From an optimization exercise on the open Yosys and OpenROAD flow, aimed at small area, a short achievable clock period and few clock cycles; shortcuts taken in it are not production practice. Where RTL was checked, it was by simulation tests only, not by an equivalence proof against the original. Some runs may be left out. An edit can pass the tests and still lose a function that they never use. Only the layout flow was run in runs 2 to 4, 7 and 9; the RTL was not checked for function there.

==> design/flow/design.v <==
module dekoder64
#(
	parameter N = 64,
	parameter K = 128
)
(
	input              rst,
	input              clk,
	input              ena,
	input              start,
	input      [N-1:0] data,
	input      [K-1:0] key,
	output reg [N-1:0] res,
	output reg         rdy
);
	localparam SIZE = 4;
	localparam [SIZE-1:0] idle     = 4'd0,
	                      init     = 4'd1,  
	                      divide   = 4'd2,
	                      state_r2 = 4'd3,
	                      state_l1 = 4'd4,
	                      state_l2 = 4'd5,
	                      state_r1 = 4'd6,
	                      swap     = 4'd7,
	                      store    = 4'd8;
	localparam [31:0] delta    = 32'h9e3779b9;
	localparam [31:0] sum_init = 32'hc6ef3720;
	reg [SIZE-1:0] state_reg, state_next;
	reg            rdy_next;
	reg  [4:0]   iteration, iteration_next;
	reg  [31:0]  sum_par, sum_par_next;
	reg  [N-1:0] data_reg, data_reg_next;
	reg  [K-1:0] key_reg, key_reg_next;
	wire [31:0]  key0 = key_reg[127:96];
	wire [31:0]  key1 = key_reg[95:64];
	wire [31:0]  key2 = key_reg[63:32];
	wire [31:0]  key3 = key_reg[31:0];
	reg  [31:0]  temp0, temp1, temp2, temp3;
	reg  [31:0]  temp0_next, temp1_next, temp2_next, temp3_next;
	reg  [31:0]  L_reg, L_next;
	reg  [31:0]  R_reg, R_next;
	reg  [N-1:0] res_next;
	always @(posedge clk or posedge rst) begin
		if (rst) begin
			state_reg <= idle;
			rdy       <= 1'b0;
		end
		else if (ena) begin
			state_reg <= state_next;
			rdy       <= rdy_next;
		end
	end
	always @(posedge clk or posedge rst) begin
		if (rst) begin
			L_reg     <= 32'd0;
			R_reg     <= 32'd0;
			temp0     <= 32'd0;
			temp1     <= 32'd0;
			temp2     <= 32'd0;
			temp3     <= 32'd0;
			res       <= {(N){1'b0}};
			iteration <= 5'd0;
			sum_par   <= sum_init;
			data_reg  <= {(N){1'b0}};
			key_reg   <= {(K){1'b0}};
		end
		else if (ena) begin
			L_reg     <= L_next;
			R_reg     <= R_next;
			temp0     <= temp0_next;
			temp1     <= temp1_next;
			temp2     <= temp2_next;
			temp3     <= temp3_next;
			res       <= res_next;
			iteration <= iteration_next;
			sum_par   <= sum_par_next;
			data_reg  <= data_reg_next;
			key_reg   <= key_reg_next;
		end
	end
	always @(*)
		case (state_reg)
			idle     : if (start) state_next = init;
			           else       state_next = idle;
			init     : state_next = divide;
			divide   : state_next = state_l2;
			state_r2 : state_next = state_l1;
			state_l1 : state_next = swap;
			state_l2 : state_next = state_r1;
			state_r1 : state_next = state_r2;
			swap     : if (iteration == 5'd31) state_next = store;
			           else                    state_next = state_l2;
			store    : state_next = idle;
			default  : state_next = idle;
		endcase
	always @(*) begin
		L_next         = L_reg;
		R_next         = R_reg;
		temp0_next     = temp0;
		temp1_next     = temp1;
		temp2_next     = temp2;
		temp3_next     = temp3;
		res_next       = res;
		rdy_next       = 1'b0;
		iteration_next = iteration;
		sum_par_next   = sum_par;
		data_reg_next  = data_reg;
		key_reg_next   = key_reg;
		case (state_reg)
			init     : begin
			           data_reg_next  = data;
			           key_reg_next   = key;
			           res_next       = {(N){1'b0}};
			           iteration_next = 5'd0;
			           sum_par_next   = sum_init;
			           end
			divide   : begin
			           L_next = data_reg[63:32];
			           R_next = data_reg[31:0];
			           end
			state_r2 : begin
			           temp0_next = ((R_reg << 4) + key0);
			           temp1_next =  R_reg + sum_par;
			           temp2_next = ((R_reg >> 5) + key1);
			           end
			state_l1 : begin
			           temp3_next = (temp0 ^ temp1 ^ temp2);
			           L_next = L_reg - temp3_next;
			           end
			state_l2 : begin
			           temp0_next = ((L_reg << 4) + key2);
			           temp1_next =  L_reg + sum_par;
			           temp2_next = ((L_reg >> 5) + key3);
			           end
			state_r1 : begin
			           temp3_next = temp0 ^ temp1 ^ temp2;
			           R_next = R_reg - temp3_next;
			           end
			swap     : begin
			           iteration_next = iteration + 5'd1;
			           sum_par_next   = sum_par - delta;
			           end
			store    : begin
			           res_next[63:32] = L_reg;
			           res_next[31:0]  = R_reg;
			           rdy_next        = 1'b1;
			           end
			default  : ;
		endcase
	end
endmodule
module keygen
(
input         rst,        
input         clk,        
input         load,       
input  [47:0] start_key,  
input         ena,        
output        done,       
output [127:0] key        
);
reg [7:0] cnt1_reg, cnt2_reg, cnt3_reg, cnt4_reg, cnt5_reg, cnt6_reg;
reg [7:0] cnt1_next, cnt2_next, cnt3_next, cnt4_next, cnt5_next, cnt6_next;
function [7:0] step;
	input [7:0] c;
	begin
		if (c == 8'd122)     step = 8'd32;
		else if (c == 8'd32) step = 8'd65;
		else                 step = c + 8'd1;
	end
endfunction
always @(posedge clk or posedge rst) begin
	if (rst) begin
		cnt1_reg <= 65;
		cnt2_reg <= 65;
		cnt3_reg <= 65;
		cnt4_reg <= 65;
		cnt5_reg <= 65;
		cnt6_reg <= 65;
	end
	else if (load) begin
		cnt1_reg <= start_key[47:40];
		cnt2_reg <= start_key[39:32];
		cnt3_reg <= start_key[31:24];
		cnt4_reg <= start_key[23:16];
		cnt5_reg <= start_key[15:8];
		cnt6_reg <= start_key[7:0];
	end
	else if (ena) begin
		cnt1_reg <= cnt1_next;
		cnt2_reg <= cnt2_next;
		cnt3_reg <= cnt3_next;
		cnt4_reg <= cnt4_next;
		cnt5_reg <= cnt5_next;
		cnt6_reg <= cnt6_next;
	end
end
always @(*) begin
	cnt1_next = step(cnt1_reg);
	cnt2_next = (cnt1_reg == 8'd32) ? step(cnt2_reg) : cnt2_reg;
	cnt3_next = (cnt1_reg == 8'd32 && cnt2_reg == 8'd32) ? step(cnt3_reg) : cnt3_reg;
	cnt4_next = (cnt1_reg == 8'd32 && cnt2_reg == 8'd32 && cnt3_reg == 8'd32) ? step(cnt4_reg) : cnt4_reg;
	cnt5_next = (cnt1_reg == 8'd32 && cnt2_reg == 8'd32 && cnt3_reg == 8'd32 &&
	             cnt4_reg == 8'd32) ? step(cnt5_reg) : cnt5_reg;
	cnt6_next = (cnt1_reg == 8'd32 && cnt2_reg == 8'd32 && cnt3_reg == 8'd32 &&
	             cnt4_reg == 8'd32 && cnt5_reg == 8'd32) ? step(cnt6_reg) : cnt6_reg;
end
assign key[127:48] = 80'h68756c6b206973207468;  
assign key[47:40]  = cnt1_reg;
assign key[39:32]  = cnt2_reg;
assign key[31:24]  = cnt3_reg;
assign key[23:16]  = cnt4_reg;
assign key[15:8]   = cnt5_reg;
assign key[7:0]    = cnt6_reg;
assign done = (cnt1_reg == 8'd32 && cnt2_reg == 8'd32 && cnt3_reg == 8'd32 &&
               cnt4_reg == 8'd32 && cnt5_reg == 8'd32 && cnt6_reg == 8'd32);
endmodule
module kombajn
(
	input              rst,
	input              clk,
	input              start,
	input      [63:0]  data,
	input      [47:0]  start_key,
	output reg         busy,
	output reg         found,
	output reg [127:0] keyout
);
wire [127:0] key;
wire         next;
wire         done;
wire [63:0]  result;
reg  [63:0]  data_reg;
wire accept = start & ~busy;
wire match  = (result[63:32] == 32'h25706466);
wire finish = busy & next & (match | done);
dekoder64
	b1
	(
	.rst   (rst),
	.clk   (clk),
	.start (busy & ~finish),
	.ena   (1'b1),
	.data  (data_reg),
	.res   (result),
	.rdy   (next),
	.key   (key)
	);
keygen
	b2
	(
	.rst       (rst),
	.clk       (clk),
	.load      (accept),
	.start_key (start_key),
	.ena       (busy & next & ~finish),
	.done      (done),
	.key       (key)
	);
always @(posedge clk or posedge rst) begin
	if (rst) begin
		busy     <= 1'b0;
		found    <= 1'b0;
		keyout   <= 128'd0;
		data_reg <= 64'd0;
	end
	else if (accept) begin
		busy     <= 1'b1;
		found    <= 1'b0;
		data_reg <= data;
	end
	else if (finish) begin
		busy  <= 1'b0;
		found <= match;
		if (match) keyout <= key;
	end
end
endmodule
==> design/flow/run.sh <==
#!/bin/bash
# synth_recipe.tcl (not shown) runs the flow's synth.tcl, then flattens the netlist and writes it again
# the make line also repeats each setting of config.mk as NAME=value (left out here)
make -C /OpenROAD-flow-scripts/flow DESIGN_CONFIG=/design/flow/config.mk WORK_HOME=/design/flow/orfs CLKGATE_MAP_FILE= SYNTH_SCRIPT=/design/flow/synth_recipe.tcl finish
==> design/flow/config.mk <==
export PLATFORM = sky130hd
export DESIGN_NAME = kombajn
export DESIGN_NICKNAME = kombajn
export VERILOG_FILES = /design/flow/design.v
export SDC_FILE = /design/flow/constraint.sdc
export NUM_CORES = 4
export LEC_CHECK = 0
export CAP_MARGIN = 20
export CORE_MARGIN = 2
export CORE_UTILIZATION = 40
export SLEW_MARGIN = 20
==> design/flow/constraint.sdc <==
create_clock -name core_clock -period 8.0 [get_ports {clk}]
set_input_delay 1.6000 -clock core_clock [delete_from_list [all_inputs] [get_ports {clk}]]
set_output_delay 1.6000 -clock core_clock [all_outputs]
set_load 0.01 [all_outputs]
run_1/m3.png
Cells faint in the background.
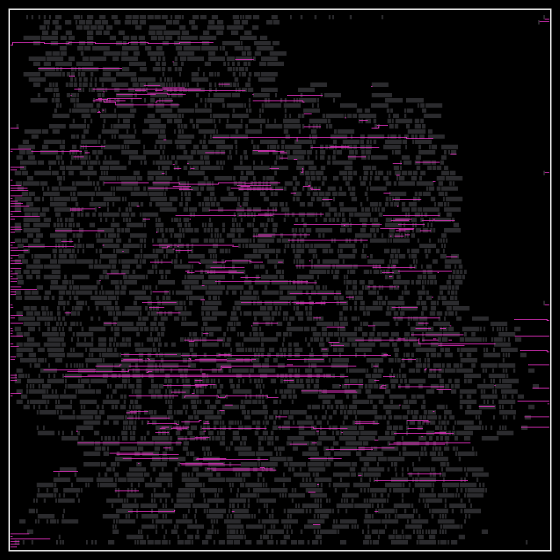
- wire length on this layer: 4600 um
- nets with wire on the layer: 248
- main direction: horizontal

run_1/layers.png
Two of the layers only.
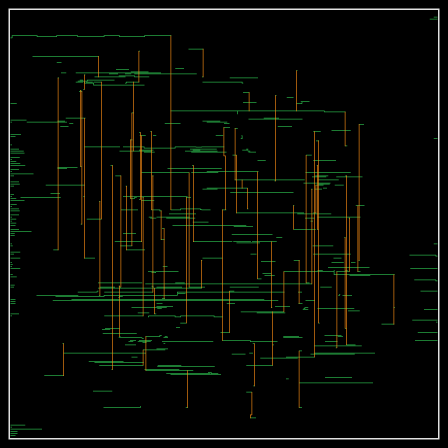
- M4: orange (wire length 3420 um)
- M3: green (wire length 4600 um)
Vias: 25470
WL per Instance: 19.43 um
Routed WL: 91670 um
GRT Overall Usage: 0.2298

run_1/route_heat.png
The bar under the picture is 100 um long. The die is cut into 28 by 28 equal tiles; white is low, dark blue is high, scaled to the fullest tile. Values are wire area over tile area, all layers added.
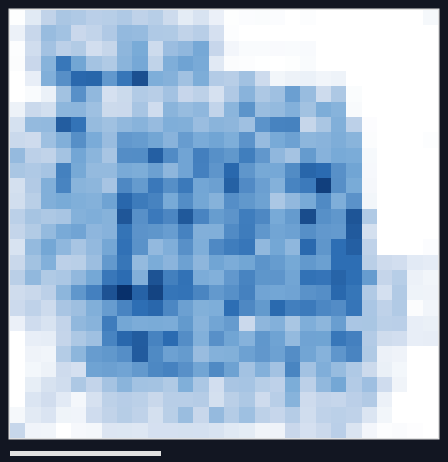
- mean over tiles: 0.18
- tiles over half the peak: 30%
- fullest tile: 0.52
- nearly empty tiles: 16%
- emptiest ninth of the die: north-east
- densest ninth of the die: center

==> impl_results.md, run 1 <==
- Status: complete, no violations
- Grt total ovfl: 0
- R2R Path Start: b1.state_reg[2]$_DFF_PP0_
- Final setup fails: 0
- CTS Root Cell: clkbuf_16
- Final WS setup: 2.490 ns
- Syn Inst Count: 3544
- Max-Cap Viols: 0
- CP Launch Type: flip-flop
- Sequential fraction of the synthesis area: 0.4125
- Fmax achieved: 181.5 MHz
- Cell Count, Final, Fillers Out: 4719
- Slowest-stage cell, CP: o41ai_1
- Diodes inserted: 0
- Layout cells sized above 1: 0.07556
- Port bufs: 199
- RSZ-0062 raised after global routing: false
- Largest net degree at the start of global routing: 142
- Die area: 79810 sq um
- Initial DRC count: 1736
- Synth warn: 3
- Headroom to the max-slew limit: 0.3077
- Clock transition at the registers of the reported paths: 0.06 ns
- CP arrival: 6.01 ns
- Minimum clock period: 5.510 ns
- EDFF count, synth: 0
- First-pass DRT Iterations: 5
- Die height: 282.5 um
- Syn avg cell area: 8.755 sq um
- Global-route wire length before repair: 143900 um
- CTS Buf Count: 58
- Area fraction of the dominant cell type after synthesis: 0.3879
- CTS tree: yes
- Critical path's largest stage delay: 0.71 ns
- FILL cells: 7494
- Hold path startpoint: data_reg[33]$_DFFE_PP0P_
- Clock sink total: 510
- Area leader, netlist: dfrtp_1
- DIE WIDTH: 282.5 um
- CP Class: reg2reg
- Clk_skew: 0.02078 ns
- Setup Fix Bufs, Post-CTS: 0
- Top cells by area, synth: dfrtp_1 39%, nand2_1 10%, ha_1 6.1%
- Net count reported at finish: 3900
- Post-Syn Area: 31030 sq um
- Ys async rst share: 1.000
- Vias in the first global route: 24850
- Pre-CTS setup slack: 2.641 ns
- Post-synth top cells: 836 x nand2_1, 481 x dfrtp_1, 208 x nor2_1
- Gpl congestion: 0.9140
- Clock Path Buffers: 3
- Placed cells: 4609
- Initial antenna violation count: 0
- Initial Utilization: 0.4025
- CTS H-Tree Depth: 2
- Post-DP HPWL: 66420 um
- Most frequent cell after synthesis: nand2_1
- Site Rows: 102
- Worst Path Required: 8.50 ns
- Core ar.: 77080 sq um
- Cts hold-fix bufs: 0
- Area grow syn2layout: 14.93%
- Antenna-violating nets left: 0
- Ys flop type: dfrtp_1
- Max Slew Vio Count: 0
- Slew @ Worst Pin: 1.035 ns
- Final period utilization: 0.6887
- Vias per inst: 5.397
- Crit path from: b1.state_reg[2]$_DFF_PP0_
- FF+latch count, synth: 510
- Critical path, cell by cell: inv_1, nor2_1, nand2_2, nand2_1, nand2_1, ha_1, a21o_1, a21oi_1, o211a_1, o31ai_1, a21oi_1, o41ai_1, a311o_1, a211oi_1, o21ai_1, and3_1, a41oi_1, xnor2_1, o21ai_1
- Final hold violation count: 0
- Post-CTS resize count: 0
- Hold/Removal Path Class: reg2reg
- CP max FO: 52
- Yosys cell types: 88
- Element type at the critical path end: flip-flop
- Ports: 245
- # DRC: 0
- Clock Latency Late Sink: 0.64 ns
Testbench counts for the RTL of run 1, summed over its fixed seeds: cycles 1,713,072.
-- run 1: logic make-up after synthesis --
group           Yosys count  synth area share
flops                   510            0.4125
compound gates          852            0.1797
xor+xnor                243           0.07400
buf+inv                 335           0.05037
fa+ha+maj               175           0.07033
other cells               1         0.0001209
simple gates           1360            0.1890
mux                      68           0.02391
-- run 1: through the flow --
| stage | setup TNS, ns | cell area (sq um) | util |
|---|---|---|---|
| 3_5_place_dp | 0 | 33620 | 0.4361 |
| 4_1_cts | 0 | 35660 | 0.4626 |
| 3_3_place_gp | 0 | 33620 | 0.4361 |
| 5_1_grt | 0 | 35660 | 0.4626 |
| 2_1_floorplan | -240.83 | 31200 | - |
| 6_report | 0 | 35660 | 0.4626 |
-- run 1: worst paths after layout --
path | depth (start not counted) | to | slack (ns)
max reg2reg | 19 | b1.temp1[31]$_DFFE_PP0P_ | 2.49
min reg2reg | 2 | b1.data_reg[33]$_DFFE_PP0P_ | 0.46
max in group asynchronous | 3 | b1.key_reg[25]$_DFFE_PP0P_ | 5.49
max | 19 | b1.temp1[31]$_DFFE_PP0P_ | 2.49
min | 2 | b1.data_reg[33]$_DFFE_PP0P_ | 0.46
min in group asynchronous | 2 | b1.data_reg[7]$_DFFE_PP0P_ | 1.30
-- run 1: routing by layer --
layer	share of wire	wire, um	GRT usage	vias to the layer above
met5	0	0	0	-
met4	0.037	3418	0.08466	0
met3	0.050	4603	0.03502	148
met2	0.47	42790	0.3751	604
met1	0.45	40860	0.3085	12290
li1	-	-	-	12430
-- run 1: cells in the final DEF, fill, tap and decap left out, types with 52 or more instances in the layout --
cell,netlist,routed
dfrtp_1,481,481
a21oi_1,201,201
clkbuf_16,0,59
a31oi_1,52,52
clkdlybuf4s50_1,0,199
nand2_1,836,834
nor2_1,208,204
a21o_1,57,57
nand3_1,64,63
xnor2_1,130,130
ha_1,152,152
xor2_1,101,101
inv_1,79,78
o21ai_0,190,190
-- run 1: critical path: cells and delay by family (launching register included) --
family / cells / cell delay (ns)
buffers and inverters: 1 / 0.19
AND/OR/NAND/NOR: 5 / 1.52
adder cells (fa/ha/maj): 1 / 0.29
XOR/XNOR: 1 / 0.19
AO/OA/AOI/OAI: 11 / 2.48
flip-flops: 1 / 0.67
-- run 1: layout make-up --
| class | instances | area [sq um] | area share |
|---|---|---|---|
| sequential | 510 | 12800 | 0.3589 |
| multi-input combinational | 2743 | 16910 | 0.4742 |
| timing repair buffer | 235 | 2300 | 0.06449 |
| clock buffer | 82 | 1713 | 0.04804 |
| inverter | 81 | 307.8 | 0.008632 |
| tap | 1040 | 1301 | 0.03649 |
| clock inverter | 28 | 330.3 | 0.009263 |
run_1/cts.png
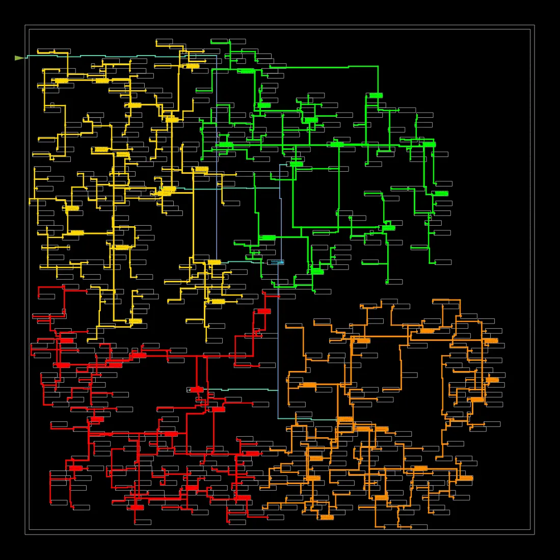

==> inputs of run 2 (changes only) <==
==> design/flow/design.v (replaced) <==
module dekoder64
(
	input             clk,
	input             load,    
	input      [31:0] d,
	input      [31:0] s,       
	input      [31:0] kx,
	input      [31:0] ky,
	output reg [31:0] b
);
	reg  [31:0] a;
	wire [31:0] f   = ((b << 4) + kx) ^ (b + s) ^ ((b >> 5) + ky);
	wire [31:0] nxt = a - f;
	always @(posedge clk) begin
		a <= b;
		b <= load ? d : nxt;
	end
endmodule
module keygen
(
	input  [39:0] hi,     
	output [39:0] next,
	output        last    
);
	function [7:0] step;
		input [7:0] c;
		begin
			if (c == 8'd122)     step = 8'd32;
			else if (c == 8'd32) step = 8'd65;
			else                 step = c + 8'd1;
		end
	endfunction
	wire [4:0] sp;
	genvar i;
	generate for (i = 0; i < 5; i = i + 1) begin : g
		assign sp[i] = (hi[39-8*i -: 8] == 8'd32);
		if (i == 0) begin : g0
			assign next[39 -: 8] = step(hi[39 -: 8]);
		end else begin : gn
			assign next[39-8*i -: 8] = &sp[i-1:0] ? step(hi[39-8*i -: 8]) : hi[39-8*i -: 8];
		end
	end endgenerate
	assign last = &sp;
endmodule
module kombajn
(
	input              rst,
	input              clk,
	input              start,
	input      [63:0]  data,
	input      [47:0]  start_key,
	output reg         busy,
	output reg         found,
	output     [127:0] keyout
);
localparam P  = 12;
localparam NB = (59 + P - 1) / P;      
localparam [31:0] MAGIC = 32'h25706466;
localparam [31:0] DELTA = 32'h9e3779b9;
localparam [31:0] SUM0  = 32'hc6ef3720;
localparam [31:0] K0    = 32'h68756c6b;
localparam [31:0] K1    = 32'h20697320;
reg  [63:0] data_reg;
reg  [7:0]  c1_raw;        
reg  [39:0] hi;            
reg  [5:0]  bp;            
reg  [5:0]  so;            
reg         first;         
reg  [6:0]  cnt;
reg  [31:0] sum;
reg  [47:0] kout;
wire [39:0] hi_next;
wire        hi_last;
keygen kg (.hi(hi), .next(hi_next), .last(hi_last));
assign keyout = {80'h68756c6b206973207468, kout};
wire [5:0] pos0 = (c1_raw == 8'd32) ? 6'd58 : c1_raw[5:0] - 6'd1;    
wire [5:0] bp0  = (pos0 / P) * P;
wire accept = start & ~busy;
wire load   = (cnt == 7'd0) | (cnt == 7'd1);
wire phase  = cnt[0];      
wire [31:0] d = cnt[0] ? data_reg[63:32] : data_reg[31:0];
wire [31:0] ky = phase ? K1 : hi[31:0];
wire [P-1:0] match;
wire [P-1:0] valid;
wire [7:0]   c1 [0:P-1];
genvar i;
generate for (i = 0; i < P; i = i + 1) begin : lane
	wire [5:0]  pos = bp + i;
	assign c1[i] = (pos == 6'd58) ? 8'd32 : {2'b01, pos} + 8'd1;
	wire [31:0] kx = phase ? K0 : {16'h7468, c1[i], hi[39:32]};
	wire [31:0] b;
	dekoder64 u (.clk(clk), .load(load), .d(d), .s(sum), .kx(kx), .ky(ky), .b(b));
	assign match[i] = (b == MAGIC);
	assign valid[i] = (i >= so) && (pos <= 6'd58);
end endgenerate
wire [P-1:0] hit = match & valid;
reg [7:0] hit_c1;
integer j;
always @(*) begin
	hit_c1 = c1[0];
	for (j = P - 1; j >= 0; j = j - 1)
		if (hit[j]) hit_c1 = c1[j];
end
wire eval     = busy & ~first & (cnt == 7'd0);
wire any_hit  = |hit;
wire last_blk = (bp == (NB - 1) * P);
wire finish   = eval & (any_hit | (hi_last & last_blk));
always @(posedge clk or posedge rst) begin
	if (rst) begin
		busy  <= 1'b0;
		found <= 1'b0;
	end else if (accept) begin
		busy  <= 1'b1;
		found <= 1'b0;
	end else if (finish) begin
		busy  <= 1'b0;
		found <= any_hit;
	end
end
always @(posedge clk) begin
	if (~busy) begin
		data_reg <= data;
		c1_raw   <= start_key[47:40];
		hi       <= start_key[39:0];
		first    <= 1'b1;
		cnt      <= 7'd0;
	end else begin
		cnt <= (cnt == 7'd65) ? 7'd0 : cnt + 7'd1;
		if (cnt == 7'd0) begin
			if (first) begin
				bp    <= bp0;
				so    <= pos0 - bp0;
				first <= 1'b0;
			end else begin
				so <= 6'd0;
				if (last_blk) begin
					bp <= 6'd0;
					hi <= hi_next;
				end else
					bp <= bp + P;
			end
		end
	end
	if (cnt == 7'd1)
		sum <= SUM0;
	else if (phase)
		sum <= sum - DELTA;
	if (finish & any_hit)
		kout <= {hit_c1, hi};
end
endmodule
run_2/cts.png
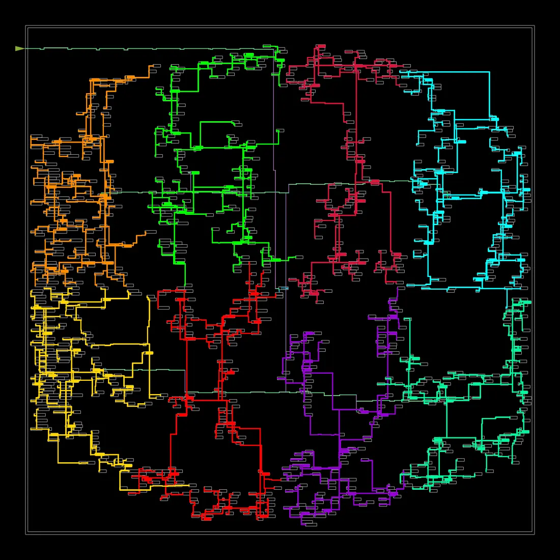
clock sink total: 980
sequential cell count: 980
CTS H-Tree Depth: 3
CTS Buf Count: 120

==> run 2 against run 1 <==
  * Non-clock buffer count increased by 134
  * First-iteration DRC count increased to 6.6 times the previous value
  * Register-to-register slack got worse by 1.8 ns
  * Maximum frequency decreased by 25%
  * Still clean on timing, DRC and antenna
  * Die area increased to 3.0 times the previous value
==> impl_results.md, run 2 <==
- Area leader, netlist: ha_1 (was dfrtp_1)
- Largest family of logic cells by synthesized area: compound AO/OA/AOI/OAI gates (was simple AND/OR/NAND/NOR gates)
- Element type at the critical path end: flip-flop (unchanged)
- Mux cell area share after synthesis: 0.004626 (was 0.02391)
- Gpl congestion: 1.059 (was 0.9140)
- Top cells by area, synth: ha_1 17%, dfxtp_1 17%, xnor2_1 16% (was dfrtp_1 39%, nand2_1 10%, ha_1 6.1%)
- Hold/Removal Path Class: reg2reg (unchanged)
- Met2 wire length: 177800 um (was 42790 um)
- DIE WIDTH: 491.9 um (was 282.5 um)
- Minimum clock period: 7.321 ns (was 5.510 ns)
- Ys async rst share: 0.002041 (was 1.000)
- # DRC: 0 (unchanged)
- Commonest non-fill, non-tap cell in the layout: xnor2_1 (was nand2_1)
- Ys flop type: dfxtp_1 (was dfrtp_1)
- CP arrival: 8.05 ns (was 6.01 ns)
- Routed length on met3: 52250 um (was 4603 um)
- Final hold violation count: 0 (unchanged)
- Final setup fails: 0 (unchanged)
- Status: complete, no violations (unchanged)
- Fmax achieved: 136.6 MHz (was 181.5 MHz)
- CTS tree: yes (unchanged)
- FF+latch count, synth: 980 (was 510)
- Antenna-violating nets left: 0 (unchanged)
- Slew @ Worst Pin: 1.274 ns (was 1.035 ns)
- CTS Root Cell: clkbuf_16 (unchanged)
- Post-Syn Area: 95200 sq um (was 31030 sq um)
- Syn Inst Count: 11060 (was 3544)
- Post-synth top cells: 1759 x xnor2_1, 1303 x ha_1, 1008 x a21oi_1 (was 836 x nand2_1, 481 x dfrtp_1, 208 x nor2_1)
- WL per Instance: 28.81 um (was 19.43 um)
- Ports: 245 (unchanged)
- Max Slew Vio Count: 0 (unchanged)
- Port bufs: 164 (was 199)
- Initial Utilization: 0.4014 (was 0.4025)
- Clock transition at the registers of the reported paths: 0.07 ns (was 0.06 ns)
- Net count reported at finish: 12860 (was 3900)
- Die height: 491.9 um (was 282.5 um)
- Clock Latency Late Sink: 0.84 ns (was 0.64 ns)
- Clock Path Buffers: 3 (unchanged)
- Core ar.: 237200 sq um (was 77080 sq um)
- Finished Core Util: 0.4477 (was 0.4626)
- CP Class: reg2reg (unchanged)
- Simple logic cell fraction of the synthesized area: 0.1301 (was 0.1890)
- XOR/XNOR Fraction of Synth Area: 0.2024 (was 0.07400)
- Post-Synth Adder-Cell Area: 0.1818 (was 0.07033)
- First-pass DRT Iterations: 6 (was 5)
- Area grow syn2layout: 11.53% (was 14.93%)
- Most frequent cell after synthesis: xnor2_1 (was nand2_1)
- Initial antenna violation count: 70 (was 0)
- Syn avg cell area: 8.607 sq um (was 8.755 sq um)
- Cts hold-fix bufs: 0 (unchanged)
- Area fraction of the dominant cell type after synthesis: 0.1712 (was 0.3879)
- Post-CTS resize count: 0 (unchanged)
- Headroom to the max-slew limit: 0.1510 (was 0.3077)
- Metal1 wirelength: 169300 um (was 40860 um)
- Site Rows: 179 (was 102)
run_2/m3.png
Cells faint in the background.
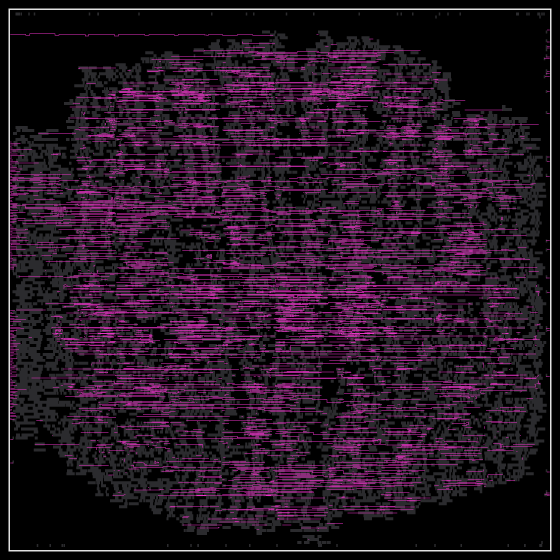
- main direction: horizontal
- share of all routed wire: 12%

## run 2: layer usage
layer / vias up / track usage
li1: 40990 / -
met4: 26 / 0.2062
met1: 43950 / 0.4426
met5: - / 0
met3: 1096 / 0.08545
met2: 5756 / 0.4968
## run 2: cell families after synthesis
logic type               after synthesis
AND/OR/NAND/NOR                     2462
XOR/XNOR                            2177
adder cells (fa/ha/maj)             1353
other                                  2
multiplexers                          40
flip-flops                           980
buffers and inverters                552
AO/OA/AOI/OAI                       3495
## run 2: stage by stage
step | setup slack, ns | hold WS, ns | instances | cell area (sq um)
final | 0.6791 | 0.3868 | 14790 | 106200
after floorplan | 0.1141 | 0.3671 | 11140 | 95510
after detailed placement | 0.8976 | 0.3994 | 14440 | 101800
after global placement | 0.9744 | 0.3921 | 14440 | 101800
after global routing | 0.3993 | 0.4114 | 14690 | 105900
after CTS | 0.8667 | 0.3980 | 14660 | 105800
## run 2: worst paths after layout
path | from | to | slack, ns | cells past startpoint
max in group asynchronous | rst | busy$_DFFE_PP0P_ | 6.93 | 2
max | bp[3]$_DFFE_PP_ | lane[11].u.b[31]$_DFF_P_ | 0.68 | 24
min in group asynchronous | rst | found$_DFFE_PP0P_ | 0.95 | 2
min | lane[10].u.b[0]$_DFF_P_ | lane[10].u.a[0]$_DFF_P_ | 0.39 | 0
min reg2reg | lane[10].u.b[0]$_DFF_P_ | lane[10].u.a[0]$_DFF_P_ | 0.39 | 0
max reg2reg | bp[3]$_DFFE_PP_ | lane[11].u.b[31]$_DFF_P_ | 0.68 | 24
## run 2: critical path, cell delays in order, from the launching register on
cell and delay (ns):
edfxtp_1 0.56, inv_1 0.30, ha_1 0.50, nand3b_1 0.81
nand2b_1 0.42, ha_1 0.36, a21boi_0 0.14, o21ai_0 0.25
nand2b_1 0.15, a2111oi_0 0.50, nor3_1 0.16, xnor2_1 0.22
xnor2_1 0.17, xnor2_1 0.15, ha_1 0.31, a21oi_1 0.18
nor2b_1 0.09, nand2_1 0.07, or3b_2 0.45, nand2_1 0.11
a31oi_1 0.13, and4_1 0.23, a2111oi_0 0.54, xnor3_1 0.30
o21ai_0 0.14
## run 2: final cells by class
| type | count | area (sq um) |
|---|---|---|
| Fill cell | 23160 | 131000 |
| Clock buffer | 156 | 3322 |
| Sequential cell | 980 | 21340 |
| Tap cell | 3167 | 3963 |
| Inverter | 318 | 1199 |
| Multi-Input combinational cell | 9607 | 72050 |
| Clock inverter | 68 | 668.1 |
| Timing Repair Buffer | 369 | 3321 |
| Antenna cell | 127 | 317.8 |
run_2/route_heat.png
The bar under the picture is 100 um long. The die is cut into 25 by 25 equal tiles; white is low, dark blue is high, scaled to the fullest tile. Values are wire area over tile area, all layers added.
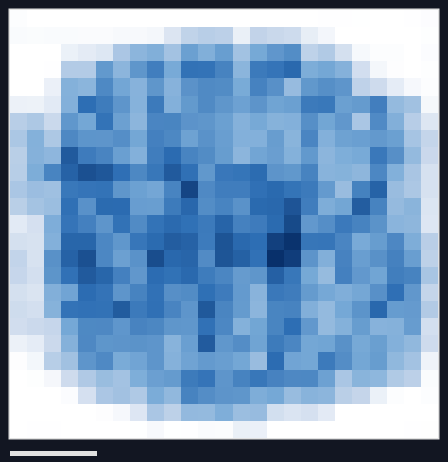

==> run 3: a larger rewrite; changed files in full <==
==> design/flow/design.v <==
module dekoder64
(
	input             clk,
	input             load,    
	input             phase,   
	input      [31:0] d,
	input      [31:0] s,       
	input      [7:0]  c1,      
	input      [7:0]  c2,
	input      [31:0] ky,
	output reg [31:0] x,
	output reg [31:0] d1
);
	function [31:0] addf;
		input [31:0] x, y;
		input        ci;
		reg   [31:0] g, p, p0;
		integer i, d;
		begin
			p0 = x ^ y;
			g  = x & y;
			p  = p0;
			g[0] = g[0] | (p[0] & ci);
			for (d = 1; d < 32; d = d * 2)
				for (i = 2*d - 1; i < 32; i = i + 2*d) begin
					g[i] = g[i] | (p[i] & g[i-d]);
					p[i] = p[i] & p[i-d];
				end
			for (d = 8; d >= 1; d = d / 2)
				for (i = 3*d - 1; i < 32; i = i + 2*d) begin
					g[i] = g[i] | (p[i] & g[i-d]);
					p[i] = p[i] & p[i-d];
				end
			addf = p0 ^ {g[30:0], ci};
		end
	endfunction
	reg [31:0] d2, d3, t;
	reg        ld, ph;
	reg  [7:0]  c1r;
	wire [31:0] kx = ph ? 32'h68756c6b : {16'h7468, c1r, c2};
	wire [31:0] f = addf(x << 4, kx, 1'b0) ^ addf(x, s, 1'b0) ^ addf(x >> 5, ky, 1'b0);
	always @(posedge clk) begin
		ld  <= load;
		ph  <= phase;
		c1r <= c1;
		t  <= f;
		d1 <= x;
		d2 <= d1;
		d3 <= d2;
		x  <= ld ? d : addf(d3, ~t, 1'b1);
	end
endmodule
module keygen
(
	input  [39:0] hi,     
	output [39:0] next,
	output        last    
);
	function [7:0] step;
		input [7:0] c;
		begin
			if (c == 8'd122)     step = 8'd32;
			else if (c == 8'd32) step = 8'd65;
			else                 step = c + 8'd1;
		end
	endfunction
	wire [4:0] sp;
	genvar i;
	generate for (i = 0; i < 5; i = i + 1) begin : g
		assign sp[i] = (hi[39-8*i -: 8] == 8'd32);
		if (i == 0) begin : g0
			assign next[39 -: 8] = step(hi[39 -: 8]);
		end else begin : gn
			assign next[39-8*i -: 8] = &sp[i-1:0] ? step(hi[39-8*i -: 8]) : hi[39-8*i -: 8];
		end
	end endgenerate
	assign last = &sp;
endmodule
module kombajn
(
	input              rst,
	input              clk,
	input              start,
	input      [63:0]  data,
	input      [47:0]  start_key,
	output reg         busy,
	output reg         found,
	output     [127:0] keyout
);
localparam P = 8;
localparam B = 2 * P;                  
localparam [31:0] MAGIC = 32'h25706466;
localparam [31:0] DELTA = 32'h9e3779b9;
localparam [31:0] SUM0  = 32'hc6ef3720;
localparam [31:0] K1    = 32'h20697320;
reg  [63:0] data_reg;
reg  [7:0]  c1_raw;        
reg  [39:0] hi;            
reg  [1:0]  blk;           
reg  [3:0]  so;            
reg         first;         
reg  [7:0]  cnt;
reg  [31:0] sum;
reg  [31:0] ky;            
reg  [31:0] d;             
reg  [47:0] kout;
wire [39:0] hi_next;
wire        hi_last;
keygen kg (.hi(hi), .next(hi_next), .last(hi_last));
assign keyout = {80'h68756c6b206973207468, kout};
wire [5:0] pos0 = (c1_raw == 8'd32) ? 6'd58 : c1_raw[5:0] - 6'd1;    
function [7:0] chr;
	input [5:0] pos;
	chr = (pos == 6'd58) ? 8'd32 : {2'b01, pos} + 8'd1;
endfunction
wire accept   = start & ~busy;
wire [7:0] cn = ~busy ? 8'd129 : (cnt == 8'd131) ? 8'd0 : cnt + 8'd1;    
wire load_n   = (cn == 8'd129) | (cn == 8'd130) | (cn == 8'd131) | (cn == 8'd0);
wire [B-1:0] match;
wire [B-1:0] valid;
wire [7:0]   c1 [0:B-1];
genvar i;
generate for (i = 0; i < P; i = i + 1) begin : lane
	wire [5:0] pa = {blk, i[2:0], 1'b0};
	assign c1[2*i]   = chr(pa);
	assign c1[2*i+1] = chr(pa | 6'd1);
	wire [31:0] x, d1;
	dekoder64 u (.clk(clk), .load(load_n), .phase(cn[1]), .d(d), .s(sum),
	             .c1(cn[0] ? c1[2*i+1] : c1[2*i]), .c2(hi[39:32]), .ky(ky),
	             .x(x), .d1(d1));
	assign match[2*i]   = (d1 == MAGIC);
	assign match[2*i+1] = (x == MAGIC);
	assign valid[2*i]   = (2*i >= so) && (pa <= 6'd58);
	assign valid[2*i+1] = (2*i+1 >= so) && (pa <= 6'd57);
end endgenerate
wire [B-1:0] hit = match & valid;
reg [7:0] hit_c1;
integer j;
always @(*) begin
	hit_c1 = c1[0];
	for (j = B - 1; j >= 0; j = j - 1)
		if (hit[j]) hit_c1 = c1[j];
end
wire eval     = busy & ~first & (cnt == 8'd129);
wire any_hit  = |hit;
wire last_blk = (blk == 2'd3);
wire finish   = eval & (any_hit | (hi_last & last_blk));
always @(posedge clk or posedge rst) begin
	if (rst) begin
		busy  <= 1'b0;
		found <= 1'b0;
	end else if (accept) begin
		busy  <= 1'b1;
		found <= 1'b0;
	end else if (finish) begin
		busy  <= 1'b0;
		found <= any_hit;
	end
end
always @(posedge clk) begin
	cnt <= cn;
	if (~busy) begin
		data_reg <= data;
		c1_raw   <= start_key[47:40];
		hi       <= start_key[39:0];
		first    <= 1'b1;
	end else if (cnt == 8'd129) begin
		if (first) begin
			blk   <= pos0[5:4];
			so    <= pos0[3:0];
			first <= 1'b0;
		end else begin
			so  <= 4'd0;
			blk <= blk + 2'd1;
			if (last_blk)
				hi <= hi_next;
		end
	end
	if (~busy)
		d <= data[31:0];
	else
		d <= (cn == 8'd129 || cn == 8'd130) ? data_reg[31:0] : data_reg[63:32];
	ky <= cn[1] ? K1 : hi[31:0];
	if (cnt == 8'd131)
		sum <= SUM0;
	else if (cnt[1:0] == 2'd3)
		sum <= sum - DELTA;
	if (finish & any_hit)
		kout <= {hit_c1, hi};
end
endmodule
==> design/flow/config.mk <==
export PLATFORM = sky130hd
export DESIGN_NAME = kombajn
export DESIGN_NICKNAME = kombajn
export VERILOG_FILES = /design/flow/design.v
export SDC_FILE = /design/flow/constraint.sdc
export NUM_CORES = 4
export LEC_CHECK = 0
export CAP_MARGIN = 20
export CORE_MARGIN = 2
export CORE_UTILIZATION = 60
export SETUP_SLACK_MARGIN = 4.5
export SLEW_MARGIN = 20
run_3/route_heat.png
The bar under the picture is 100 um long. The die is cut into 37 by 37 equal tiles; white is low, dark blue is high, scaled to the fullest tile. Values are wire area over tile area, all layers added.
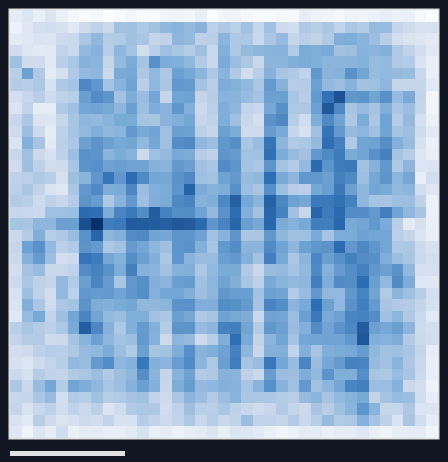
GRT Overall Usage: 0.3650
Vias: 58660
Routed WL: 255900 um
WL per Instance: 25.65 um

run_3/m3.png
Cells faint in the background.
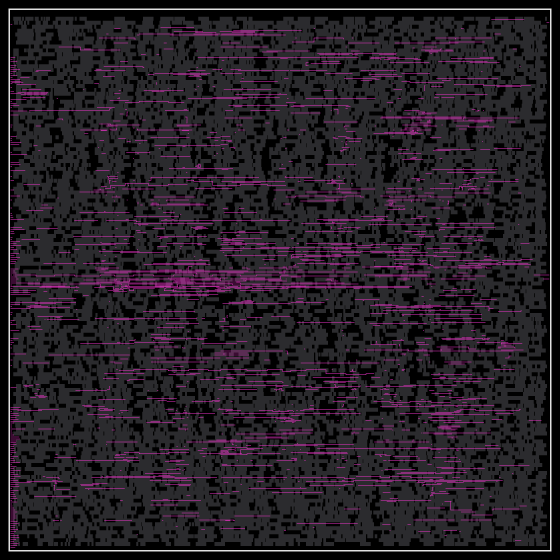
- longest straight run: 178 um
- nets with wire on the layer: 822
- main direction: horizontal
met3 GRT Util: 0.05936

==> run 3 against run 2 <==
  * Worst hold slack worse by 0.073 ns
  * First-iteration DRC count down 61%
  * Cell count fell by 33%
  * Synthesized area down 15%
  * Critical endpoint is now lane[7].u.t[26]$_DFF_P_
  * Sequential share of layout area is 14 points higher
  * Non-clock buffer count up 177
==> impl_results.md, run 3 <==
- Clock sink total: 1567 (was 980)
- Max-Cap Viols: 0 (unchanged)
- Die area: 138300 sq um (was 241900 sq um)
- CP Class: reg2reg (unchanged)
- Syn Inst Count: 7427 (was 11060)
- Slew @ Worst Pin: 1.199 ns (was 1.274 ns)
- # DRC: 0 (unchanged)
- Hold/Removal Path Class: reg2reg (unchanged)
- Hold path startpoint: lane[1].u.d2[30]$_DFF_P_ (was lane[10].u.b[0]$_DFF_P_)
- Antenna-violating nets left: 0 (unchanged)
- Cts hold-fix bufs: 0 (unchanged)
- CTS tree: yes (unchanged)
- Initial Utilization: 0.6062 (was 0.4014)
- Reg2reg setup slack: 3.99 ns (was 0.68 ns)
- Area grow syn2layout: 21.05% (was 11.53%)
- Most frequent cells in the layout: 1295 x dfxtp_1, 804 x ha_1, 684 x xnor2_1, 640 x inv_1, 385 x a21oi_1 (was 1758 x xnor2_1, 1303 x ha_1, 1008 x a21oi_1, 817 x o21ai_0, 803 x dfxtp_1)
- Element type at the critical path end: flip-flop (unchanged)
- Minimum clock period: 4.009 ns (was 7.321 ns)
- Post-Syn Area: 81210 sq um (was 95200 sq um)
- Reg area: 33230 sq um (was 21340 sq um)
- CP Launch Type: flip-flop (unchanged)
- Max Slew Vio Count: 0 (unchanged)
- Ports: 245 (unchanged)
- Top cells by area, synth: dfxtp_1 34%, ha_1 13%, fa_1 11% (was ha_1 17%, dfxtp_1 17%, xnor2_1 16%)
- First-pass DRT Iterations: 6 (unchanged)
- CP arrival: 4.71 ns (was 8.05 ns)
- Final setup fails: 0 (unchanged)
- Most frequent cell after synthesis: dfxtp_1 (was xnor2_1)
- Fmax achieved: 249.4 MHz (was 136.6 MHz)
- Synth warn: 3 (unchanged)
- CTS H-Tree Depth: 4 (was 3)
- Final period utilization: 0.5012 (was 0.9151)
- Finished Core Util: 0.7339 (was 0.4477)
- Commonest non-fill, non-tap cell in the layout: dfxtp_1 (was xnor2_1)
- FF+latch count, synth: 1567 (was 980)
- Worst Hold Depth: 0 (unchanged)
- Vias in the first global route: 59770 (was 86280)
- Gpl congestion: 0.9894 (was 1.059)
- R2R Path Start: cnt[1]$_DFF_P_ (was bp[3]$_DFFE_PP_)
- Final hold violation count: 0 (unchanged)
- Syn avg cell area: 10.93 sq um (was 8.607 sq um)
- R2R depth: 15 (was 24)
- Layout cells sized above 1: 0.1738 (was 0.05401)
- Sequential fraction of the synthesis area: 0.4069 (was 0.2241)
- Worst Path Required: 8.70 ns (was 8.73 ns)
- Area leader, netlist: dfxtp_1 (was ha_1)
- Port bufs: 164 (unchanged)
- Core ar.: 134000 sq um (was 237200 sq um)
- Status: complete, no violations (unchanged)
- DIE WIDTH: 371.9 um (was 491.9 um)
- Post-synth top cells: 1399 x dfxtp_1, 870 x ha_1, 806 x xnor2_1 (was 1759 x xnor2_1, 1303 x ha_1, 1008 x a21oi_1)
- Headroom to the max-slew limit: 0.1978 (was 0.1510)
- Total negative slack: 0 ns (unchanged)
==> run 3: metrics by stage <==
step	instances	hold slack (ns)
after global placement	9361	0.3096
after CTS	9856	0.3171
after global routing	9971	0.3263
final	9976	0.3143
after floorplan	7506	0.3096
after detailed placement	9361	0.3121
==> run 3: routing by layer <==
metal / vias to the layer above / routed length (um) / track usage / share of wire
met5: - / 0 / 0 / 0
met4: 0 / 18850 / 0.2266 / 0.074
met3: 691 / 17130 / 0.05936 / 0.067
met2: 2290 / 119000 / 0.5993 / 0.47
met1: 29060 / 100900 / 0.4499 / 0.39
li1: 26630 / - / - / -
==> run 3: what timing repair did <==
| item | in CTS | in global routing |
|---|---|---|
| cloned | 3 | 3 |
| gates resized for setup | 693 | 336 |
| endpoints found under the setup margin | 345 | 281 |
| pin swaps | 401 | 424 |
| buffers inserted | 191 | 112 |
==> run 3: cells by family after synthesis <==
logic type      Yosys count  synth area share
buf+inv                 818           0.04171
xor+xnor               1026            0.1107
mux                      34          0.004206
simple gates           1214           0.07787
other cells               2        0.00009248
flops                  1567            0.4069
fa+ha+maj              1318            0.2445
compound gates         1448            0.1141
==> run 3: worst max-delay path by stage <==
stage	from	end	slack, ns	cells past startpoint
6_report	cnt[1]$_DFF_P_	lane[7].u.t[26]$_DFF_P_	3.99	15
5_1_grt	cnt[1]$_DFF_P_	lane[7].u.t[26]$_DFF_P_	3.95	15
4_1_cts	cnt[1]$_DFF_P_	lane[1].u.t[31]$_DFF_P_	4.02	16
3_5_place_dp	cnt[1]$_DFF_P_	lane[0].u.t[29]$_DFF_P_	3.02	14
3_3_place_gp	cnt[1]$_DFF_P_	lane[5].u.t[29]$_DFF_P_	3.10	16
2_1_floorplan	cnt[1]$_DFF_P_	lane[1].u.t[31]$_DFF_P_	3.25	18
==> run 3: layout make-up <==
cell class / count / area share
Clock buffer: 220 / 0.04691
Timing Repair Buffer: 546 / 0.05190
Antenna cell: 5 / 0.0001273
Multi-Input combinational cell: 5124 / 0.5048
Inverter: 665 / 0.02565
Sequential cell: 1567 / 0.3380
Clock inverter: 81 / 0.01009
Tap cell: 1768 / 0.02250
==> run 3: critical path: stages (launching register included) <==
cell and delay (ns):
dfxtp_4 0.42, buf_6 0.15, or2_4 0.34, ha_4 0.24, nor2b_4 0.12, o31a_1 0.30
o41ai_4 0.34, a211oi_2 0.15, a21o_1 0.24, a211oi_2 0.30, a21o_1 0.26, inv_2 0.06
and3_4 0.18, fa_2 0.57, xnor2_1 0.13, xnor2_1 0.09
run_3/layers.png
Two of the layers only.
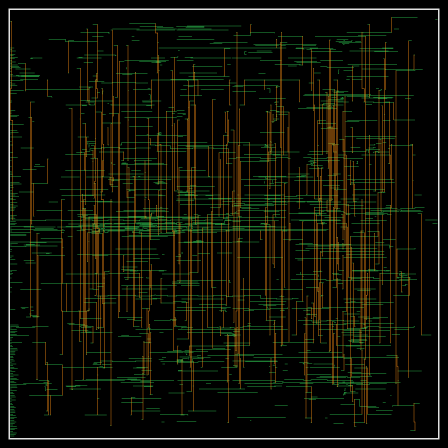

==> inputs of run 4 (changes only) <==
--- a/design/flow/config.mk
+++ b/design/flow/config.mk
@@ -9,3 +9,3 @@
 export CORE_MARGIN = 2
-export CORE_UTILIZATION = 60
+export CORE_UTILIZATION = 40
 export SETUP_SLACK_MARGIN = 4.5
run_4/layers.png
Two of the layers only.
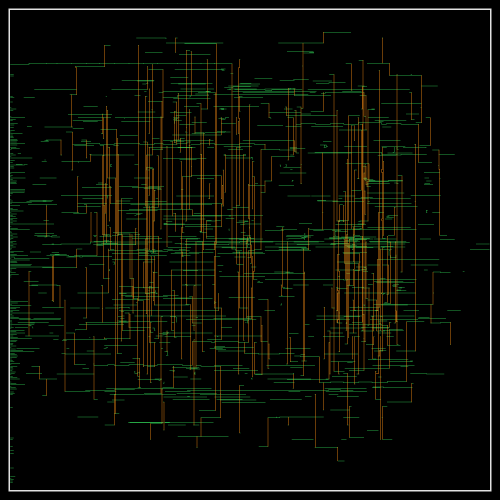
- M4: orange (wire length 15600 um)
- M3: green (wire length 16400 um)
WL per Instance: 24.81 um
GRT Overall Usage: 0.2583
Routed WL: 270800 um

==> run 4 against run 3 <==
  * Still clean on timing, DRC and antenna
  * Synthesized area stayed put
  * First-iteration DRC count is 13% lower
  * Synthesized cell count stayed put
  * Sequential share of layout area is 0.87 points lower
  * Setup slack better by 0.018 ns
  * Die area is 49% higher
  * Register-to-register slack better by 0.02 ns
  * Worst hold slack worse by 0.012 ns
  * Cell count is 9.4% higher
  * Routed wire length is 5.8% higher
  * Non-clock buffer count is 29 higher
  * Highest routed layer is now met5
==> impl_results.md, run 4 <==
- Gpl congestion: 0.9465 (was 0.9894)
- Most frequent cell after synthesis: dfxtp_1 (unchanged)
- Simple logic cell fraction of the synthesized area: 0.07787 (unchanged)
- # DRC: 0 (unchanged)
- Clock transition at the registers of the reported paths: 0.06 ns (about the same)
- Status: complete, no violations (unchanged)
- Final setup fails: 0 (unchanged)
- Worst Path Required: 8.78 ns (was 8.70 ns)
- Max-Cap Viols: 0 (unchanged)
- CP Launch Type: flip-flop (unchanged)
- Slew @ Worst Pin: 1.215 ns (was 1.199 ns)
- Headroom to the max-slew limit: 0.1869 (was 0.1978)
- Cell Count, Final, Fillers Out: 10910 (was 9976)
- Sequential fraction of the synthesis area: 0.4069 (unchanged)
- Minimum clock period: 3.991 ns (was 4.009 ns)
- Area grow syn2layout: 24.25% (was 21.05%)
- Final hold violation count: 0 (unchanged)
- Area leader, netlist: dfxtp_1 (unchanged)
- Global-route wire length before repair: 390300 um (was 368500 um)
- Critical path's largest stage delay: 0.45 ns (was 0.57 ns)
- Post-Synth Adder-Cell Area: 0.2445 (unchanged)
- Ports: 245 (unchanged)
- XOR/XNOR Fraction of Synth Area: 0.1107 (unchanged)
- Area of the multi-input gates: 50350 sq um (was 49630 sq um)
- Yosys cell types: 80 (unchanged)
- Ys async rst share: 0.001276 (unchanged)
- First-pass DRT Iterations: 5 (was 6)
- Fmax achieved: 250.5 MHz (was 249.4 MHz)
- Commonest non-fill, non-tap cell in the layout: dfxtp_1 (unchanged)
- Final period utilization: 0.4989 (was 0.5012)
- Vias per inst: 5.348 (was 5.880)
- Slowest-stage cell, CP: edfxtp_1 (was fa_2)
- Die height: 454.6 um (was 371.9 um)
- EDFF count, synth: 166 (unchanged)
- Ys flop type: dfxtp_1 (unchanged)
- Hold/Removal Path Class: reg2reg (unchanged)
- CTS Buf Count: 167 (was 162)
- Syn avg cell area: 10.93 sq um (unchanged)
- Clock Latency Late Sink: 0.85 ns (was 0.81 ns)
- Total negative slack: 0 ns (unchanged)
- Element type at the critical path end: flip-flop (unchanged)
- FILL cells: 17830 (was 9342)
- Placed cells: 10270 (was 9361)
- Mux cell area share after synthesis: 0.004206 (unchanged)
- Die area: 206600 sq um (was 138300 sq um)
- CTS Root Cell: clkbuf_16 (unchanged)
- Clock Path Buffers: 3 (unchanged)
- Finished Core Util: 0.4998 (was 0.7339)
- Initial DRC count: 3928 (was 4510)
- Largest family of logic cells by synthesized area: adder cells (unchanged)
- Placed cell area: 86460 sq um (was 85310 sq um)
- Net count reported at finish: 9533 (was 9499)
- Post-Layout Inst Area: 100900 sq um (was 98310 sq um)
- Syn Inst Count: 7427 (unchanged)
- Critical path, cell by cell: nor2b_4, buf_12, buf_12, ha_4, inv_2, fa_2, nor2b_4, o21ai_4, a21boi_2, o211ai_1, a211oi_2, a21oi_2, o21ai_2, a311o_1, buf_4, a211oi_2, ha_2, xnor2_2, xnor2_1, xnor2_1 (was buf_6, or2_4, ha_4, nor2b_4, o31a_1, o41ai_4, a211oi_2, a21o_1, a211oi_2, a21o_1, inv_2, and3_4, fa_2, xnor2_1, xnor2_1)
- Post-synth top cells: 1399 x dfxtp_1, 870 x ha_1, 806 x xnor2_1 (unchanged)
- Synth warn: 3 (unchanged)
- Post-Syn Area: 81210 sq um (unchanged)
run_4/cts.png
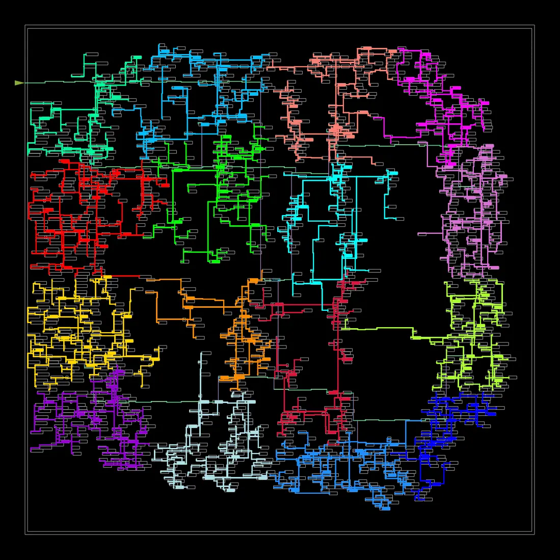
CTS H-Tree Depth: 4
clock sink total: 1567

run 4: cell counts after synthesis:
Identical to the previous run, type by type.
run 4: what timing repair did:
action / 4_1_cts / 5_1_grt
setup endpoints to repair: 347 / 269
resized for setup: 770 / 404
endpoints found under the hold margin: 0 / 0
buffers inserted: 220 / 109
cloned: 6 / 0
pin swaps: 437 / 477
run 4: kinds of logic after synthesis:
kind of cell / after synthesis
flip-flops: 1567
AO/OA/AOI/OAI: 1448
adder cells (fa/ha/maj): 1318
AND/OR/NAND/NOR: 1214
XOR/XNOR: 1026
buffers and inverters: 818
multiplexers: 34
other: 2
run 4: cell type report:
cell class | count | area share
clock buffers | 225 | 0.04737
multi-input cells | 5124 | 0.4990
flip-flops and latches | 1567 | 0.3293
repair buffers | 575 | 0.05403
diodes | 4 | 0.00009920
inverters | 665 | 0.02491
well taps | 2672 | 0.03313
clock inverters | 80 | 0.01218
run 4: metal layers:
layer / track usage / wire (um) / vias up
met5: 0 / 27 / -
met4: 0.1356 / 15610 / 4
met2: 0.4250 / 125700 / 2027
li1: - / - / 26680
met3: 0.04024 / 16450 / 642
met1: 0.3265 / 112900 / 29010
run 4: through the flow:
step                hold slack [ns]  setup slack [ns]
global placement             0.3098             2.676
detailed placement           0.3121             2.713
CTS                          0.2910             4.001
floorplan                    0.3096             3.248
finish                       0.3018             4.009
global route                 0.3035             3.905
run 4: worst register-to-register path, cell delays in order, from the launching register on:
cell and delay (ns):
edfxtp_1 0.45, nor2b_4 0.17, buf_12 0.15, buf_12 0.13
ha_4 0.15, inv_2 0.05, fa_2 0.24, nor2b_4 0.06
o21ai_4 0.15, a21boi_2 0.09, o211ai_1 0.34, a211oi_2 0.17
a21oi_2 0.27, o21ai_2 0.12, a311o_1 0.39, buf_4 0.16
a211oi_2 0.21, ha_2 0.22, xnor2_2 0.12, xnor2_1 0.15
xnor2_1 0.14
run 4: worst paths after layout:
check                                         from                       to  slack [ns]  cells after the start
max                               hi[36]$_DFFE_PP_  lane[6].u.t[31]$_DFF_P_        4.01                     20
min                        lane[1].u.d2[7]$_DFF_P_  lane[1].u.d3[7]$_DFF_P_        0.30                      0
max reg2reg                       hi[36]$_DFFE_PP_  lane[6].u.t[31]$_DFF_P_        4.01                     20
min reg2reg                lane[1].u.d2[7]$_DFF_P_  lane[1].u.d3[7]$_DFF_P_        0.30                      0
max in group asynchronous                      rst         busy$_DFFE_PP0P_        6.98                      2
min in group asynchronous                      rst         busy$_DFFE_PP0P_        0.89                      2
run_4/ff_map.png
Other sequential cells in the stronger gray, the rest of the logic in the fainter gray.
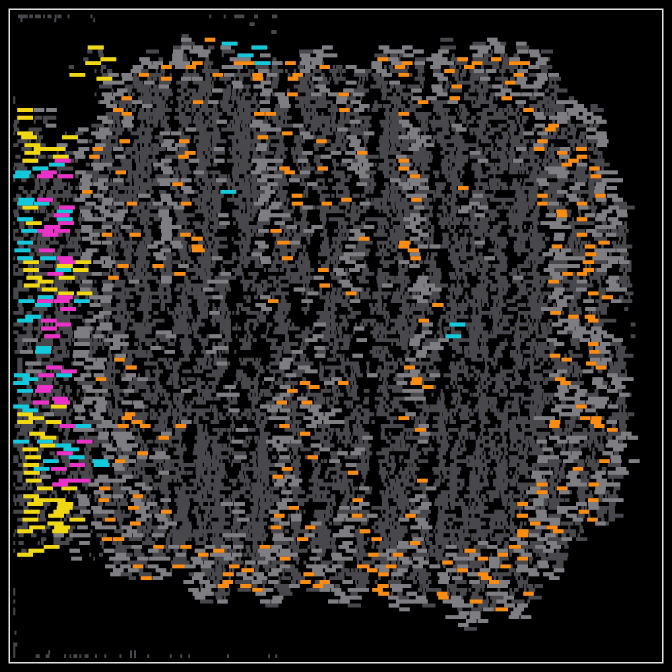

==> inputs of run 5 (changes only) <==
--- a/design/flow/design.v
+++ b/design/flow/design.v
@@ -105,3 +105,3 @@
 reg  [31:0] d;             
-reg  [47:0] kout;
+reg  [7:0]  kc1;           
 wire [39:0] hi_next;
@@ -109,3 +109,3 @@
 keygen kg (.hi(hi), .next(hi_next), .last(hi_last));
-assign keyout = {80'h68756c6b206973207468, kout};
+assign keyout = {80'h68756c6b206973207468, kc1, hi};
 wire [5:0] pos0 = (c1_raw == 8'd32) ? 6'd58 : c1_raw[5:0] - 6'd1;    
@@ -136,8 +136,8 @@
 wire [B-1:0] hit = match & valid;
-reg [7:0] hit_c1;
+reg [3:0] hit_q;
 integer j;
 always @(*) begin
-	hit_c1 = c1[0];
+	hit_q = 4'd0;
 	for (j = B - 1; j >= 0; j = j - 1)
-		if (hit[j]) hit_c1 = c1[j];
+		if (hit[j]) hit_q = j;
 end
@@ -161,2 +161,4 @@
 	cnt <= cn;
+	if (accept)
+		hi <= start_key[39:0];
 	if (~busy) begin
@@ -164,3 +166,2 @@
 		c1_raw   <= start_key[47:40];
-		hi       <= start_key[39:0];
 		first    <= 1'b1;
@@ -171,3 +172,3 @@
 			first <= 1'b0;
-		end else begin
+		end else if (~any_hit) begin
 			so  <= 4'd0;
@@ -188,3 +189,3 @@
 	if (finish & any_hit)
-		kout <= {hit_c1, hi};
+		kc1 <= chr({blk, hit_q});
 end
--- a/design/flow/config.mk
+++ b/design/flow/config.mk
@@ -9,3 +9,4 @@
 export CORE_MARGIN = 2
-export CORE_UTILIZATION = 40
+export CORE_UTILIZATION = 60
+export CTS_BUF_LIST = sky130_fd_sc_hd__clkbuf_4
 export SETUP_SLACK_MARGIN = 4.5
run_5/ff_map.png
Other sequential cells in the stronger gray, the rest of the logic in the fainter gray.
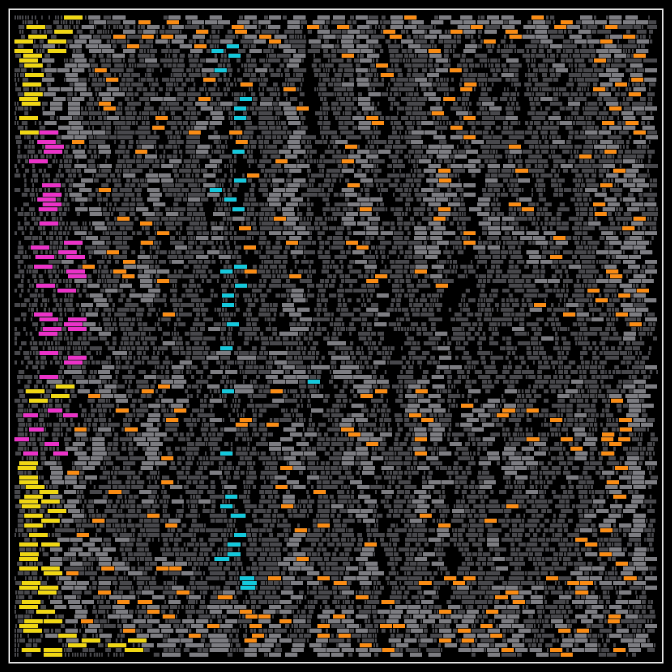
- data_reg: yellow (placed flops 64; where a column on the left)
- sum: cyan (placed flops 32)
- hi: magenta (placed flops 40)
- lane.u.x: orange (placed flops 256; where spread over the die)
- not colored: 1136

==> run 5 against run 4 <==
  * Still clean
  * Utilization is 22 points higher
  * Critical path depth is 3 lower
  * Clock skew up 0.067 ns
  * Via count increased by 4.7%
  * Register-to-register slack worse by 0.30 ns
  * Non-clock buffer count grew 4
==> impl_results.md, run 5 <==
- Initial Utilization: 0.6033 (was 0.4022)
- Vias: 61080 (was 58360)
- Worst Path Required: 9.28 ns (was 8.78 ns)
- # DRC: 0 (unchanged)
- CTS H-Tree Depth: 5 (was 4)
- Minimum clock period: 4.288 ns (was 3.991 ns)
- CTS Root Cell: clkbuf_4 (was clkbuf_16)
- Routed WL: 260500 um (was 270800 um)
- EDFF count, synth: 118 (was 166)
- Post-Layout Inst Area: 96520 sq um (was 100900 sq um)
- Net count reported at finish: 9802 (was 9533)
- Critical path, cell by cell: nor2b_4, buf_6, ha_4, fa_2, a21o_1, a21o_1, a2111oi_4, o31ai_2, o311a_1, a31o_1, a211o_1, nor2_4, nor2_2, and3_4, fa_2, xnor2_2, xnor2_1 (was nor2b_4, buf_12, buf_12, ha_4, inv_2, fa_2, nor2b_4, o21ai_4, a21boi_2, o211ai_1, a211oi_2, a21oi_2, o21ai_2, a311o_1, buf_4, a211oi_2, ha_2, xnor2_2, xnor2_1, xnor2_1)
- Area leader, netlist: dfxtp_1 (unchanged)
- GRT Overall Usage: 0.3761 (was 0.2583)
- Vias per inst: 5.866 (was 5.348)
- Site Rows: 134 (was 165)
- Element type at the critical path end: flip-flop (unchanged)
- Status: complete, no violations (unchanged)
- Most frequent cells in the layout: 1343 x dfxtp_1, 818 x ha_1, 659 x xnor2_1, 607 x inv_1, 539 x clkbuf_4 (was 1305 x dfxtp_1, 796 x ha_1, 640 x xnor2_1, 638 x inv_1, 377 x a21oi_1)
- Largest net degree at the start of global routing: 147 (was 110)
- Slew @ Worst Pin: 1.206 ns (was 1.215 ns)
- Levels on crit path: 17 (was 20)
- First-pass DRT Iterations: 6 (was 5)
- Hold/Removal Path Class: reg2reg (unchanged)
- R2R Path Start: hi[36]$_DFF_P_ (was hi[36]$_DFFE_PP_)
- Area of the multi-input gates: 50260 sq um (was 50350 sq um)
- Die height: 370.1 um (was 454.6 um)
- Crit path max-delay family: compound AO/OA/AOI/OAI gates (unchanged)
- Core ar.: 133300 sq um (was 201900 sq um)
- Clk_skew: 0.1134 ns (was 0.04629 ns)
- Antenna-violating nets left: 0 (unchanged)
- Layout cells sized above 1: 0.2141 (was 0.1903)
- Metal1 wirelength: 101400 um (was 112900 um)
- Post-DP HPWL: 196800 um (was 205600 um)
- Met2 wire length: 121100 um (was 125700 um)
- FF+latch count, synth: 1528 (was 1567)
- Vias in the first global route: 62850 (was 60440)
- Commonest non-fill, non-tap cell in the layout: dfxtp_1 (unchanged)
- Slowest-stage cell, CP: fa_2 (was edfxtp_1)
- Port bufs: 164 (unchanged)
- Global-route wire length before repair: 378800 um (was 390300 um)
- Ys async rst share: 0.001309 (was 0.001276)
- Fmax achieved: 233.2 MHz (was 250.5 MHz)
- Final setup fails: 0 (unchanged)
- WL per Instance: 25.02 um (was 24.81 um)
- Yosys cell types: 91 (was 80)
- Syn avg cell area: 10.75 sq um (was 10.93 sq um)
- Top cells by area, synth: dfxtp_1 35%, ha_1 14%, fa_1 11% (was dfxtp_1 34%, ha_1 13%, fa_1 11%)
- DIE WIDTH: 370.1 um (was 454.6 um)
- Routed length on met3: 18590 um (was 16450 um)
- Clock Path Buffers: 4 (was 3)
- Ys flop type: dfxtp_1 (unchanged)
- R2R depth: 17 (was 20)
- Total negative slack: 0 ns (unchanged)
- Area fraction of the dominant cell type after synthesis: 0.3505 (was 0.3449)
- CP Launch Type: flip-flop (unchanged)
- Final period utilization: 0.5360 (was 0.4989)
- Most frequent cell after synthesis: dfxtp_1 (unchanged)
- Crit path from: hi[36]$_DFF_P_ (was hi[36]$_DFFE_PP_)
- Headroom to the max-slew limit: 0.1928 (was 0.1869)
- Critical path's largest stage delay: 0.55 ns (was 0.45 ns)
- Area grow syn2layout: 20.03% (was 24.25%)
- FF-to-FF End: lane[0].u.t[26]$_DFF_P_ (was lane[6].u.t[31]$_DFF_P_)
- CP arrival: 5.57 ns (was 4.77 ns)
- Clock Latency Late Sink: 1.39 ns (was 0.85 ns)
- Initial DRC count: 4570 (was 3928)
- Buffers plus inverters on the worst setup path: 1 (was 4)
- Synth warn: 3 (unchanged)
- Top sig layer: met4 (was met5)
- Final hold violation count: 0 (unchanged)
- Initial antenna violation count: 10 (was 20)
- Post-Syn Area: 80410 sq um (was 81210 sq um)
- Syn Inst Count: 7480 (was 7427)
- Grt total ovfl: 0 (unchanged)
Testbench counts for the RTL of run 5, summed over its fixed seeds: cycles 109,024.
run_5/layers.png
Two of the layers only.
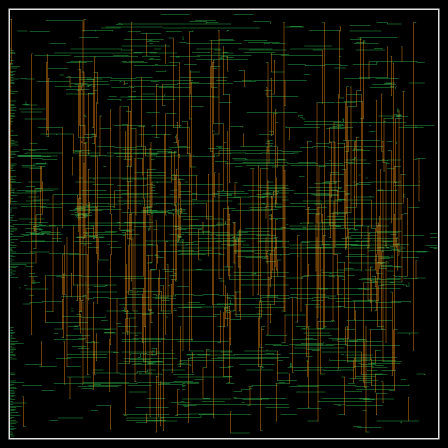
- M4: orange (wire length 19400 um)
- M3: green (wire length 18600 um)

## run 5: cell types whose count changed after synthesis, moves of 27 or more
cell,previous run,this run
o21a_1,128,46
nand2_1,219,300
a21o_1,189,257
nor2_1,335,280
edfxtp_1,166,118
o21ai_1,6,53
inv_1,663,624
xnor2_1,806,770
nand2b_1,96,69
## run 5: worst min-delay path by stage
stage,cells after the start,end,slack (ns),startpoint
2_1_floorplan,0,lane[0].u.d3[0]$_DFF_P_,0.31,lane[0].u.d2[0]$_DFF_P_
3_3_place_gp,0,lane[0].u.d3[3]$_DFF_P_,0.31,lane[0].u.d2[3]$_DFF_P_
3_5_place_dp,0,lane[0].u.d3[31]$_DFF_P_,0.31,lane[0].u.d2[31]$_DFF_P_
4_1_cts,0,lane[2].u.d3[21]$_DFF_P_,0.27,lane[2].u.d2[21]$_DFF_P_
5_1_grt,0,lane[7].u.d2[24]$_DFF_P_,0.28,lane[7].u.d1[24]$_DFF_P_
6_report,0,lane[2].u.d3[21]$_DFF_P_,0.27,lane[2].u.d2[21]$_DFF_P_
## run 5: metrics by stage
step           std cells  hold slack [ns]  setup slack (ns)
3_3_place_gp        9395           0.3095             2.397
2_1_floorplan       7558           0.3096             3.172
4_1_cts            10290           0.2735             3.735
6_report           10410           0.2693             3.712
3_5_place_dp        9395           0.3121             2.404
5_1_grt            10410           0.2763             3.629
## run 5: cells by family (layout without fill, tap and decap cells)
family                   count (synthesis)  after routing  synth area share
flip-flops                            1528           1528            0.3952
AO/OA/AOI/OAI                         1507           1507            0.1169
adder cells (fa/ha/maj)               1319           1319            0.2471
AND/OR/NAND/NOR                       1281           1281           0.08486
XOR/XNOR                              1008           1008            0.1098
buffers and inverters                  794           1862           0.04103
multiplexers                            41             41          0.005104
other                                    2             98        0.00009339
## run 5: layout make-up
cell class / instances / area share
Tap cell: 1768 / 0.02292
Inverter: 627 / 0.02442
Multi-Input combinational cell: 5236 / 0.5208
Clock buffer: 539 / 0.04192
Clock inverter: 117 / 0.006183
Timing Repair Buffer: 579 / 0.05264
Antenna cell: 18 / 0.0004667
Sequential cell: 1528 / 0.3307
## run 5: routing by layer
layer	vias to the layer above	GRT usage
li1	27650	-
met1	30020	0.4597
met2	2627	0.6134
met3	786	0.06518
met4	0	0.2462
met5	-	0
## run 5: what timing repair did
item,in CTS,in global routing
pin swaps,458,428
gates resized for setup,936,295
gates cloned,3,0
endpoints found under the hold margin,0,0
endpoints found under the setup margin,467,310
setup buffers,232,108
run_5/m3.png
Cells faint in the background.
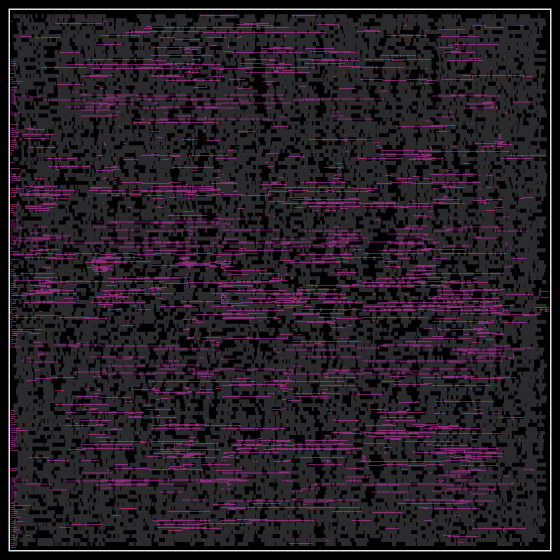

==> inputs of run 6 (changes only) <==
--- a/design/flow/config.mk
+++ b/design/flow/config.mk
@@ -10,3 +10,2 @@
 export CORE_UTILIZATION = 60
-export CTS_BUF_LIST = sky130_fd_sc_hd__clkbuf_4
 export SETUP_SLACK_MARGIN = 4.5
run_6/m3.png
Cells faint in the background.
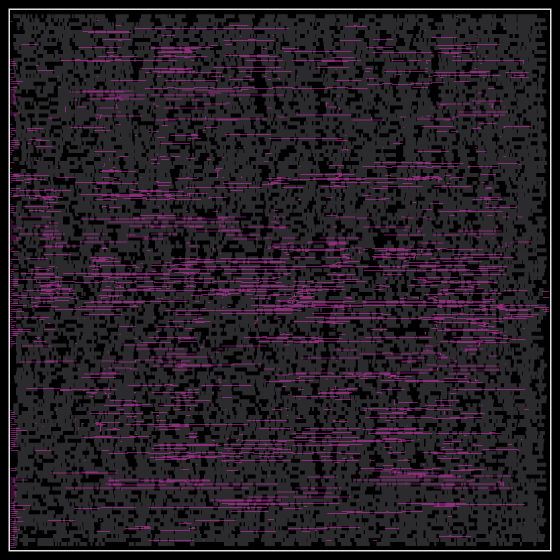
- main direction: horizontal
- nets with wire on the layer: 861
- share of all routed wire: 7.0%
- longest straight run: 154 um
- wire length on this layer: 18100 um
Routed WL: 259000 um
met3 GRT Util: 0.05836
Vias: 59300

==> run 6 against run 5 <==
  * Setup slack better by 0.074 ns
  * First-iteration DRC count fell by 1.1%
  * Critical endpoint is now lane[2].u.t[31]$_DFF_P_
  * Non-clock buffer count is 23 lower
  * Largest cell class unchanged
==> impl_results.md, run 6 <==
- Initial Utilization: 0.6033 (unchanged)
- Post-synth top cells: 1408 x dfxtp_1, 871 x ha_1, 770 x xnor2_1 (unchanged)
- FF-to-FF End: lane[2].u.t[31]$_DFF_P_ (was lane[0].u.t[26]$_DFF_P_)
- Ys async rst share: 0.001309 (unchanged)
- Yosys cell types: 91 (unchanged)
- Clock Latency Late Sink: 0.83 ns (was 1.39 ns)
- Vias per inst: 5.921 (was 5.866)
- Vias in the first global route: 60500 (was 62850)
- Site Rows: 134 (unchanged)
- Net count reported at finish: 9543 (was 9802)
- Final hold violation count: 0 (unchanged)
- Most frequent cells in the layout: 1344 x dfxtp_1, 811 x ha_1, 667 x xnor2_1, 605 x inv_1, 367 x a21oi_1 (was 1343 x dfxtp_1, 818 x ha_1, 659 x xnor2_1, 607 x inv_1, 539 x clkbuf_4)
- WL per Instance: 25.86 um (was 25.02 um)
- Post-Syn Area: 80410 sq um (unchanged)
- Post-DP HPWL: 196800 um (unchanged)
- Commonest non-fill, non-tap cell in the layout: dfxtp_1 (unchanged)
- Worst Path Required: 8.75 ns (was 9.28 ns)
- FF+latch count, synth: 1528 (unchanged)
- R2R Path Start: cnt[1]$_DFF_P_ (was hi[36]$_DFF_P_)
- Sequential fraction of the synthesis area: 0.3952 (unchanged)
- GRT Overall Usage: 0.3730 (was 0.3761)
- Post-Layout Inst Area: 97240 sq um (was 96520 sq um)
- CP arrival: 4.96 ns (was 5.57 ns)
- Initial antenna violation count: 14 (was 10)
- Gpl congestion: 1.003 (unchanged)
- Largest net degree at the start of global routing: 147 (unchanged)
- Die height: 370.1 um (unchanged)
- CP Class: reg2reg (unchanged)
- Ports: 245 (unchanged)
- Hold/Removal Path Class: reg2reg (unchanged)
- Clock transition at the registers of the reported paths: 0.07 ns (about the same)
- Worst Hold Depth: 0 (unchanged)
- Fmax achieved: 237.3 MHz (was 233.2 MHz)
- Grt total ovfl: 0 (unchanged)
- Core ar.: 133300 sq um (unchanged)
- Reg2reg setup slack: 3.79 ns (was 3.71 ns)
- Port bufs: 164 (unchanged)
- Initial DRC count: 4519 (was 4570)
- Max-Cap Viols: 0 (unchanged)
- DIE WIDTH: 370.1 um (unchanged)
- Element type at the critical path end: flip-flop (unchanged)
- Hold path startpoint: lane[2].u.d2[28]$_DFF_P_ (was lane[2].u.d2[21]$_DFF_P_)
- EDFF count, synth: 118 (unchanged)
- Die area: 137000 sq um (unchanged)
- CP max FO: 7 (was 6)
- CP Launch Type: flip-flop (unchanged)
- R2R depth: 17 (unchanged)
- Global-route wire length before repair: 374300 um (was 378800 um)
- RSZ-0062 raised after global routing: true (unchanged)
- Slew @ Worst Pin: 1.157 ns (was 1.206 ns)
- Synth warn: 3 (unchanged)
- Minimum clock period: 4.214 ns (was 4.288 ns)
- CTS Root Cell: clkbuf_16 (was clkbuf_4)
- Ys flop type: dfxtp_1 (unchanged)
- Antenna-violating nets left: 0 (unchanged)
- First-pass DRT Iterations: 6 (unchanged)
- Final setup fails: 0 (unchanged)
- Pre-CTS setup slack: 2.404 ns (unchanged)
- Critical path, cell by cell: nor2b_4, ha_4, fa_2, a21o_1, a21o_1, a2111oi_4, o211ai_1, a31o_1, a21o_1, a211oi_4, a21oi_2, a41o_1, o41ai_2, ha_2, xnor2_1, xnor2_1, xnor2_1 (was nor2b_4, buf_6, ha_4, fa_2, a21o_1, a21o_1, a2111oi_4, o31ai_2, o311a_1, a31o_1, a211o_1, nor2_4, nor2_2, and3_4, fa_2, xnor2_2, xnor2_1)
- FILL cells: 9519 (was 9878)
- CTS H-Tree Depth: 4 (was 5)
- Layout cells sized above 1: 0.1783 (was 0.2141)
- Status: complete, no violations (unchanged)
- Area fraction of the dominant cell type after synthesis: 0.3505 (unchanged)
- Syn avg cell area: 10.75 sq um (unchanged)
- Clk_skew: 0.02777 ns (was 0.1134 ns)
- # DRC: 0 (unchanged)
- Slowest-stage cell, CP: dfxtp_4 (was fa_2)
- Total negative slack: 0 ns (unchanged)
run_6/cts.png
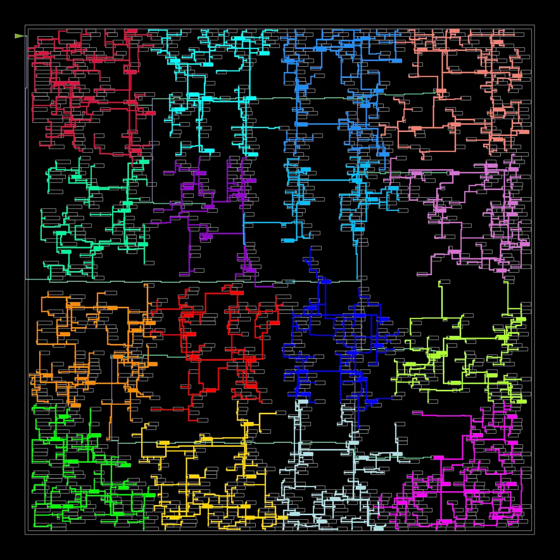
clock sink total: 1528
sequential cell count: 1528

run 6: critical path, delay by kind of cell, from the launching register on:
kind,cells,cell delay [ns]
DFF,1,0.44
and+or+nand+nor,1,0.13
AOI/OAI and AO/OA,10,2.34
adders and majority gates,3,0.78
xor gates and xnor gates,3,0.43
run 6: kinds of logic (layout without fill, tap and decap cells):
kind of cell    after synthesis  after routing  synth area share
xor+xnor                   1008           1008            0.1098
compound gates             1507           1507            0.1169
simple gates               1281           1281           0.08486
buf+inv                     794           1477           0.04103
fa+ha+maj                  1319           1319            0.2471
flops                      1528           1528            0.3952
other cells                   2             87        0.00009339
mux                          41             41          0.005104
run 6: what timing repair did:
item | in CTS | in global routing
gates resized for setup | 721 | 314
hold buffers | 0 | 0
buffers inserted | 202 | 115
setup endpoints to repair | 456 | 289
gates cloned | 1 | 2
hold endpoints to repair | 0 | 0
pin swaps | 459 | 429
run 6: worst max-delay path by stage:
stage                          start                      end  slack [ns]  depth (start not counted)
floorplan             cnt[1]$_DFF_P_  lane[0].u.t[26]$_DFF_P_        3.17                         18
global placement    blk[0]$_DFFE_PP_          hi[7]$_DFFE_PP_        2.40                         12
detailed placement  blk[0]$_DFFE_PP_          hi[7]$_DFFE_PP_        2.40                         12
CTS                   cnt[1]$_DFF_P_  lane[0].u.t[26]$_DFF_P_        3.72                         16
global route          cnt[1]$_DFF_P_  lane[2].u.t[31]$_DFF_P_        3.68                         17
finish                cnt[1]$_DFF_P_  lane[2].u.t[31]$_DFF_P_        3.79                         17
run 6: metrics by stage:
| step | utilization | hold slack (ns) | std cells |
|---|---|---|---|
| 5_1_grt | 0.7294 | 0.3224 | 10010 |
| 6_report | 0.7296 | 0.3157 | 10020 |
| 3_3_place_gp | 0.6340 | 0.3095 | 9395 |
| 3_5_place_dp | 0.6341 | 0.3121 | 9395 |
| 4_1_cts | 0.7109 | 0.3181 | 9892 |
| 2_1_floorplan | - | 0.3096 | 7558 |
run 6: per-layer routing:
| layer | vias to the layer above | share of wire | global-route usage |
|---|---|---|---|
| li1 | 26900 | - | - |
| met1 | 29300 | 0.39 | 0.4618 |
| met3 | 731 | 0.070 | 0.05836 |
| met5 | - | 0.000031 | 0 |
| met4 | 2 | 0.074 | 0.2296 |
| met2 | 2366 | 0.46 | 0.6129 |
run 6: cell type report:
| class | count | area (sq um) | share of cell area |
|---|---|---|---|
| Multi-Input combinational cell | 5236 | 50320 | 0.5175 |
| Sequential cell | 1528 | 31890 | 0.3280 |
| Timing Repair Buffer | 556 | 5050 | 0.05193 |
| Clock buffer | 231 | 4656 | 0.04788 |
| Inverter | 627 | 2357 | 0.02424 |
| Tap cell | 1768 | 2212 | 0.02275 |
| Clock inverter | 63 | 730.7 | 0.007514 |
| Antenna cell | 7 | 17.52 | 0.0001801 |
run_6/ff_map.png
Other sequential cells in the stronger gray, the rest of the logic in the fainter gray.
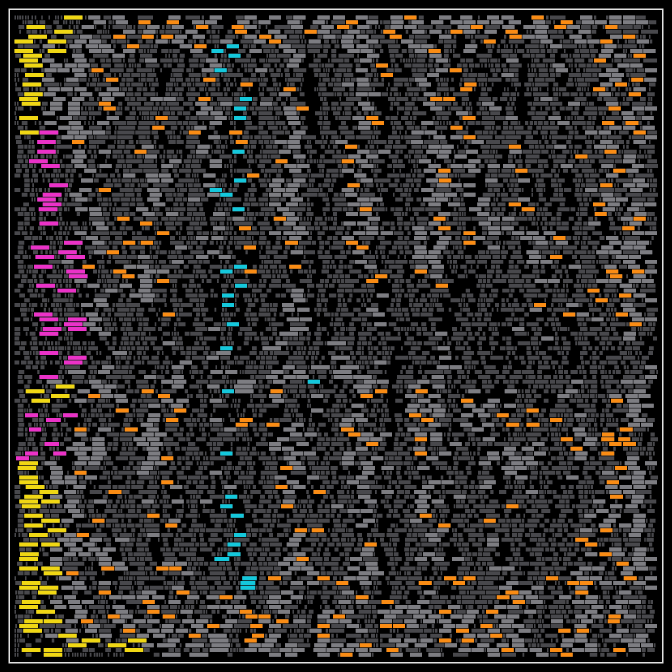

==> inputs of run 7 (changes only) <==
--- a/design/flow/design.v
+++ b/design/flow/design.v
@@ -4,3 +4,3 @@
 	input             load,    
-	input             phase,   
+	input             sync,    
 	input      [31:0] d,
@@ -16,24 +16,8 @@
 		input        ci;
-		reg   [31:0] g, p, p0;
-		integer i, d;
-		begin
-			p0 = x ^ y;
-			g  = x & y;
-			p  = p0;
-			g[0] = g[0] | (p[0] & ci);
-			for (d = 1; d < 32; d = d * 2)
-				for (i = 2*d - 1; i < 32; i = i + 2*d) begin
-					g[i] = g[i] | (p[i] & g[i-d]);
-					p[i] = p[i] & p[i-d];
-				end
-			for (d = 8; d >= 1; d = d / 2)
-				for (i = 3*d - 1; i < 32; i = i + 2*d) begin
-					g[i] = g[i] | (p[i] & g[i-d]);
-					p[i] = p[i] & p[i-d];
-				end
-			addf = p0 ^ {g[30:0], ci};
-		end
+		addf = x + y + ci;
 	endfunction
 	reg [31:0] d2, d3, t;
-	reg        ld, ph;
+	reg        ld;
+	reg [1:0]  lc;      
+	wire       ph = lc[1];    
 	reg  [7:0]  c1r;
@@ -43,3 +27,3 @@
 		ld  <= load;
-		ph  <= phase;
+		lc  <= sync ? 2'd1 : lc + 2'd1;
 		c1r <= c1;
@@ -105,2 +89,4 @@
 reg  [31:0] d;             
+reg         hitr;          
+reg  [3:0]  hq;            
 reg  [7:0]  kc1;           
@@ -127,3 +113,3 @@
 	wire [31:0] x, d1;
-	dekoder64 u (.clk(clk), .load(load_n), .phase(cn[1]), .d(d), .s(sum),
+	dekoder64 u (.clk(clk), .load(load_n), .sync(~busy), .d(d), .s(sum),
 	             .c1(cn[0] ? c1[2*i+1] : c1[2*i]), .c2(hi[39:32]), .ky(ky),
@@ -143,6 +129,5 @@
 end
-wire eval     = busy & ~first & (cnt == 8'd129);
-wire any_hit  = |hit;
+wire eval     = busy & ~first & (cnt == 8'd130);
 wire last_blk = (blk == 2'd3);
-wire finish   = eval & (any_hit | (hi_last & last_blk));
+wire finish   = eval & (hitr | (hi_last & last_blk));
 always @(posedge clk or posedge rst) begin
@@ -156,3 +141,3 @@
 		busy  <= 1'b0;
-		found <= any_hit;
+		found <= hitr;
 	end
@@ -168,2 +153,4 @@
 	end else if (cnt == 8'd129) begin
+		hitr <= |hit;
+		hq   <= hit_q;
 		if (first) begin
@@ -171,4 +158,7 @@
 			so    <= pos0[3:0];
+		end
+	end else if (cnt == 8'd130) begin
+		if (first)
 			first <= 1'b0;
-		end else if (~any_hit) begin
+		else if (~hitr) begin
 			so  <= 4'd0;
@@ -188,4 +178,4 @@
 		sum <= sum - DELTA;
-	if (finish & any_hit)
-		kc1 <= chr({blk, hit_q});
+	if (finish & hitr)
+		kc1 <= chr({blk, hq});
 end
--- a/design/flow/config.mk
+++ b/design/flow/config.mk
@@ -10,3 +10,3 @@
 export CORE_UTILIZATION = 60
-export SETUP_SLACK_MARGIN = 4.5
+export SETUP_SLACK_MARGIN = 5
 export SLEW_MARGIN = 20
run_7/ff_map.png
Other sequential cells in the stronger gray, the rest of the logic in the fainter gray.
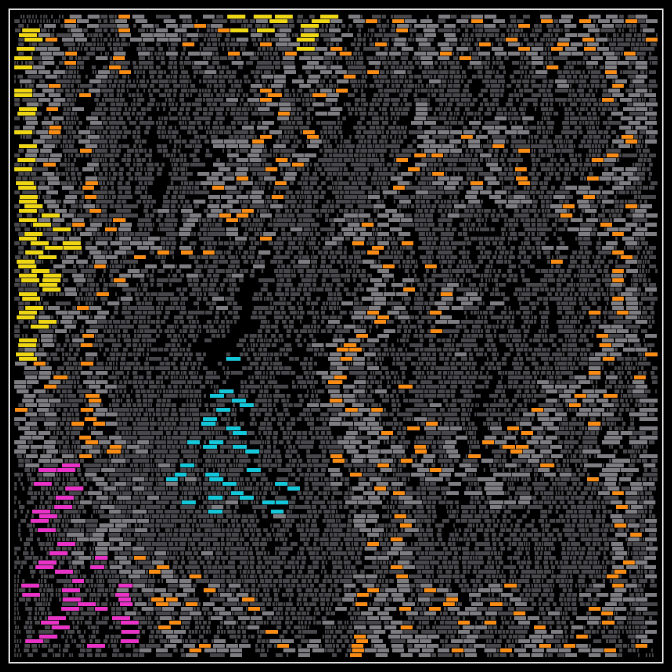
Reg area: 32550 sq um
Finished Core Util: 0.7573
Seq/total area: 0.3003

==> run 7 against run 6 <==
  * Critical path type unchanged
  * Die area rose by 7.3%
  * Cell count rose by 21%
  * Sequential share of layout area fell by 2.8 points
  * Utilization rose by 2.8 points
  * Largest cell class unchanged
  * Routed wire length rose by 36%
  * Maximum frequency rose by 17%
  * Synthesized cell count rose by 22%
==> impl_results.md, run 7 <==
- Worst Path Required: 8.73 ns (was 8.75 ns)
- Ports: 245 (unchanged)
- CP arrival: 4.33 ns (was 4.96 ns)
- Vias in the first global route: 72860 (was 60500)
- Clock Path Buffers: 3 (unchanged)
- DIE WIDTH: 383.3 um (was 370.1 um)
- Gpl congestion: 1.042 (was 1.003)
- Clock Latency Late Sink: 0.84 ns (was 0.83 ns)
- Antenna-violating nets left: 0 (unchanged)
- Final hold violation count: 0 (unchanged)
- Area grow syn2layout: 25.58% (was 20.93%)
- Grt total ovfl: 0 (unchanged)
- Sequential fraction of the synthesis area: 0.3736 (was 0.3952)
- Layout cells sized above 1: 0.2092 (was 0.1783)
- Vias per inst: 6.481 (was 5.921)
- Port bufs: 164 (unchanged)
- Core ar.: 143100 sq um (was 133300 sq um)
- Post-Syn Area: 86320 sq um (was 80410 sq um)
- Critical path, cell by cell: buf_12, or2_4, fa_2, a21oi_4, o22ai_4, o41ai_4, o21ai_2, a21o_1, a31oi_2, o211ai_1, buf_4, nand4_1, xnor2_1, xnor2_1, xnor2_1 (was nor2b_4, ha_4, fa_2, a21o_1, a21o_1, a2111oi_4, o211ai_1, a31o_1, a21o_1, a211oi_4, a21oi_2, a41o_1, o41ai_2, ha_2, xnor2_1, xnor2_1, xnor2_1)
- Critical path's largest stage delay: 0.41 ns (was 0.44 ns)
- Post-DP HPWL: 228600 um (was 196800 um)
- FILL cells: 9884 (was 9519)
- Cts hold-fix bufs: 0 (unchanged)
- Placed cell area: 91030 sq um (was 84520 sq um)
- Global-route wire length before repair: 485300 um (was 374300 um)
- Total negative slack: 0 ns (unchanged)
- Clock transition at the registers of the reported paths: 0.06 ns (was 0.07 ns)
- Area fraction of the dominant cell type after synthesis: 0.3303 (was 0.3505)
- Largest net degree at the start of global routing: 92 (was 147)
- Status: complete, no violations (unchanged)
- Final setup fails: 0 (unchanged)
- Yosys cell types: 103 (was 91)
- CP max FO: 5 (was 7)
- Slew @ Worst Pin: 1.235 ns (was 1.157 ns)
- Final period utilization: 0.4502 (was 0.5268)
- Site Rows: 139 (was 134)
- Top cells by area, synth: dfxtp_1 33%, ha_1 13%, xnor2_1 12% (was dfxtp_1 35%, ha_1 14%, fa_1 11%)
- FF+latch count, synth: 1549 (was 1528)
- Headroom to the max-slew limit: 0.1739 (was 0.2255)
- WL per Instance: 29.06 um (was 25.86 um)
- Clk_skew: 0.05056 ns (was 0.02777 ns)
- Fmax achieved: 277.6 MHz (was 237.3 MHz)
- Minimum clock period: 3.602 ns (was 4.214 ns)
- Max Slew Vio Count: 0 (unchanged)
- Area leader, netlist: dfxtp_1 (unchanged)
- Vias: 78610 (was 59300)
- Routed WL: 352400 um (was 259000 um)
- CP Class: reg2reg (unchanged)
- Ys flop type: dfxtp_1 (unchanged)
- CTS H-Tree Depth: 4 (unchanged)
- CP Launch Type: flip-flop (unchanged)
- Die height: 383.3 um (was 370.1 um)
- First-pass DRT Iterations: 7 (was 6)
- Net count reported at finish: 11020 (was 9543)
- Element type at the critical path end: flip-flop (unchanged)
- Most used cell along the critical path: xnor2_1
- Hold/Removal Path Class: reg2reg (unchanged)
- CTS tree: yes (unchanged)
- Post-Layout Inst Area: 108400 sq um (was 97240 sq um)
- Most frequent cells in the layout: 1295 x dfxtp_1, 1069 x xnor2_1, 720 x ha_1, 561 x a21oi_1, 480 x buf_4 (was 1344 x dfxtp_1, 811 x ha_1, 667 x xnor2_1, 605 x inv_1, 367 x a21oi_1)
- Ys async rst share: 0.001291 (was 0.001309)
- Post-synth top cells: 1424 x dfxtp_1, 1148 x xnor2_1, 872 x ha_1 (was 1408 x dfxtp_1, 871 x ha_1, 770 x xnor2_1)
- Commonest non-fill, non-tap cell in the layout: dfxtp_1 (unchanged)
- Initial Utilization: 0.6030 (was 0.6033)
- Area of the multi-input gates: 58290 sq um (was 50320 sq um)
- Synth warn: 3 (unchanged)
- Most frequent cell after synthesis: dfxtp_1 (unchanged)
- Slowest-stage cell, CP: dfxtp_4 (unchanged)
- Die area: 146900 sq um (was 137000 sq um)
- Max-Cap Viols: 0 (unchanged)
- GRT Overall Usage: 0.4536 (was 0.3730)
- Syn avg cell area: 9.449 sq um (was 10.75 sq um)
- Initial DRC count: 9726 (was 4519)
- # DRC: 0 (unchanged)
- EDFF count, synth: 123 (was 118)
- Initial antenna violation count: 68 (was 14)
- RSZ-0062 raised after global routing: true (unchanged)
- Syn Inst Count: 9135 (was 7480)
run_7/cts.png
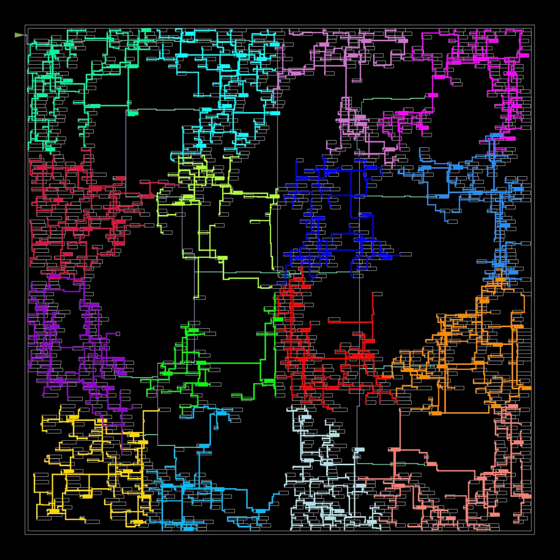
CTS Buf Count: 159
sequential cell count: 1549
clock sink total: 1549
CTS Root Cell: clkbuf_16

## run 7: cell types whose count changed in the layout (fill, tap and decap cells not counted), sizes merged, moves of 59 or more
cell / change
fa: -416
xnor2: +378
buf: +313
a21oi: +261
nor2: +193
a21o: +176
o21ai: +176
inv: -175
nand2: +173
diode: +85
nor2b: +71
o21bai: +62
o21a: +59
## run 7: layout make-up
| cell class | instances | area share |
|---|---|---|
| antenna | 92 | 0.002124 |
| clock buffer | 213 | 0.04273 |
| inverter | 437 | 0.01519 |
| multi-input combinational | 7034 | 0.5378 |
| tap | 1903 | 0.02197 |
| clock inverter | 81 | 0.009142 |
| timing repair buffer | 820 | 0.07077 |
| sequential | 1549 | 0.3003 |
## run 7: metrics by stage
stage               instances  setup WS (ns)  hold WS (ns)  utilization
floorplan                9213          4.729        0.3096            -
global placement        11160          3.579        0.3098       0.6357
detailed placement      11170          3.695        0.3121       0.6360
CTS                     11850          4.500        0.2969       0.7227
global route            12070          4.326        0.2948       0.7562
finish                  12130          4.398        0.2917       0.7573
## run 7: critical path, delay by kind of cell, from the launching register on
kind	cells	cell delay [ns]
fa+ha+maj	1	0.39
simple gates	2	0.37
buf+inv	2	0.43
compound gates	7	1.43
xor+xnor	3	0.47
flops	1	0.41
## run 7: path summary, 6_finish.rpt
kind | slack, ns | from | endpoint | cells after the start
setup / recovery | 4.40 | hi[37]$_DFF_P_ | lane[5].u.t[26]$_DFF_P_ | 15
hold / removal | 0.29 | lane[0].u.d2[10]$_DFF_P_ | lane[0].u.d3[10]$_DFF_P_ | 0
setup reg to reg | 4.40 | hi[37]$_DFF_P_ | lane[5].u.t[26]$_DFF_P_ | 15
hold reg to reg | 0.29 | lane[0].u.d2[10]$_DFF_P_ | lane[0].u.d3[10]$_DFF_P_ | 0
max in group asynchronous | 6.87 | rst | busy$_DFFE_PP0P_ | 2
min in group asynchronous | 0.97 | rst | busy$_DFFE_PP0P_ | 2
## run 7: what timing repair did
item / in CTS / in global routing
pin swaps: 462 / 532
resized for setup: 1043 / 648
cloned: 4 / 3
endpoints found under the setup margin: 397 / 295
endpoints found under the hold margin: 0 / 0
buffers inserted: 382 / 188
## run 7: cell families after synthesis
| logic type | count (synthesis) | share of synthesized area |
|---|---|---|
| AOI/OAI and AO/OA | 2515 | 0.1865 |
| and+or+nand+nor | 2060 | 0.1239 |
| DFF | 1549 | 0.3736 |
| xor gates and xnor gates | 1427 | 0.1456 |
| adders and majority gates | 904 | 0.1338 |
| buffers and inverters | 633 | 0.03119 |
| muxes | 45 | 0.005262 |
| other | 2 | 0.00008701 |
## run 7: per-layer routing
metal  track usage  routed length, um
met1        0.5669             130200
met2        0.6272             142700
met3        0.1532              47570
met4        0.3770              31730
met5             0                213
run_7/m3.png
Cells faint in the background.
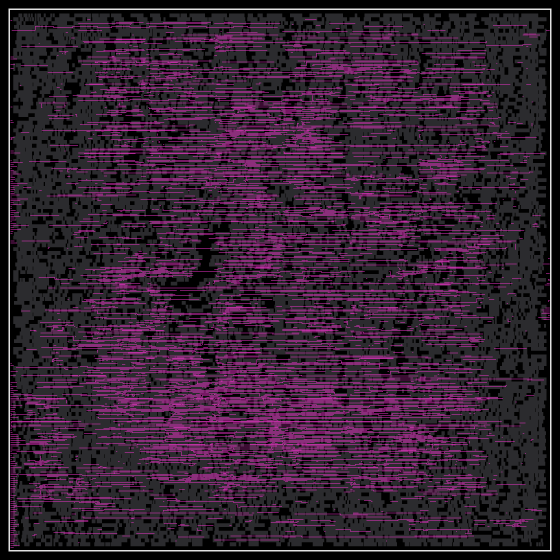

==> inputs of run 8 (changes only) <==
--- a/design/flow/design.v
+++ b/design/flow/design.v
@@ -82,4 +82,3 @@
 reg  [39:0] hi;            
-reg  [1:0]  blk;           
-reg  [3:0]  so;            
+reg  [6:0]  p;             
 reg         first;         
@@ -96,6 +95,11 @@
 assign keyout = {80'h68756c6b206973207468, kc1, hi};
-wire [5:0] pos0 = (c1_raw == 8'd32) ? 6'd58 : c1_raw[5:0] - 6'd1;    
+wire [6:0] pos0 = (c1_raw == 8'd32) ? 7'd123 : c1_raw[6:0];
 function [7:0] chr;
-	input [5:0] pos;
-	chr = (pos == 6'd58) ? 8'd32 : {2'b01, pos} + 8'd1;
+	input [6:0] p;
+	input [6:0] q;
+	reg   [6:0] s;
+	begin
+		s   = p + q;
+		chr = (s == 7'd123) ? 8'd32 : {1'b0, s};
+	end
 endfunction
@@ -106,11 +110,7 @@
 wire [B-1:0] valid;
-wire [7:0]   c1 [0:B-1];
 genvar i;
 generate for (i = 0; i < P; i = i + 1) begin : lane
-	wire [5:0] pa = {blk, i[2:0], 1'b0};
-	assign c1[2*i]   = chr(pa);
-	assign c1[2*i+1] = chr(pa | 6'd1);
 	wire [31:0] x, d1;
 	dekoder64 u (.clk(clk), .load(load_n), .sync(~busy), .d(d), .s(sum),
-	             .c1(cn[0] ? c1[2*i+1] : c1[2*i]), .c2(hi[39:32]), .ky(ky),
+	             .c1(chr(p, 2*i + cn[0])), .c2(hi[39:32]), .ky(ky),
 	             .x(x), .d1(d1));
@@ -118,4 +118,4 @@
 	assign match[2*i+1] = (x == MAGIC);
-	assign valid[2*i]   = (2*i >= so) && (pa <= 6'd58);
-	assign valid[2*i+1] = (2*i+1 >= so) && (pa <= 6'd57);
+	assign valid[2*i]   = (p <= 123 - 2*i);
+	assign valid[2*i+1] = (p <= 122 - 2*i);
 end endgenerate
@@ -130,3 +130,3 @@
 wire eval     = busy & ~first & (cnt == 8'd130);
-wire last_blk = (blk == 2'd3);
+wire last_blk = (p >= 124 - B);         
 wire finish   = eval & (hitr | (hi_last & last_blk));
@@ -156,4 +156,3 @@
 		if (first) begin
-			blk   <= pos0[5:4];
-			so    <= pos0[3:0];
+			p <= pos0;
 		end
@@ -163,6 +162,7 @@
 		else if (~hitr) begin
-			so  <= 4'd0;
-			blk <= blk + 2'd1;
-			if (last_blk)
+			if (last_blk) begin
+				p  <= 7'd65;
 				hi <= hi_next;
+			end else
+				p <= p + B;
 		end
@@ -179,3 +179,3 @@
 	if (finish & hitr)
-		kc1 <= chr({blk, hq});
+		kc1 <= chr(p, {3'b000, hq});
 end
run_8/m3.png
Cells faint in the background.
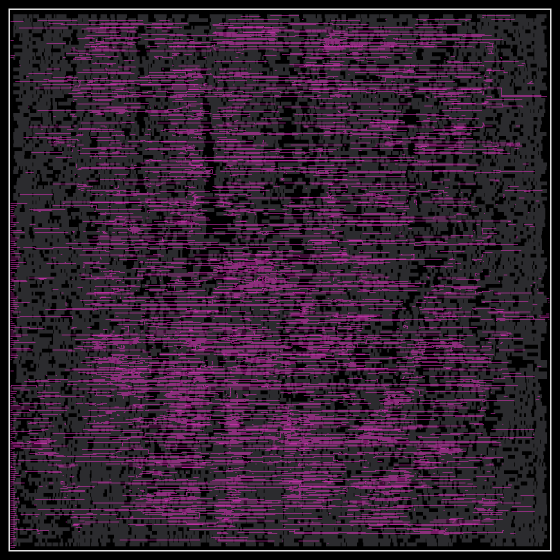
- longest straight run: 218 um
- nets with wire on the layer: 1736
- main direction: horizontal
- wire length on this layer: 47.7 mm
- share of all routed wire: 13%

==> run 8 against run 7 <==
  * Critical path depth shrank 8
  * Design area rose by 2.4%
  * Still clean on timing, DRC and antenna
==> impl_results.md, run 8 <==
- Status: complete, no violations (unchanged)
- Post-synth top cells: 1466 x dfxtp_1, 1180 x xnor2_1, 887 x ha_1 (was 1424 x dfxtp_1, 1148 x xnor2_1, 872 x ha_1)
- Element type at the critical path end: flip-flop (unchanged)
- Clock Path Buffers: 3 (unchanged)
- Grt total ovfl: 0 (unchanged)
- CTS Buf Count: 161 (was 159)
- Clock transition at the registers of the reported paths: 0.06 ns (about the same)
- EDFF count, synth: 123 (unchanged)
- CTS tree: yes (unchanged)
- Crit path from: ky[27]$_SDFF_PP0_ (was hi[37]$_DFF_P_)
- Most used cell along the critical path: xnor2_1 (unchanged)
- Global-route wire length before repair: 507300 um (was 485300 um)
- Worst Setup EP: lane[1].u.t[30]$_DFF_P_ (was lane[5].u.t[26]$_DFF_P_)
- Top cells by area, synth: dfxtp_1 33%, ha_1 13%, xnor2_1 12% (unchanged)
- CP max FO: 22 (was 5)
- CP Class: reg2reg (unchanged)
- Final hold violation count: 0 (unchanged)
- Final period utilization: 0.4783 (was 0.4502)
- Slowest-stage cell, CP: and2_1 (was dfxtp_4)
- Cts hold-fix bufs: 0 (unchanged)
- Largest family of logic cells by synthesized area: compound AO/OA/AOI/OAI gates (unchanged)
- WL per Instance: 29.75 um (was 29.06 um)
- Vias per inst: 6.489 (was 6.481)
- CP Launch Type: flip-flop (unchanged)
- Total negative slack: 0 ns (unchanged)
- Final WS setup: 4.174 ns (was 4.398 ns)
- Synth warn: 3 (unchanged)
- Post-Layout Inst Area: 111000 sq um (was 108400 sq um)
- Routed WL: 366300 um (was 352400 um)
- Port bufs: 163 (was 164)
- Post-DP HPWL: 243000 um (was 228600 um)
- Sequential fraction of the synthesis area: 0.3767 (was 0.3736)
- Most frequent cell after synthesis: dfxtp_1 (unchanged)
- R2R depth: 7 (was 15)
- Clk_skew: 0.03067 ns (was 0.05056 ns)
- Post-Synth Adder-Cell Area: 0.1339 (was 0.1338)
- Simple logic cell fraction of the synthesized area: 0.1186 (was 0.1239)
- Worst Path Required: 8.77 ns (was 8.73 ns)
- Final setup fails: 0 (unchanged)
- Layout cells sized above 1: 0.2134 (was 0.2092)
- Critical path's largest stage delay: 1.02 ns (was 0.41 ns)
- FILL cells: 9834 (was 9884)
- Area grow syn2layout: 26.31% (was 25.58%)
- Vias: 79890 (was 78610)
- Die area: 149500 sq um (was 146900 sq um)
- Core ar.: 145600 sq um (was 143100 sq um)
- Reg2reg setup slack: 4.17 ns (was 4.40 ns)
- Max Slew Vio Count: 0 (unchanged)
- Largest net degree at the start of global routing: 66 (was 92)
- Slew @ Worst Pin: 1.253 ns (was 1.235 ns)
- Most frequent cells in the layout: 1329 x dfxtp_1, 1096 x xnor2_1, 736 x ha_1, 573 x a21oi_1, 554 x buf_4 (was 1295 x dfxtp_1, 1069 x xnor2_1, 720 x ha_1, 561 x a21oi_1, 480 x buf_4)
Testbench counts for the RTL of run 8, summed over its fixed seeds: cycles 104,268.
run_8/ff_map.png
Other sequential cells in the stronger gray, the rest of the logic in the fainter gray.
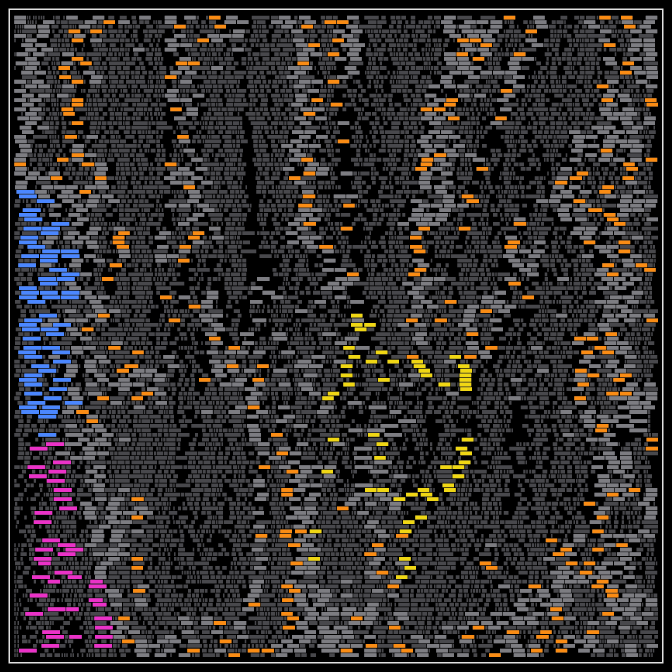
Finished Core Util: 0.7623
Reg area: 33370 sq um
Seq/total area: 0.3008

-- run 8: changes by cell type in the layout (fill, tap and decap cells not counted), moves of 16 or more --
cell,previous run,this run
xnor2_1,1069,1096
a21oi_4,25,41
dfxtp_1,1295,1329
a21o_1,432,461
a21oi_2,110,82
dfxtp_2,74,95
buf_4,480,554
nand2_2,42,26
ha_1,720,736
-- run 8: critical path, delay by kind of cell (launching register included) --
kind            cells  cell delay, ns
simple gates        2            1.80
xor+xnor            2            0.42
buf+inv             1            0.61
compound gates      2            0.55
flops               1            0.30
-- run 8: how the worst min path moves through the flow --
stage / startpoint / endpoint / cells past startpoint
finish: lane[4].u.d2[24]$_DFF_P_ / lane[4].u.d3[24]$_DFF_P_ / 0
CTS: lane[4].u.d2[24]$_DFF_P_ / lane[4].u.d3[24]$_DFF_P_ / 0
floorplan: lane[0].u.d2[0]$_DFF_P_ / lane[0].u.d3[0]$_DFF_P_ / 0
global route: lane[0].u.d2[25]$_DFF_P_ / lane[0].u.d3[25]$_DFF_P_ / 0
global placement: lane[3].u.d2[14]$_DFF_P_ / lane[3].u.d3[14]$_DFF_P_ / 0
detailed placement: lane[1].u.d2[13]$_DFF_P_ / lane[1].u.d3[13]$_DFF_P_ / 0
-- run 8: stage by stage --
stage	hold slack, ns	instances	utilization
2_1_floorplan	0.3096	9332	-
3_3_place_gp	0.3100	11290	0.6366
3_5_place_dp	0.3121	11290	0.6372
4_1_cts	0.3221	12020	0.7320
5_1_grt	0.3260	12240	0.7610
6_report	0.3216	12310	0.7623
-- run 8: metal layers --
layer	up-vias	GRT usage	routed length (um)
met1	37800	0.5600	130200
met3	1610	0.1404	47730
met2	5570	0.6818	151500
met4	10	0.3855	36790
met5	-	0	73
li1	34890	-	-
-- run 8: final cells by class --
class,count,area [sq um],area share
well taps,1917,2399,0.02162
multi-input cells,7076,59310,0.5345
clock inverters,74,1052,0.009483
clock buffers,219,4533,0.04085
diodes,81,202.7,0.001827
inverters,452,1717,0.01547
flip-flops and latches,1591,33370,0.3008
repair buffers,900,8374,0.07547
-- run 8: logic make-up after synthesis --
logic type	Yosys count
xor gates and xnor gates	1459
buffers and inverters	665
muxes	43
DFF	1591
AOI/OAI and AO/OA	2561
adders and majority gates	920
other	2
and+or+nand+nor	2012
-- run 8: timing repair --
action | in CTS | in global routing
gates cloned | 3 | 1
pin swaps | 565 | 525
setup endpoints to repair | 474 | 330
gates resized for setup | 1190 | 500
buffers inserted | 427 | 210
run_8/route_heat.png
The bar under the picture is 100 um long. The die is cut into 39 by 39 equal tiles; white is low, dark blue is high, scaled to the fullest tile. Values are wire area over tile area, all layers added.
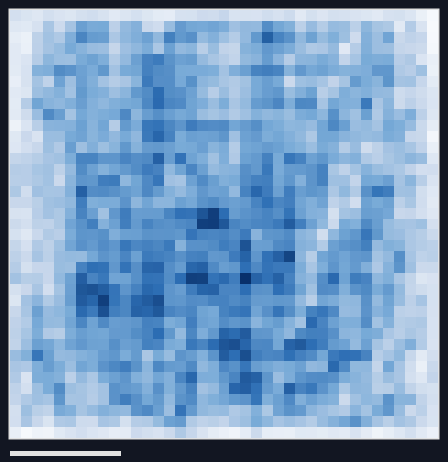

--- run 9: outline of the changes from run 8 ---
design/flow/design.v: 182 -> 250 lines; modules unchanged: 1
  dekoder64: edited, 36 -> 86 lines
  kombajn: edited, 120 -> 138 lines
==> module dekoder64 as of run 9 <==
module dekoder64
(
	input             clk,
	input             load,    
	input             sync,    
	input      [31:0] d,
	input      [15:0] s_lo,    
	input      [15:0] s_hi,    
	input      [23:0] c1,      
	input      [7:0]  c2,
	input      [15:0] ky_lo,   
	input      [15:0] ky_hi,   
	output            ph_n,    
	output reg [31:0] x,
	output reg [31:0] d1,
	output reg [31:0] d2
);
	function [16:0] add16;
		input [15:0] a, b;
		input        ci;
		reg   [15:0] g, p, p0;
		integer i, w;
		begin
			p0 = a ^ b;
			g  = a & b;
			p  = p0;
			g[0] = g[0] | (p[0] & ci);
			for (w = 1; w < 16; w = w * 2)
				for (i = 2*w - 1; i < 16; i = i + 2*w) begin
					g[i] = g[i] | (p[i] & g[i-w]);
					p[i] = p[i] & p[i-w];
				end
			for (w = 4; w >= 1; w = w / 2)
				for (i = 3*w - 1; i < 16; i = i + 2*w) begin
					g[i] = g[i] | (p[i] & g[i-w]);
					p[i] = p[i] & p[i-w];
				end
			add16 = {g[15], p0 ^ {g[14:0], ci}};
		end
	endfunction
	reg  [31:0] d3, d4;
	reg  [15:0] d5;
	reg         ld;
	reg  [2:0]  lc;        
	reg         ph1;       
	reg         ph2;       
	reg  [7:0]  c1r;
	reg  [15:0] tlo;
	reg  [2:0]  cy;
	reg  [19:0] xh;        
	reg  [15:0] thi;
	reg  [15:0] slo;
	reg         sc;
	wire [2:0] lc_n = sync ? 3'd2 : (lc == 3'd5) ? 3'd0 : lc + 3'd1;
	assign ph_n = (lc_n >= 3'd3);
	wire [1:0] j_n = (lc == 3'd2 || lc == 3'd5) ? 2'd0 : (lc == 3'd0 || lc == 3'd3) ? 2'd1 : 2'd2;
	wire [15:0] kx_lo = ph1 ? 16'h6c6b : {c1r, c2};
	wire [16:0] a1 = add16({x[11:0], 4'b0}, kx_lo, 1'b0);
	wire [16:0] a2 = add16(x[15:0], s_lo, 1'b0);
	wire [16:0] a3 = add16(x[20:5], ky_lo, 1'b0);
	wire [15:0] kx_hi = ph2 ? 16'h6875 : 16'h7468;
	wire [16:0] b1 = add16(xh[15:0], kx_hi, cy[0]);
	wire [16:0] b2 = add16(xh[19:4], s_hi, cy[1]);
	wire [16:0] b3 = add16({5'b0, xh[19:9]}, ky_hi, cy[2]);
	wire [16:0] sl = add16(d4[15:0], ~tlo, 1'b1);
	wire [16:0] sh = add16(d5, ~thi, sc);
	always @(posedge clk) begin
		ld  <= load;
		lc  <= lc_n;
		ph1 <= ph_n;
		ph2 <= ph1;
		c1r <= c1[8*j_n +: 8];
		tlo <= a1[15:0] ^ a2[15:0] ^ a3[15:0];
		cy  <= {a3[16], a2[16], a1[16]};
		xh  <= x[31:12];
		thi <= b1[15:0] ^ b2[15:0] ^ b3[15:0];
		slo <= sl[15:0];
		sc  <= sl[16];
		d1  <= x;
		d2  <= d1;
		d3  <= d2;
		d4  <= d3;
		d5  <= d4[31:16];
		x   <= ld ? d : {sh[15:0], slo};
	end
endmodule
run_9/route_heat.png
The bar under the picture is 100 um long. The die is cut into 33 by 33 equal tiles; white is low, dark blue is high, scaled to the fullest tile. Values are wire area over tile area, all layers added.
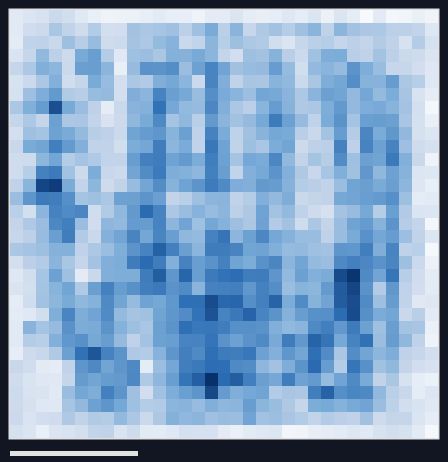
- tiles over half the peak: 34%
- fullest tile: 0.71
- mean over tiles: 0.30
GRT Overall Usage: 0.3507
WL per Instance: 24.67 um
Routed WL: 198700 um

run_9/ff_map.png
Other sequential cells in the stronger gray, the rest of the logic in the fainter gray.
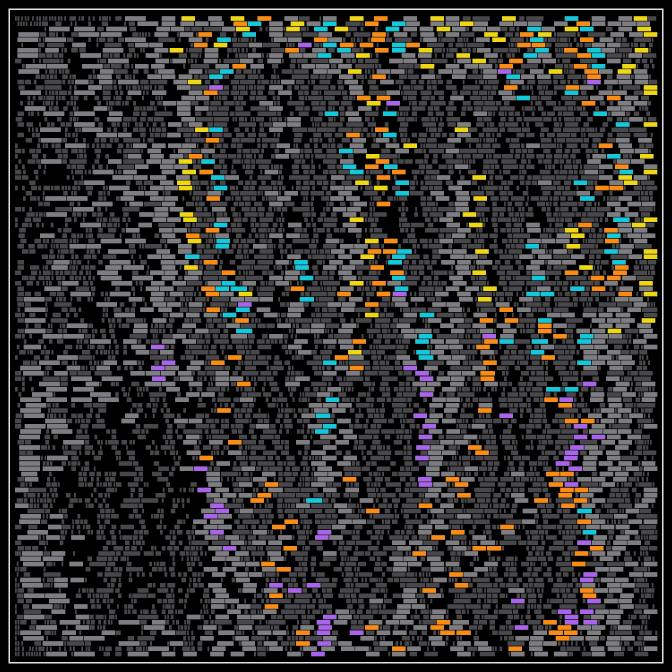
Finished Core Util: 0.7209
Reg area: 30850 sq um
Seq/total area: 0.3937

==> run 9 against run 8 <==
  * Non-clock buffer count down 450
  * First-iteration DRC count shrank 59%
==> impl_results.md, run 9 <==
- Status: complete, no violations (unchanged)
- Most used cell along the critical path: fa_2 (was xnor2_1)
- CTS tree: yes (unchanged)
- Hold/Removal Path Class: reg2reg (unchanged)
- Post-Synth Adder-Cell Area: 0.1969 (was 0.1339)
- DIE WIDTH: 334.9 um (was 386.6 um)
- Synth warn: 3 (unchanged)
- Yosys cell types: 84 (was 103)
- Initial DRC count: 3746 (was 9113)
- Max-Cap Viols: 0 (unchanged)
- Max Slew Vio Count: 0 (unchanged)
- Metal1 wirelength: 83810 um (was 130200 um)
- Clock Path Buffers: 3 (unchanged)
- Hold path startpoint: lane[2].u.d3[26]$_DFF_P_ (was lane[4].u.d2[24]$_DFF_P_)
- Total negative slack: 0 ns (unchanged)
- Largest family of logic cells by synthesized area: adder cells (was compound AO/OA/AOI/OAI gates)
- Syn avg cell area: 10.91 sq um (was 9.494 sq um)
- Final setup fails: 0 (unchanged)
- CP Launch Type: flip-flop (unchanged)
- Commonest non-fill, non-tap cell in the layout: dfxtp_1 (unchanged)
- Core ar.: 108700 sq um (was 145600 sq um)
- Fmax achieved: 293.1 MHz (was 261.3 MHz)
- CP max FO: 4 (was 22)
- R2R Path Start: sum2[0]$_DFF_P_ (was ky[27]$_SDFF_PP0_)
- Initial antenna violation count: 18 (was 46)
- Die area: 112100 sq um (was 149500 sq um)
- Final hold violation count: 0 (unchanged)
- Top sig layer: met5 (unchanged)
- Clock transition at the registers of the reported paths: 0.06 ns (about the same)
- Reg2reg setup slack: 4.59 ns (was 4.17 ns)
- Slowest-stage cell, CP: fa_2 (was and2_1)
- Critical path's largest stage delay: 0.47 ns (was 1.02 ns)
- Ys async rst share: 0.001360 (was 0.001257)
- Post-synth top cells: 1346 x dfxtp_1, 596 x inv_1, 552 x ha_1 (was 1466 x dfxtp_1, 1180 x xnor2_1, 887 x ha_1)
- Placed cell area: 68980 sq um (was 92750 sq um)
- Area grow syn2layout: 19.31% (was 26.31%)
- Final period utilization: 0.4264 (was 0.4783)
- Initial Utilization: 0.6042 (was 0.6035)
- CTS Root Cell: clkbuf_16 (unchanged)
- CP Class: reg2reg (unchanged)
- Global-route wire length before repair: 287900 um (was 507300 um)
- Crit path from: sum2[0]$_DFF_P_ (was ky[27]$_SDFF_PP0_)
- Most frequent cells in the layout: 1271 x dfxtp_1, 568 x inv_1, 511 x ha_1, 470 x xnor2_1, 279 x nor2_1 (was 1329 x dfxtp_1, 1096 x xnor2_1, 736 x ha_1, 573 x a21oi_1, 554 x buf_4)
- Clk_skew: 0.02067 ns (was 0.03067 ns)
- Net count reported at finish: 7481 (was 11220)
- Vias in the first global route: 45750 (was 75440)
- Grt total ovfl: 0 (unchanged)
- Antenna-violating nets left: 0 (unchanged)
- FF+latch count, synth: 1471 (was 1591)
- Vias: 46200 (was 79890)
- XOR/XNOR Fraction of Synth Area: 0.08934 (was 0.1462)
- Post-Layout Inst Area: 78370 sq um (was 111000 sq um)
- Met2 wire length: 87410 um (was 151500 um)
- CTS H-Tree Depth: 4 (unchanged)
- Cell Count, Final, Fillers Out: 8056 (was 12310)
- Post-Syn Area: 65680 sq um (was 87850 sq um)
- # DRC: 0 (unchanged)
- Clock Latency Late Sink: 0.76 ns (was 0.86 ns)
- Port bufs: 163 (unchanged)
- Site Rows: 121 (was 140)
- Slew @ Worst Pin: 1.085 ns (was 1.253 ns)
- Area leader, netlist: dfxtp_1 (unchanged)
- Routed length on met3: 15360 um (was 47730 um)
- Most frequent cell after synthesis: dfxtp_1 (unchanged)
- Mux cell area share after synthesis: 0.002000 (was 0.004928)
- Ys flop type: dfxtp_1 (unchanged)
- Clock sink total: 1471 (was 1591)
- Vias per inst: 5.735 (was 6.489)
- CTS Buf Count: 149 (was 161)
- Layout cells sized above 1: 0.1725 (was 0.2134)
- Syn Inst Count: 6019 (was 9253)
- Placed cells: 7525 (was 11290)
- Critical path, cell by cell: buf_4, fa_2, inv_2, fa_2, nor2b_2, o21ai_1, nand2b_1, a2111oi_2, or3_4, o21ai_4, o41ai_4, o21a_1, fa_2, xnor2_2, xnor2_1 (was buf_4, and2_1, nand2_1, a21oi_1, a41oi_2, xnor2_1, xnor2_1)
- Simple logic cell fraction of the synthesized area: 0.09974 (was 0.1186)
- RSZ-0062 raised after global routing: true (unchanged)
- Gpl congestion: 0.9651 (was 1.062)
- Pre-CTS setup slack: 4.019 ns (was 3.329 ns)
- Element type at the critical path end: flip-flop (unchanged)
- Post-DP HPWL: 147800 um (was 243000 um)
- Sequential fraction of the synthesis area: 0.4672 (was 0.3767)
- Final WS setup: 4.589 ns (was 4.174 ns)
- Minimum clock period: 3.411 ns (was 3.826 ns)
- Die height: 334.9 um (was 386.6 um)
- Area fraction of the dominant cell type after synthesis: 0.4102 (was 0.3341)
- CP arrival: 4.05 ns (was 4.60 ns)
- Headroom to the max-slew limit: 0.2757 (was 0.1627)
- EDFF count, synth: 123 (unchanged)
- FILL cells: 7827 (was 9834)
- Top cells by area, synth: dfxtp_1 41%, ha_1 11%, fa_1 9.2% (was dfxtp_1 33%, ha_1 13%, xnor2_1 12%)
- Ports: 245 (unchanged)
- Largest net degree at the start of global routing: 124 (was 66)
- Worst Path Required: 8.64 ns (was 8.77 ns)
- Complex-gate fraction of the synthesized area: 0.09439 (was 0.1876)
-- run 9: changes by cell type after synthesis, sizes merged, moves of 76 or more --
cell,change
a21oi,-476
xnor2,-644
nand2,-182
fa,+268
xor2,-140
nor2b,-76
nor2,-178
o21bai,-99
ha,-335
a21o,-345
o21ai,-290
dfxtp,-120
inv,+149
-- run 9: metal layers --
metal,track usage,vias to the layer above
met5,0,-
met4,0.1852,6
met3,0.06581,487
met2,0.5410,1867
met1,0.4701,22630
li1,-,21220
-- run 9: logic make-up (layout without fill, tap and decap cells) --
group,count (synthesis),count (layout)
AOI/OAI and AO/OA,958,958
other,2,92
and+or+nand+nor,1262,1263
DFF,1471,1471
muxes,13,13
adders and majority gates,853,853
xor gates and xnor gates,670,670
buffers and inverters,790,1322
-- run 9: worst paths after layout --
check                                       endpoint  cells past startpoint
min reg2reg                 lane[2].u.d4[26]$_DFF_P_                      0
min in group asynchronous          found$_DFFE_PP0P_                      2
max                        lane[4].u.thi[14]$_DFF_P_                     15
max in group asynchronous           busy$_DFFE_PP0P_                      2
max reg2reg                lane[4].u.thi[14]$_DFF_P_                     15
min                         lane[2].u.d4[26]$_DFF_P_                      0
-- run 9: repair_timing --
item / 4_1_cts / 5_1_grt
gates resized for setup: 548 / 242
gates cloned: 1 / 2
pin swaps: 255 / 286
setup endpoints to repair: 302 / 198
hold buffers: 0 / 0
buffers inserted: 151 / 97
-- run 9: cell type report --
| type | count | area [sq um] | share of cell area |
|---|---|---|---|
| tap | 1414 | 1769 | 0.02258 |
| sequential | 1471 | 30850 | 0.3937 |
| antenna | 6 | 15.01 | 0.0001916 |
| clock inverter | 72 | 865.8 | 0.01105 |
| timing repair buffer | 450 | 3895 | 0.04970 |
| multi-input combinational | 3843 | 34340 | 0.4382 |
| clock buffer | 202 | 4330 | 0.05526 |
| inverter | 598 | 2298 | 0.02933 |
-- run 9: through the flow --
stage               utilization  hold WS [ns]
finish                   0.7209        0.3129
global route             0.7208        0.3247
CTS                      0.7040        0.3101
detailed placement       0.6346        0.3121
global placement         0.6340        0.3098
floorplan                     -        0.3089
-- run 9: worst max-delay path, delay by kind of cell (launching register included) --
| family | cells | cell delay (ns) |
|---|---|---|
| AO/OA/AOI/OAI | 5 | 1.04 |
| adder cells (fa/ha/maj) | 3 | 1.01 |
| flip-flops | 1 | 0.38 |
| AND/OR/NAND/NOR | 3 | 0.36 |
| XOR/XNOR | 2 | 0.28 |
| buffers and inverters | 2 | 0.21 |

==> notes/layouts.md <==
Pictures saved along the way, in no particular order.

Wiring heat map.
panel A
The bar under the picture is 100 um long. The die is cut into 37 by 37 equal tiles; white is low, dark blue is high, scaled to the fullest tile. Values are wire area over tile area, all layers added.
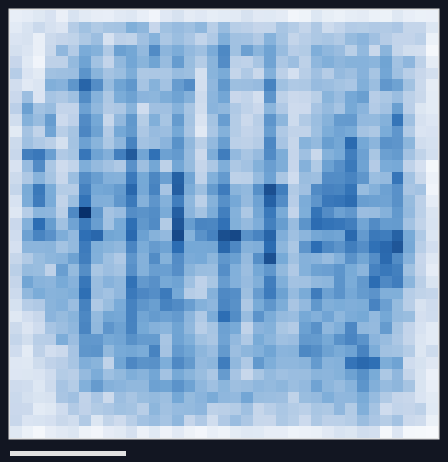
panel B
The bar under the picture is 100 um long. The die is cut into 23 by 23 equal tiles; white is low, dark blue is high, scaled to the fullest tile. Values are wire area over tile area, all layers added.
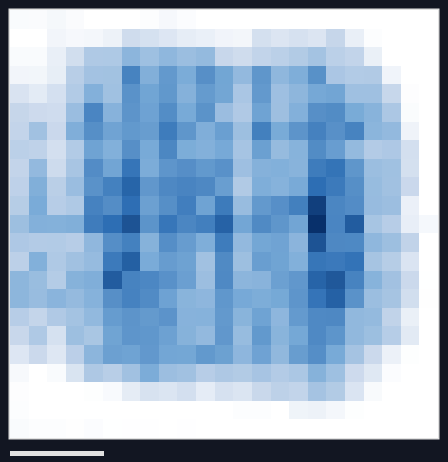
panel C
The bar under the picture is 100 um long. The die is cut into 38 by 38 equal tiles; white is low, dark blue is high, scaled to the fullest tile. Values are wire area over tile area, all layers added.
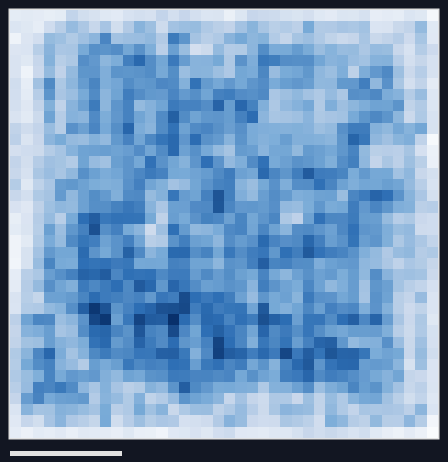
| picture | from |
|---|---|
| panel C | run 7 |
| panel A | run 5 |
| panel B | run 4 |
Of these, largest die: panel B


==> screenshots <==
Clock tree after CTS.
(a)
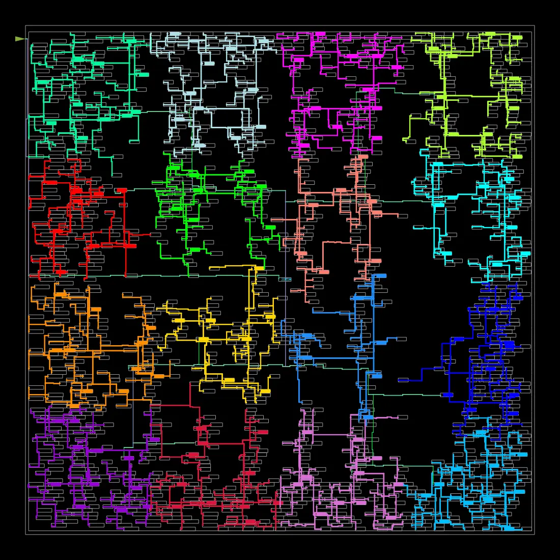
(b)
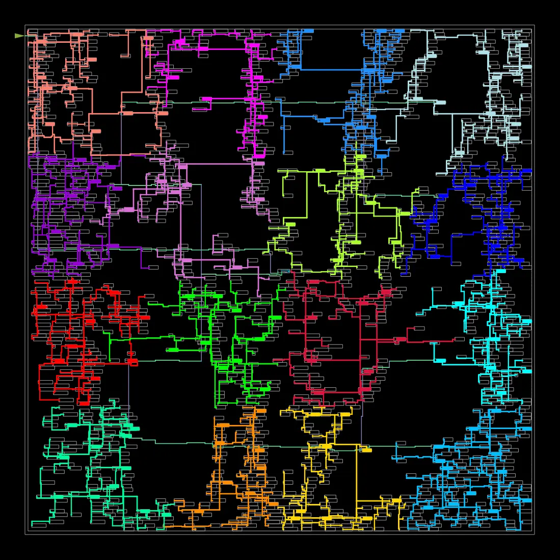
(c)
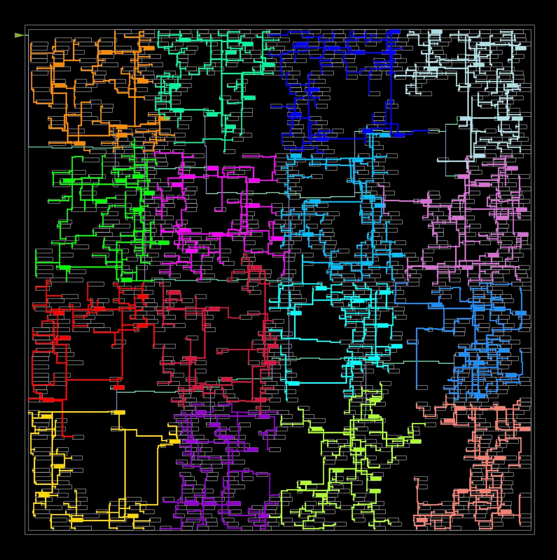
(d)
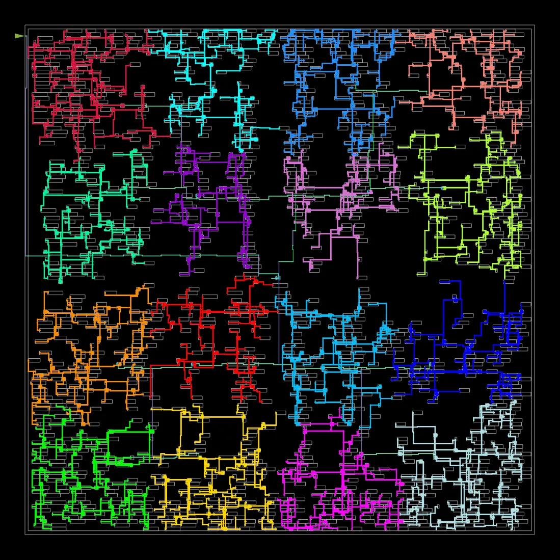
(c) is run 9.
(d) is run 5.
(a) is run 3.
(b) is run 8.

## port drivers added, routing unchanged
Ports are ideal in the flow. The routed layouts listed here were re-timed in OpenROAD. Step 1 assumes that a clkbuf_16 drives the clock port and a buf_2 every other input. Step 2 times the ports against the registers' clock, not the clock port: input delays grow and output delays shrink by t, the midpoint of the rising clock arrivals with the driver on. Slacks: no drivers / after step 1 / after step 2; pairs: no drivers / after step 1.
run	t, ns	setup slack, ns	latest minus earliest clock arrival (ns)	worst slew at a driven data input, ns
run 1	0.700	2.490 / 2.490 / 2.490	0.021 / 0.021	0.06
run 2	0.905	0.679 / 0.679 / 0.679	0.053 / 0.053	0.06
run 3	0.885	3.991 / 3.991 / 3.991	0.030 / 0.029	0.05
run 4	0.923	4.009 / 4.009 / 4.009	0.046 / 0.047	0.06
run 5	1.409	3.712 / 3.712 / 3.712	0.124 / 0.124	0.06
run 6	0.899	3.786 / 3.786 / 3.786	0.031 / 0.031	0.06
run 7	0.907	4.398 / 4.398 / 4.307	0.051 / 0.051	0.09
run 8	0.933	4.174 / 4.174 / 4.174	0.033 / 0.032	0.06
run 9	0.833	4.589 / 4.589 / 4.537	0.023 / 0.023	0.06
After both steps setup and hold are still met in every run listed. The setup slack of run 7, which loses most, moves by 0.000 ns with the drivers and by -0.091 ns with both steps.
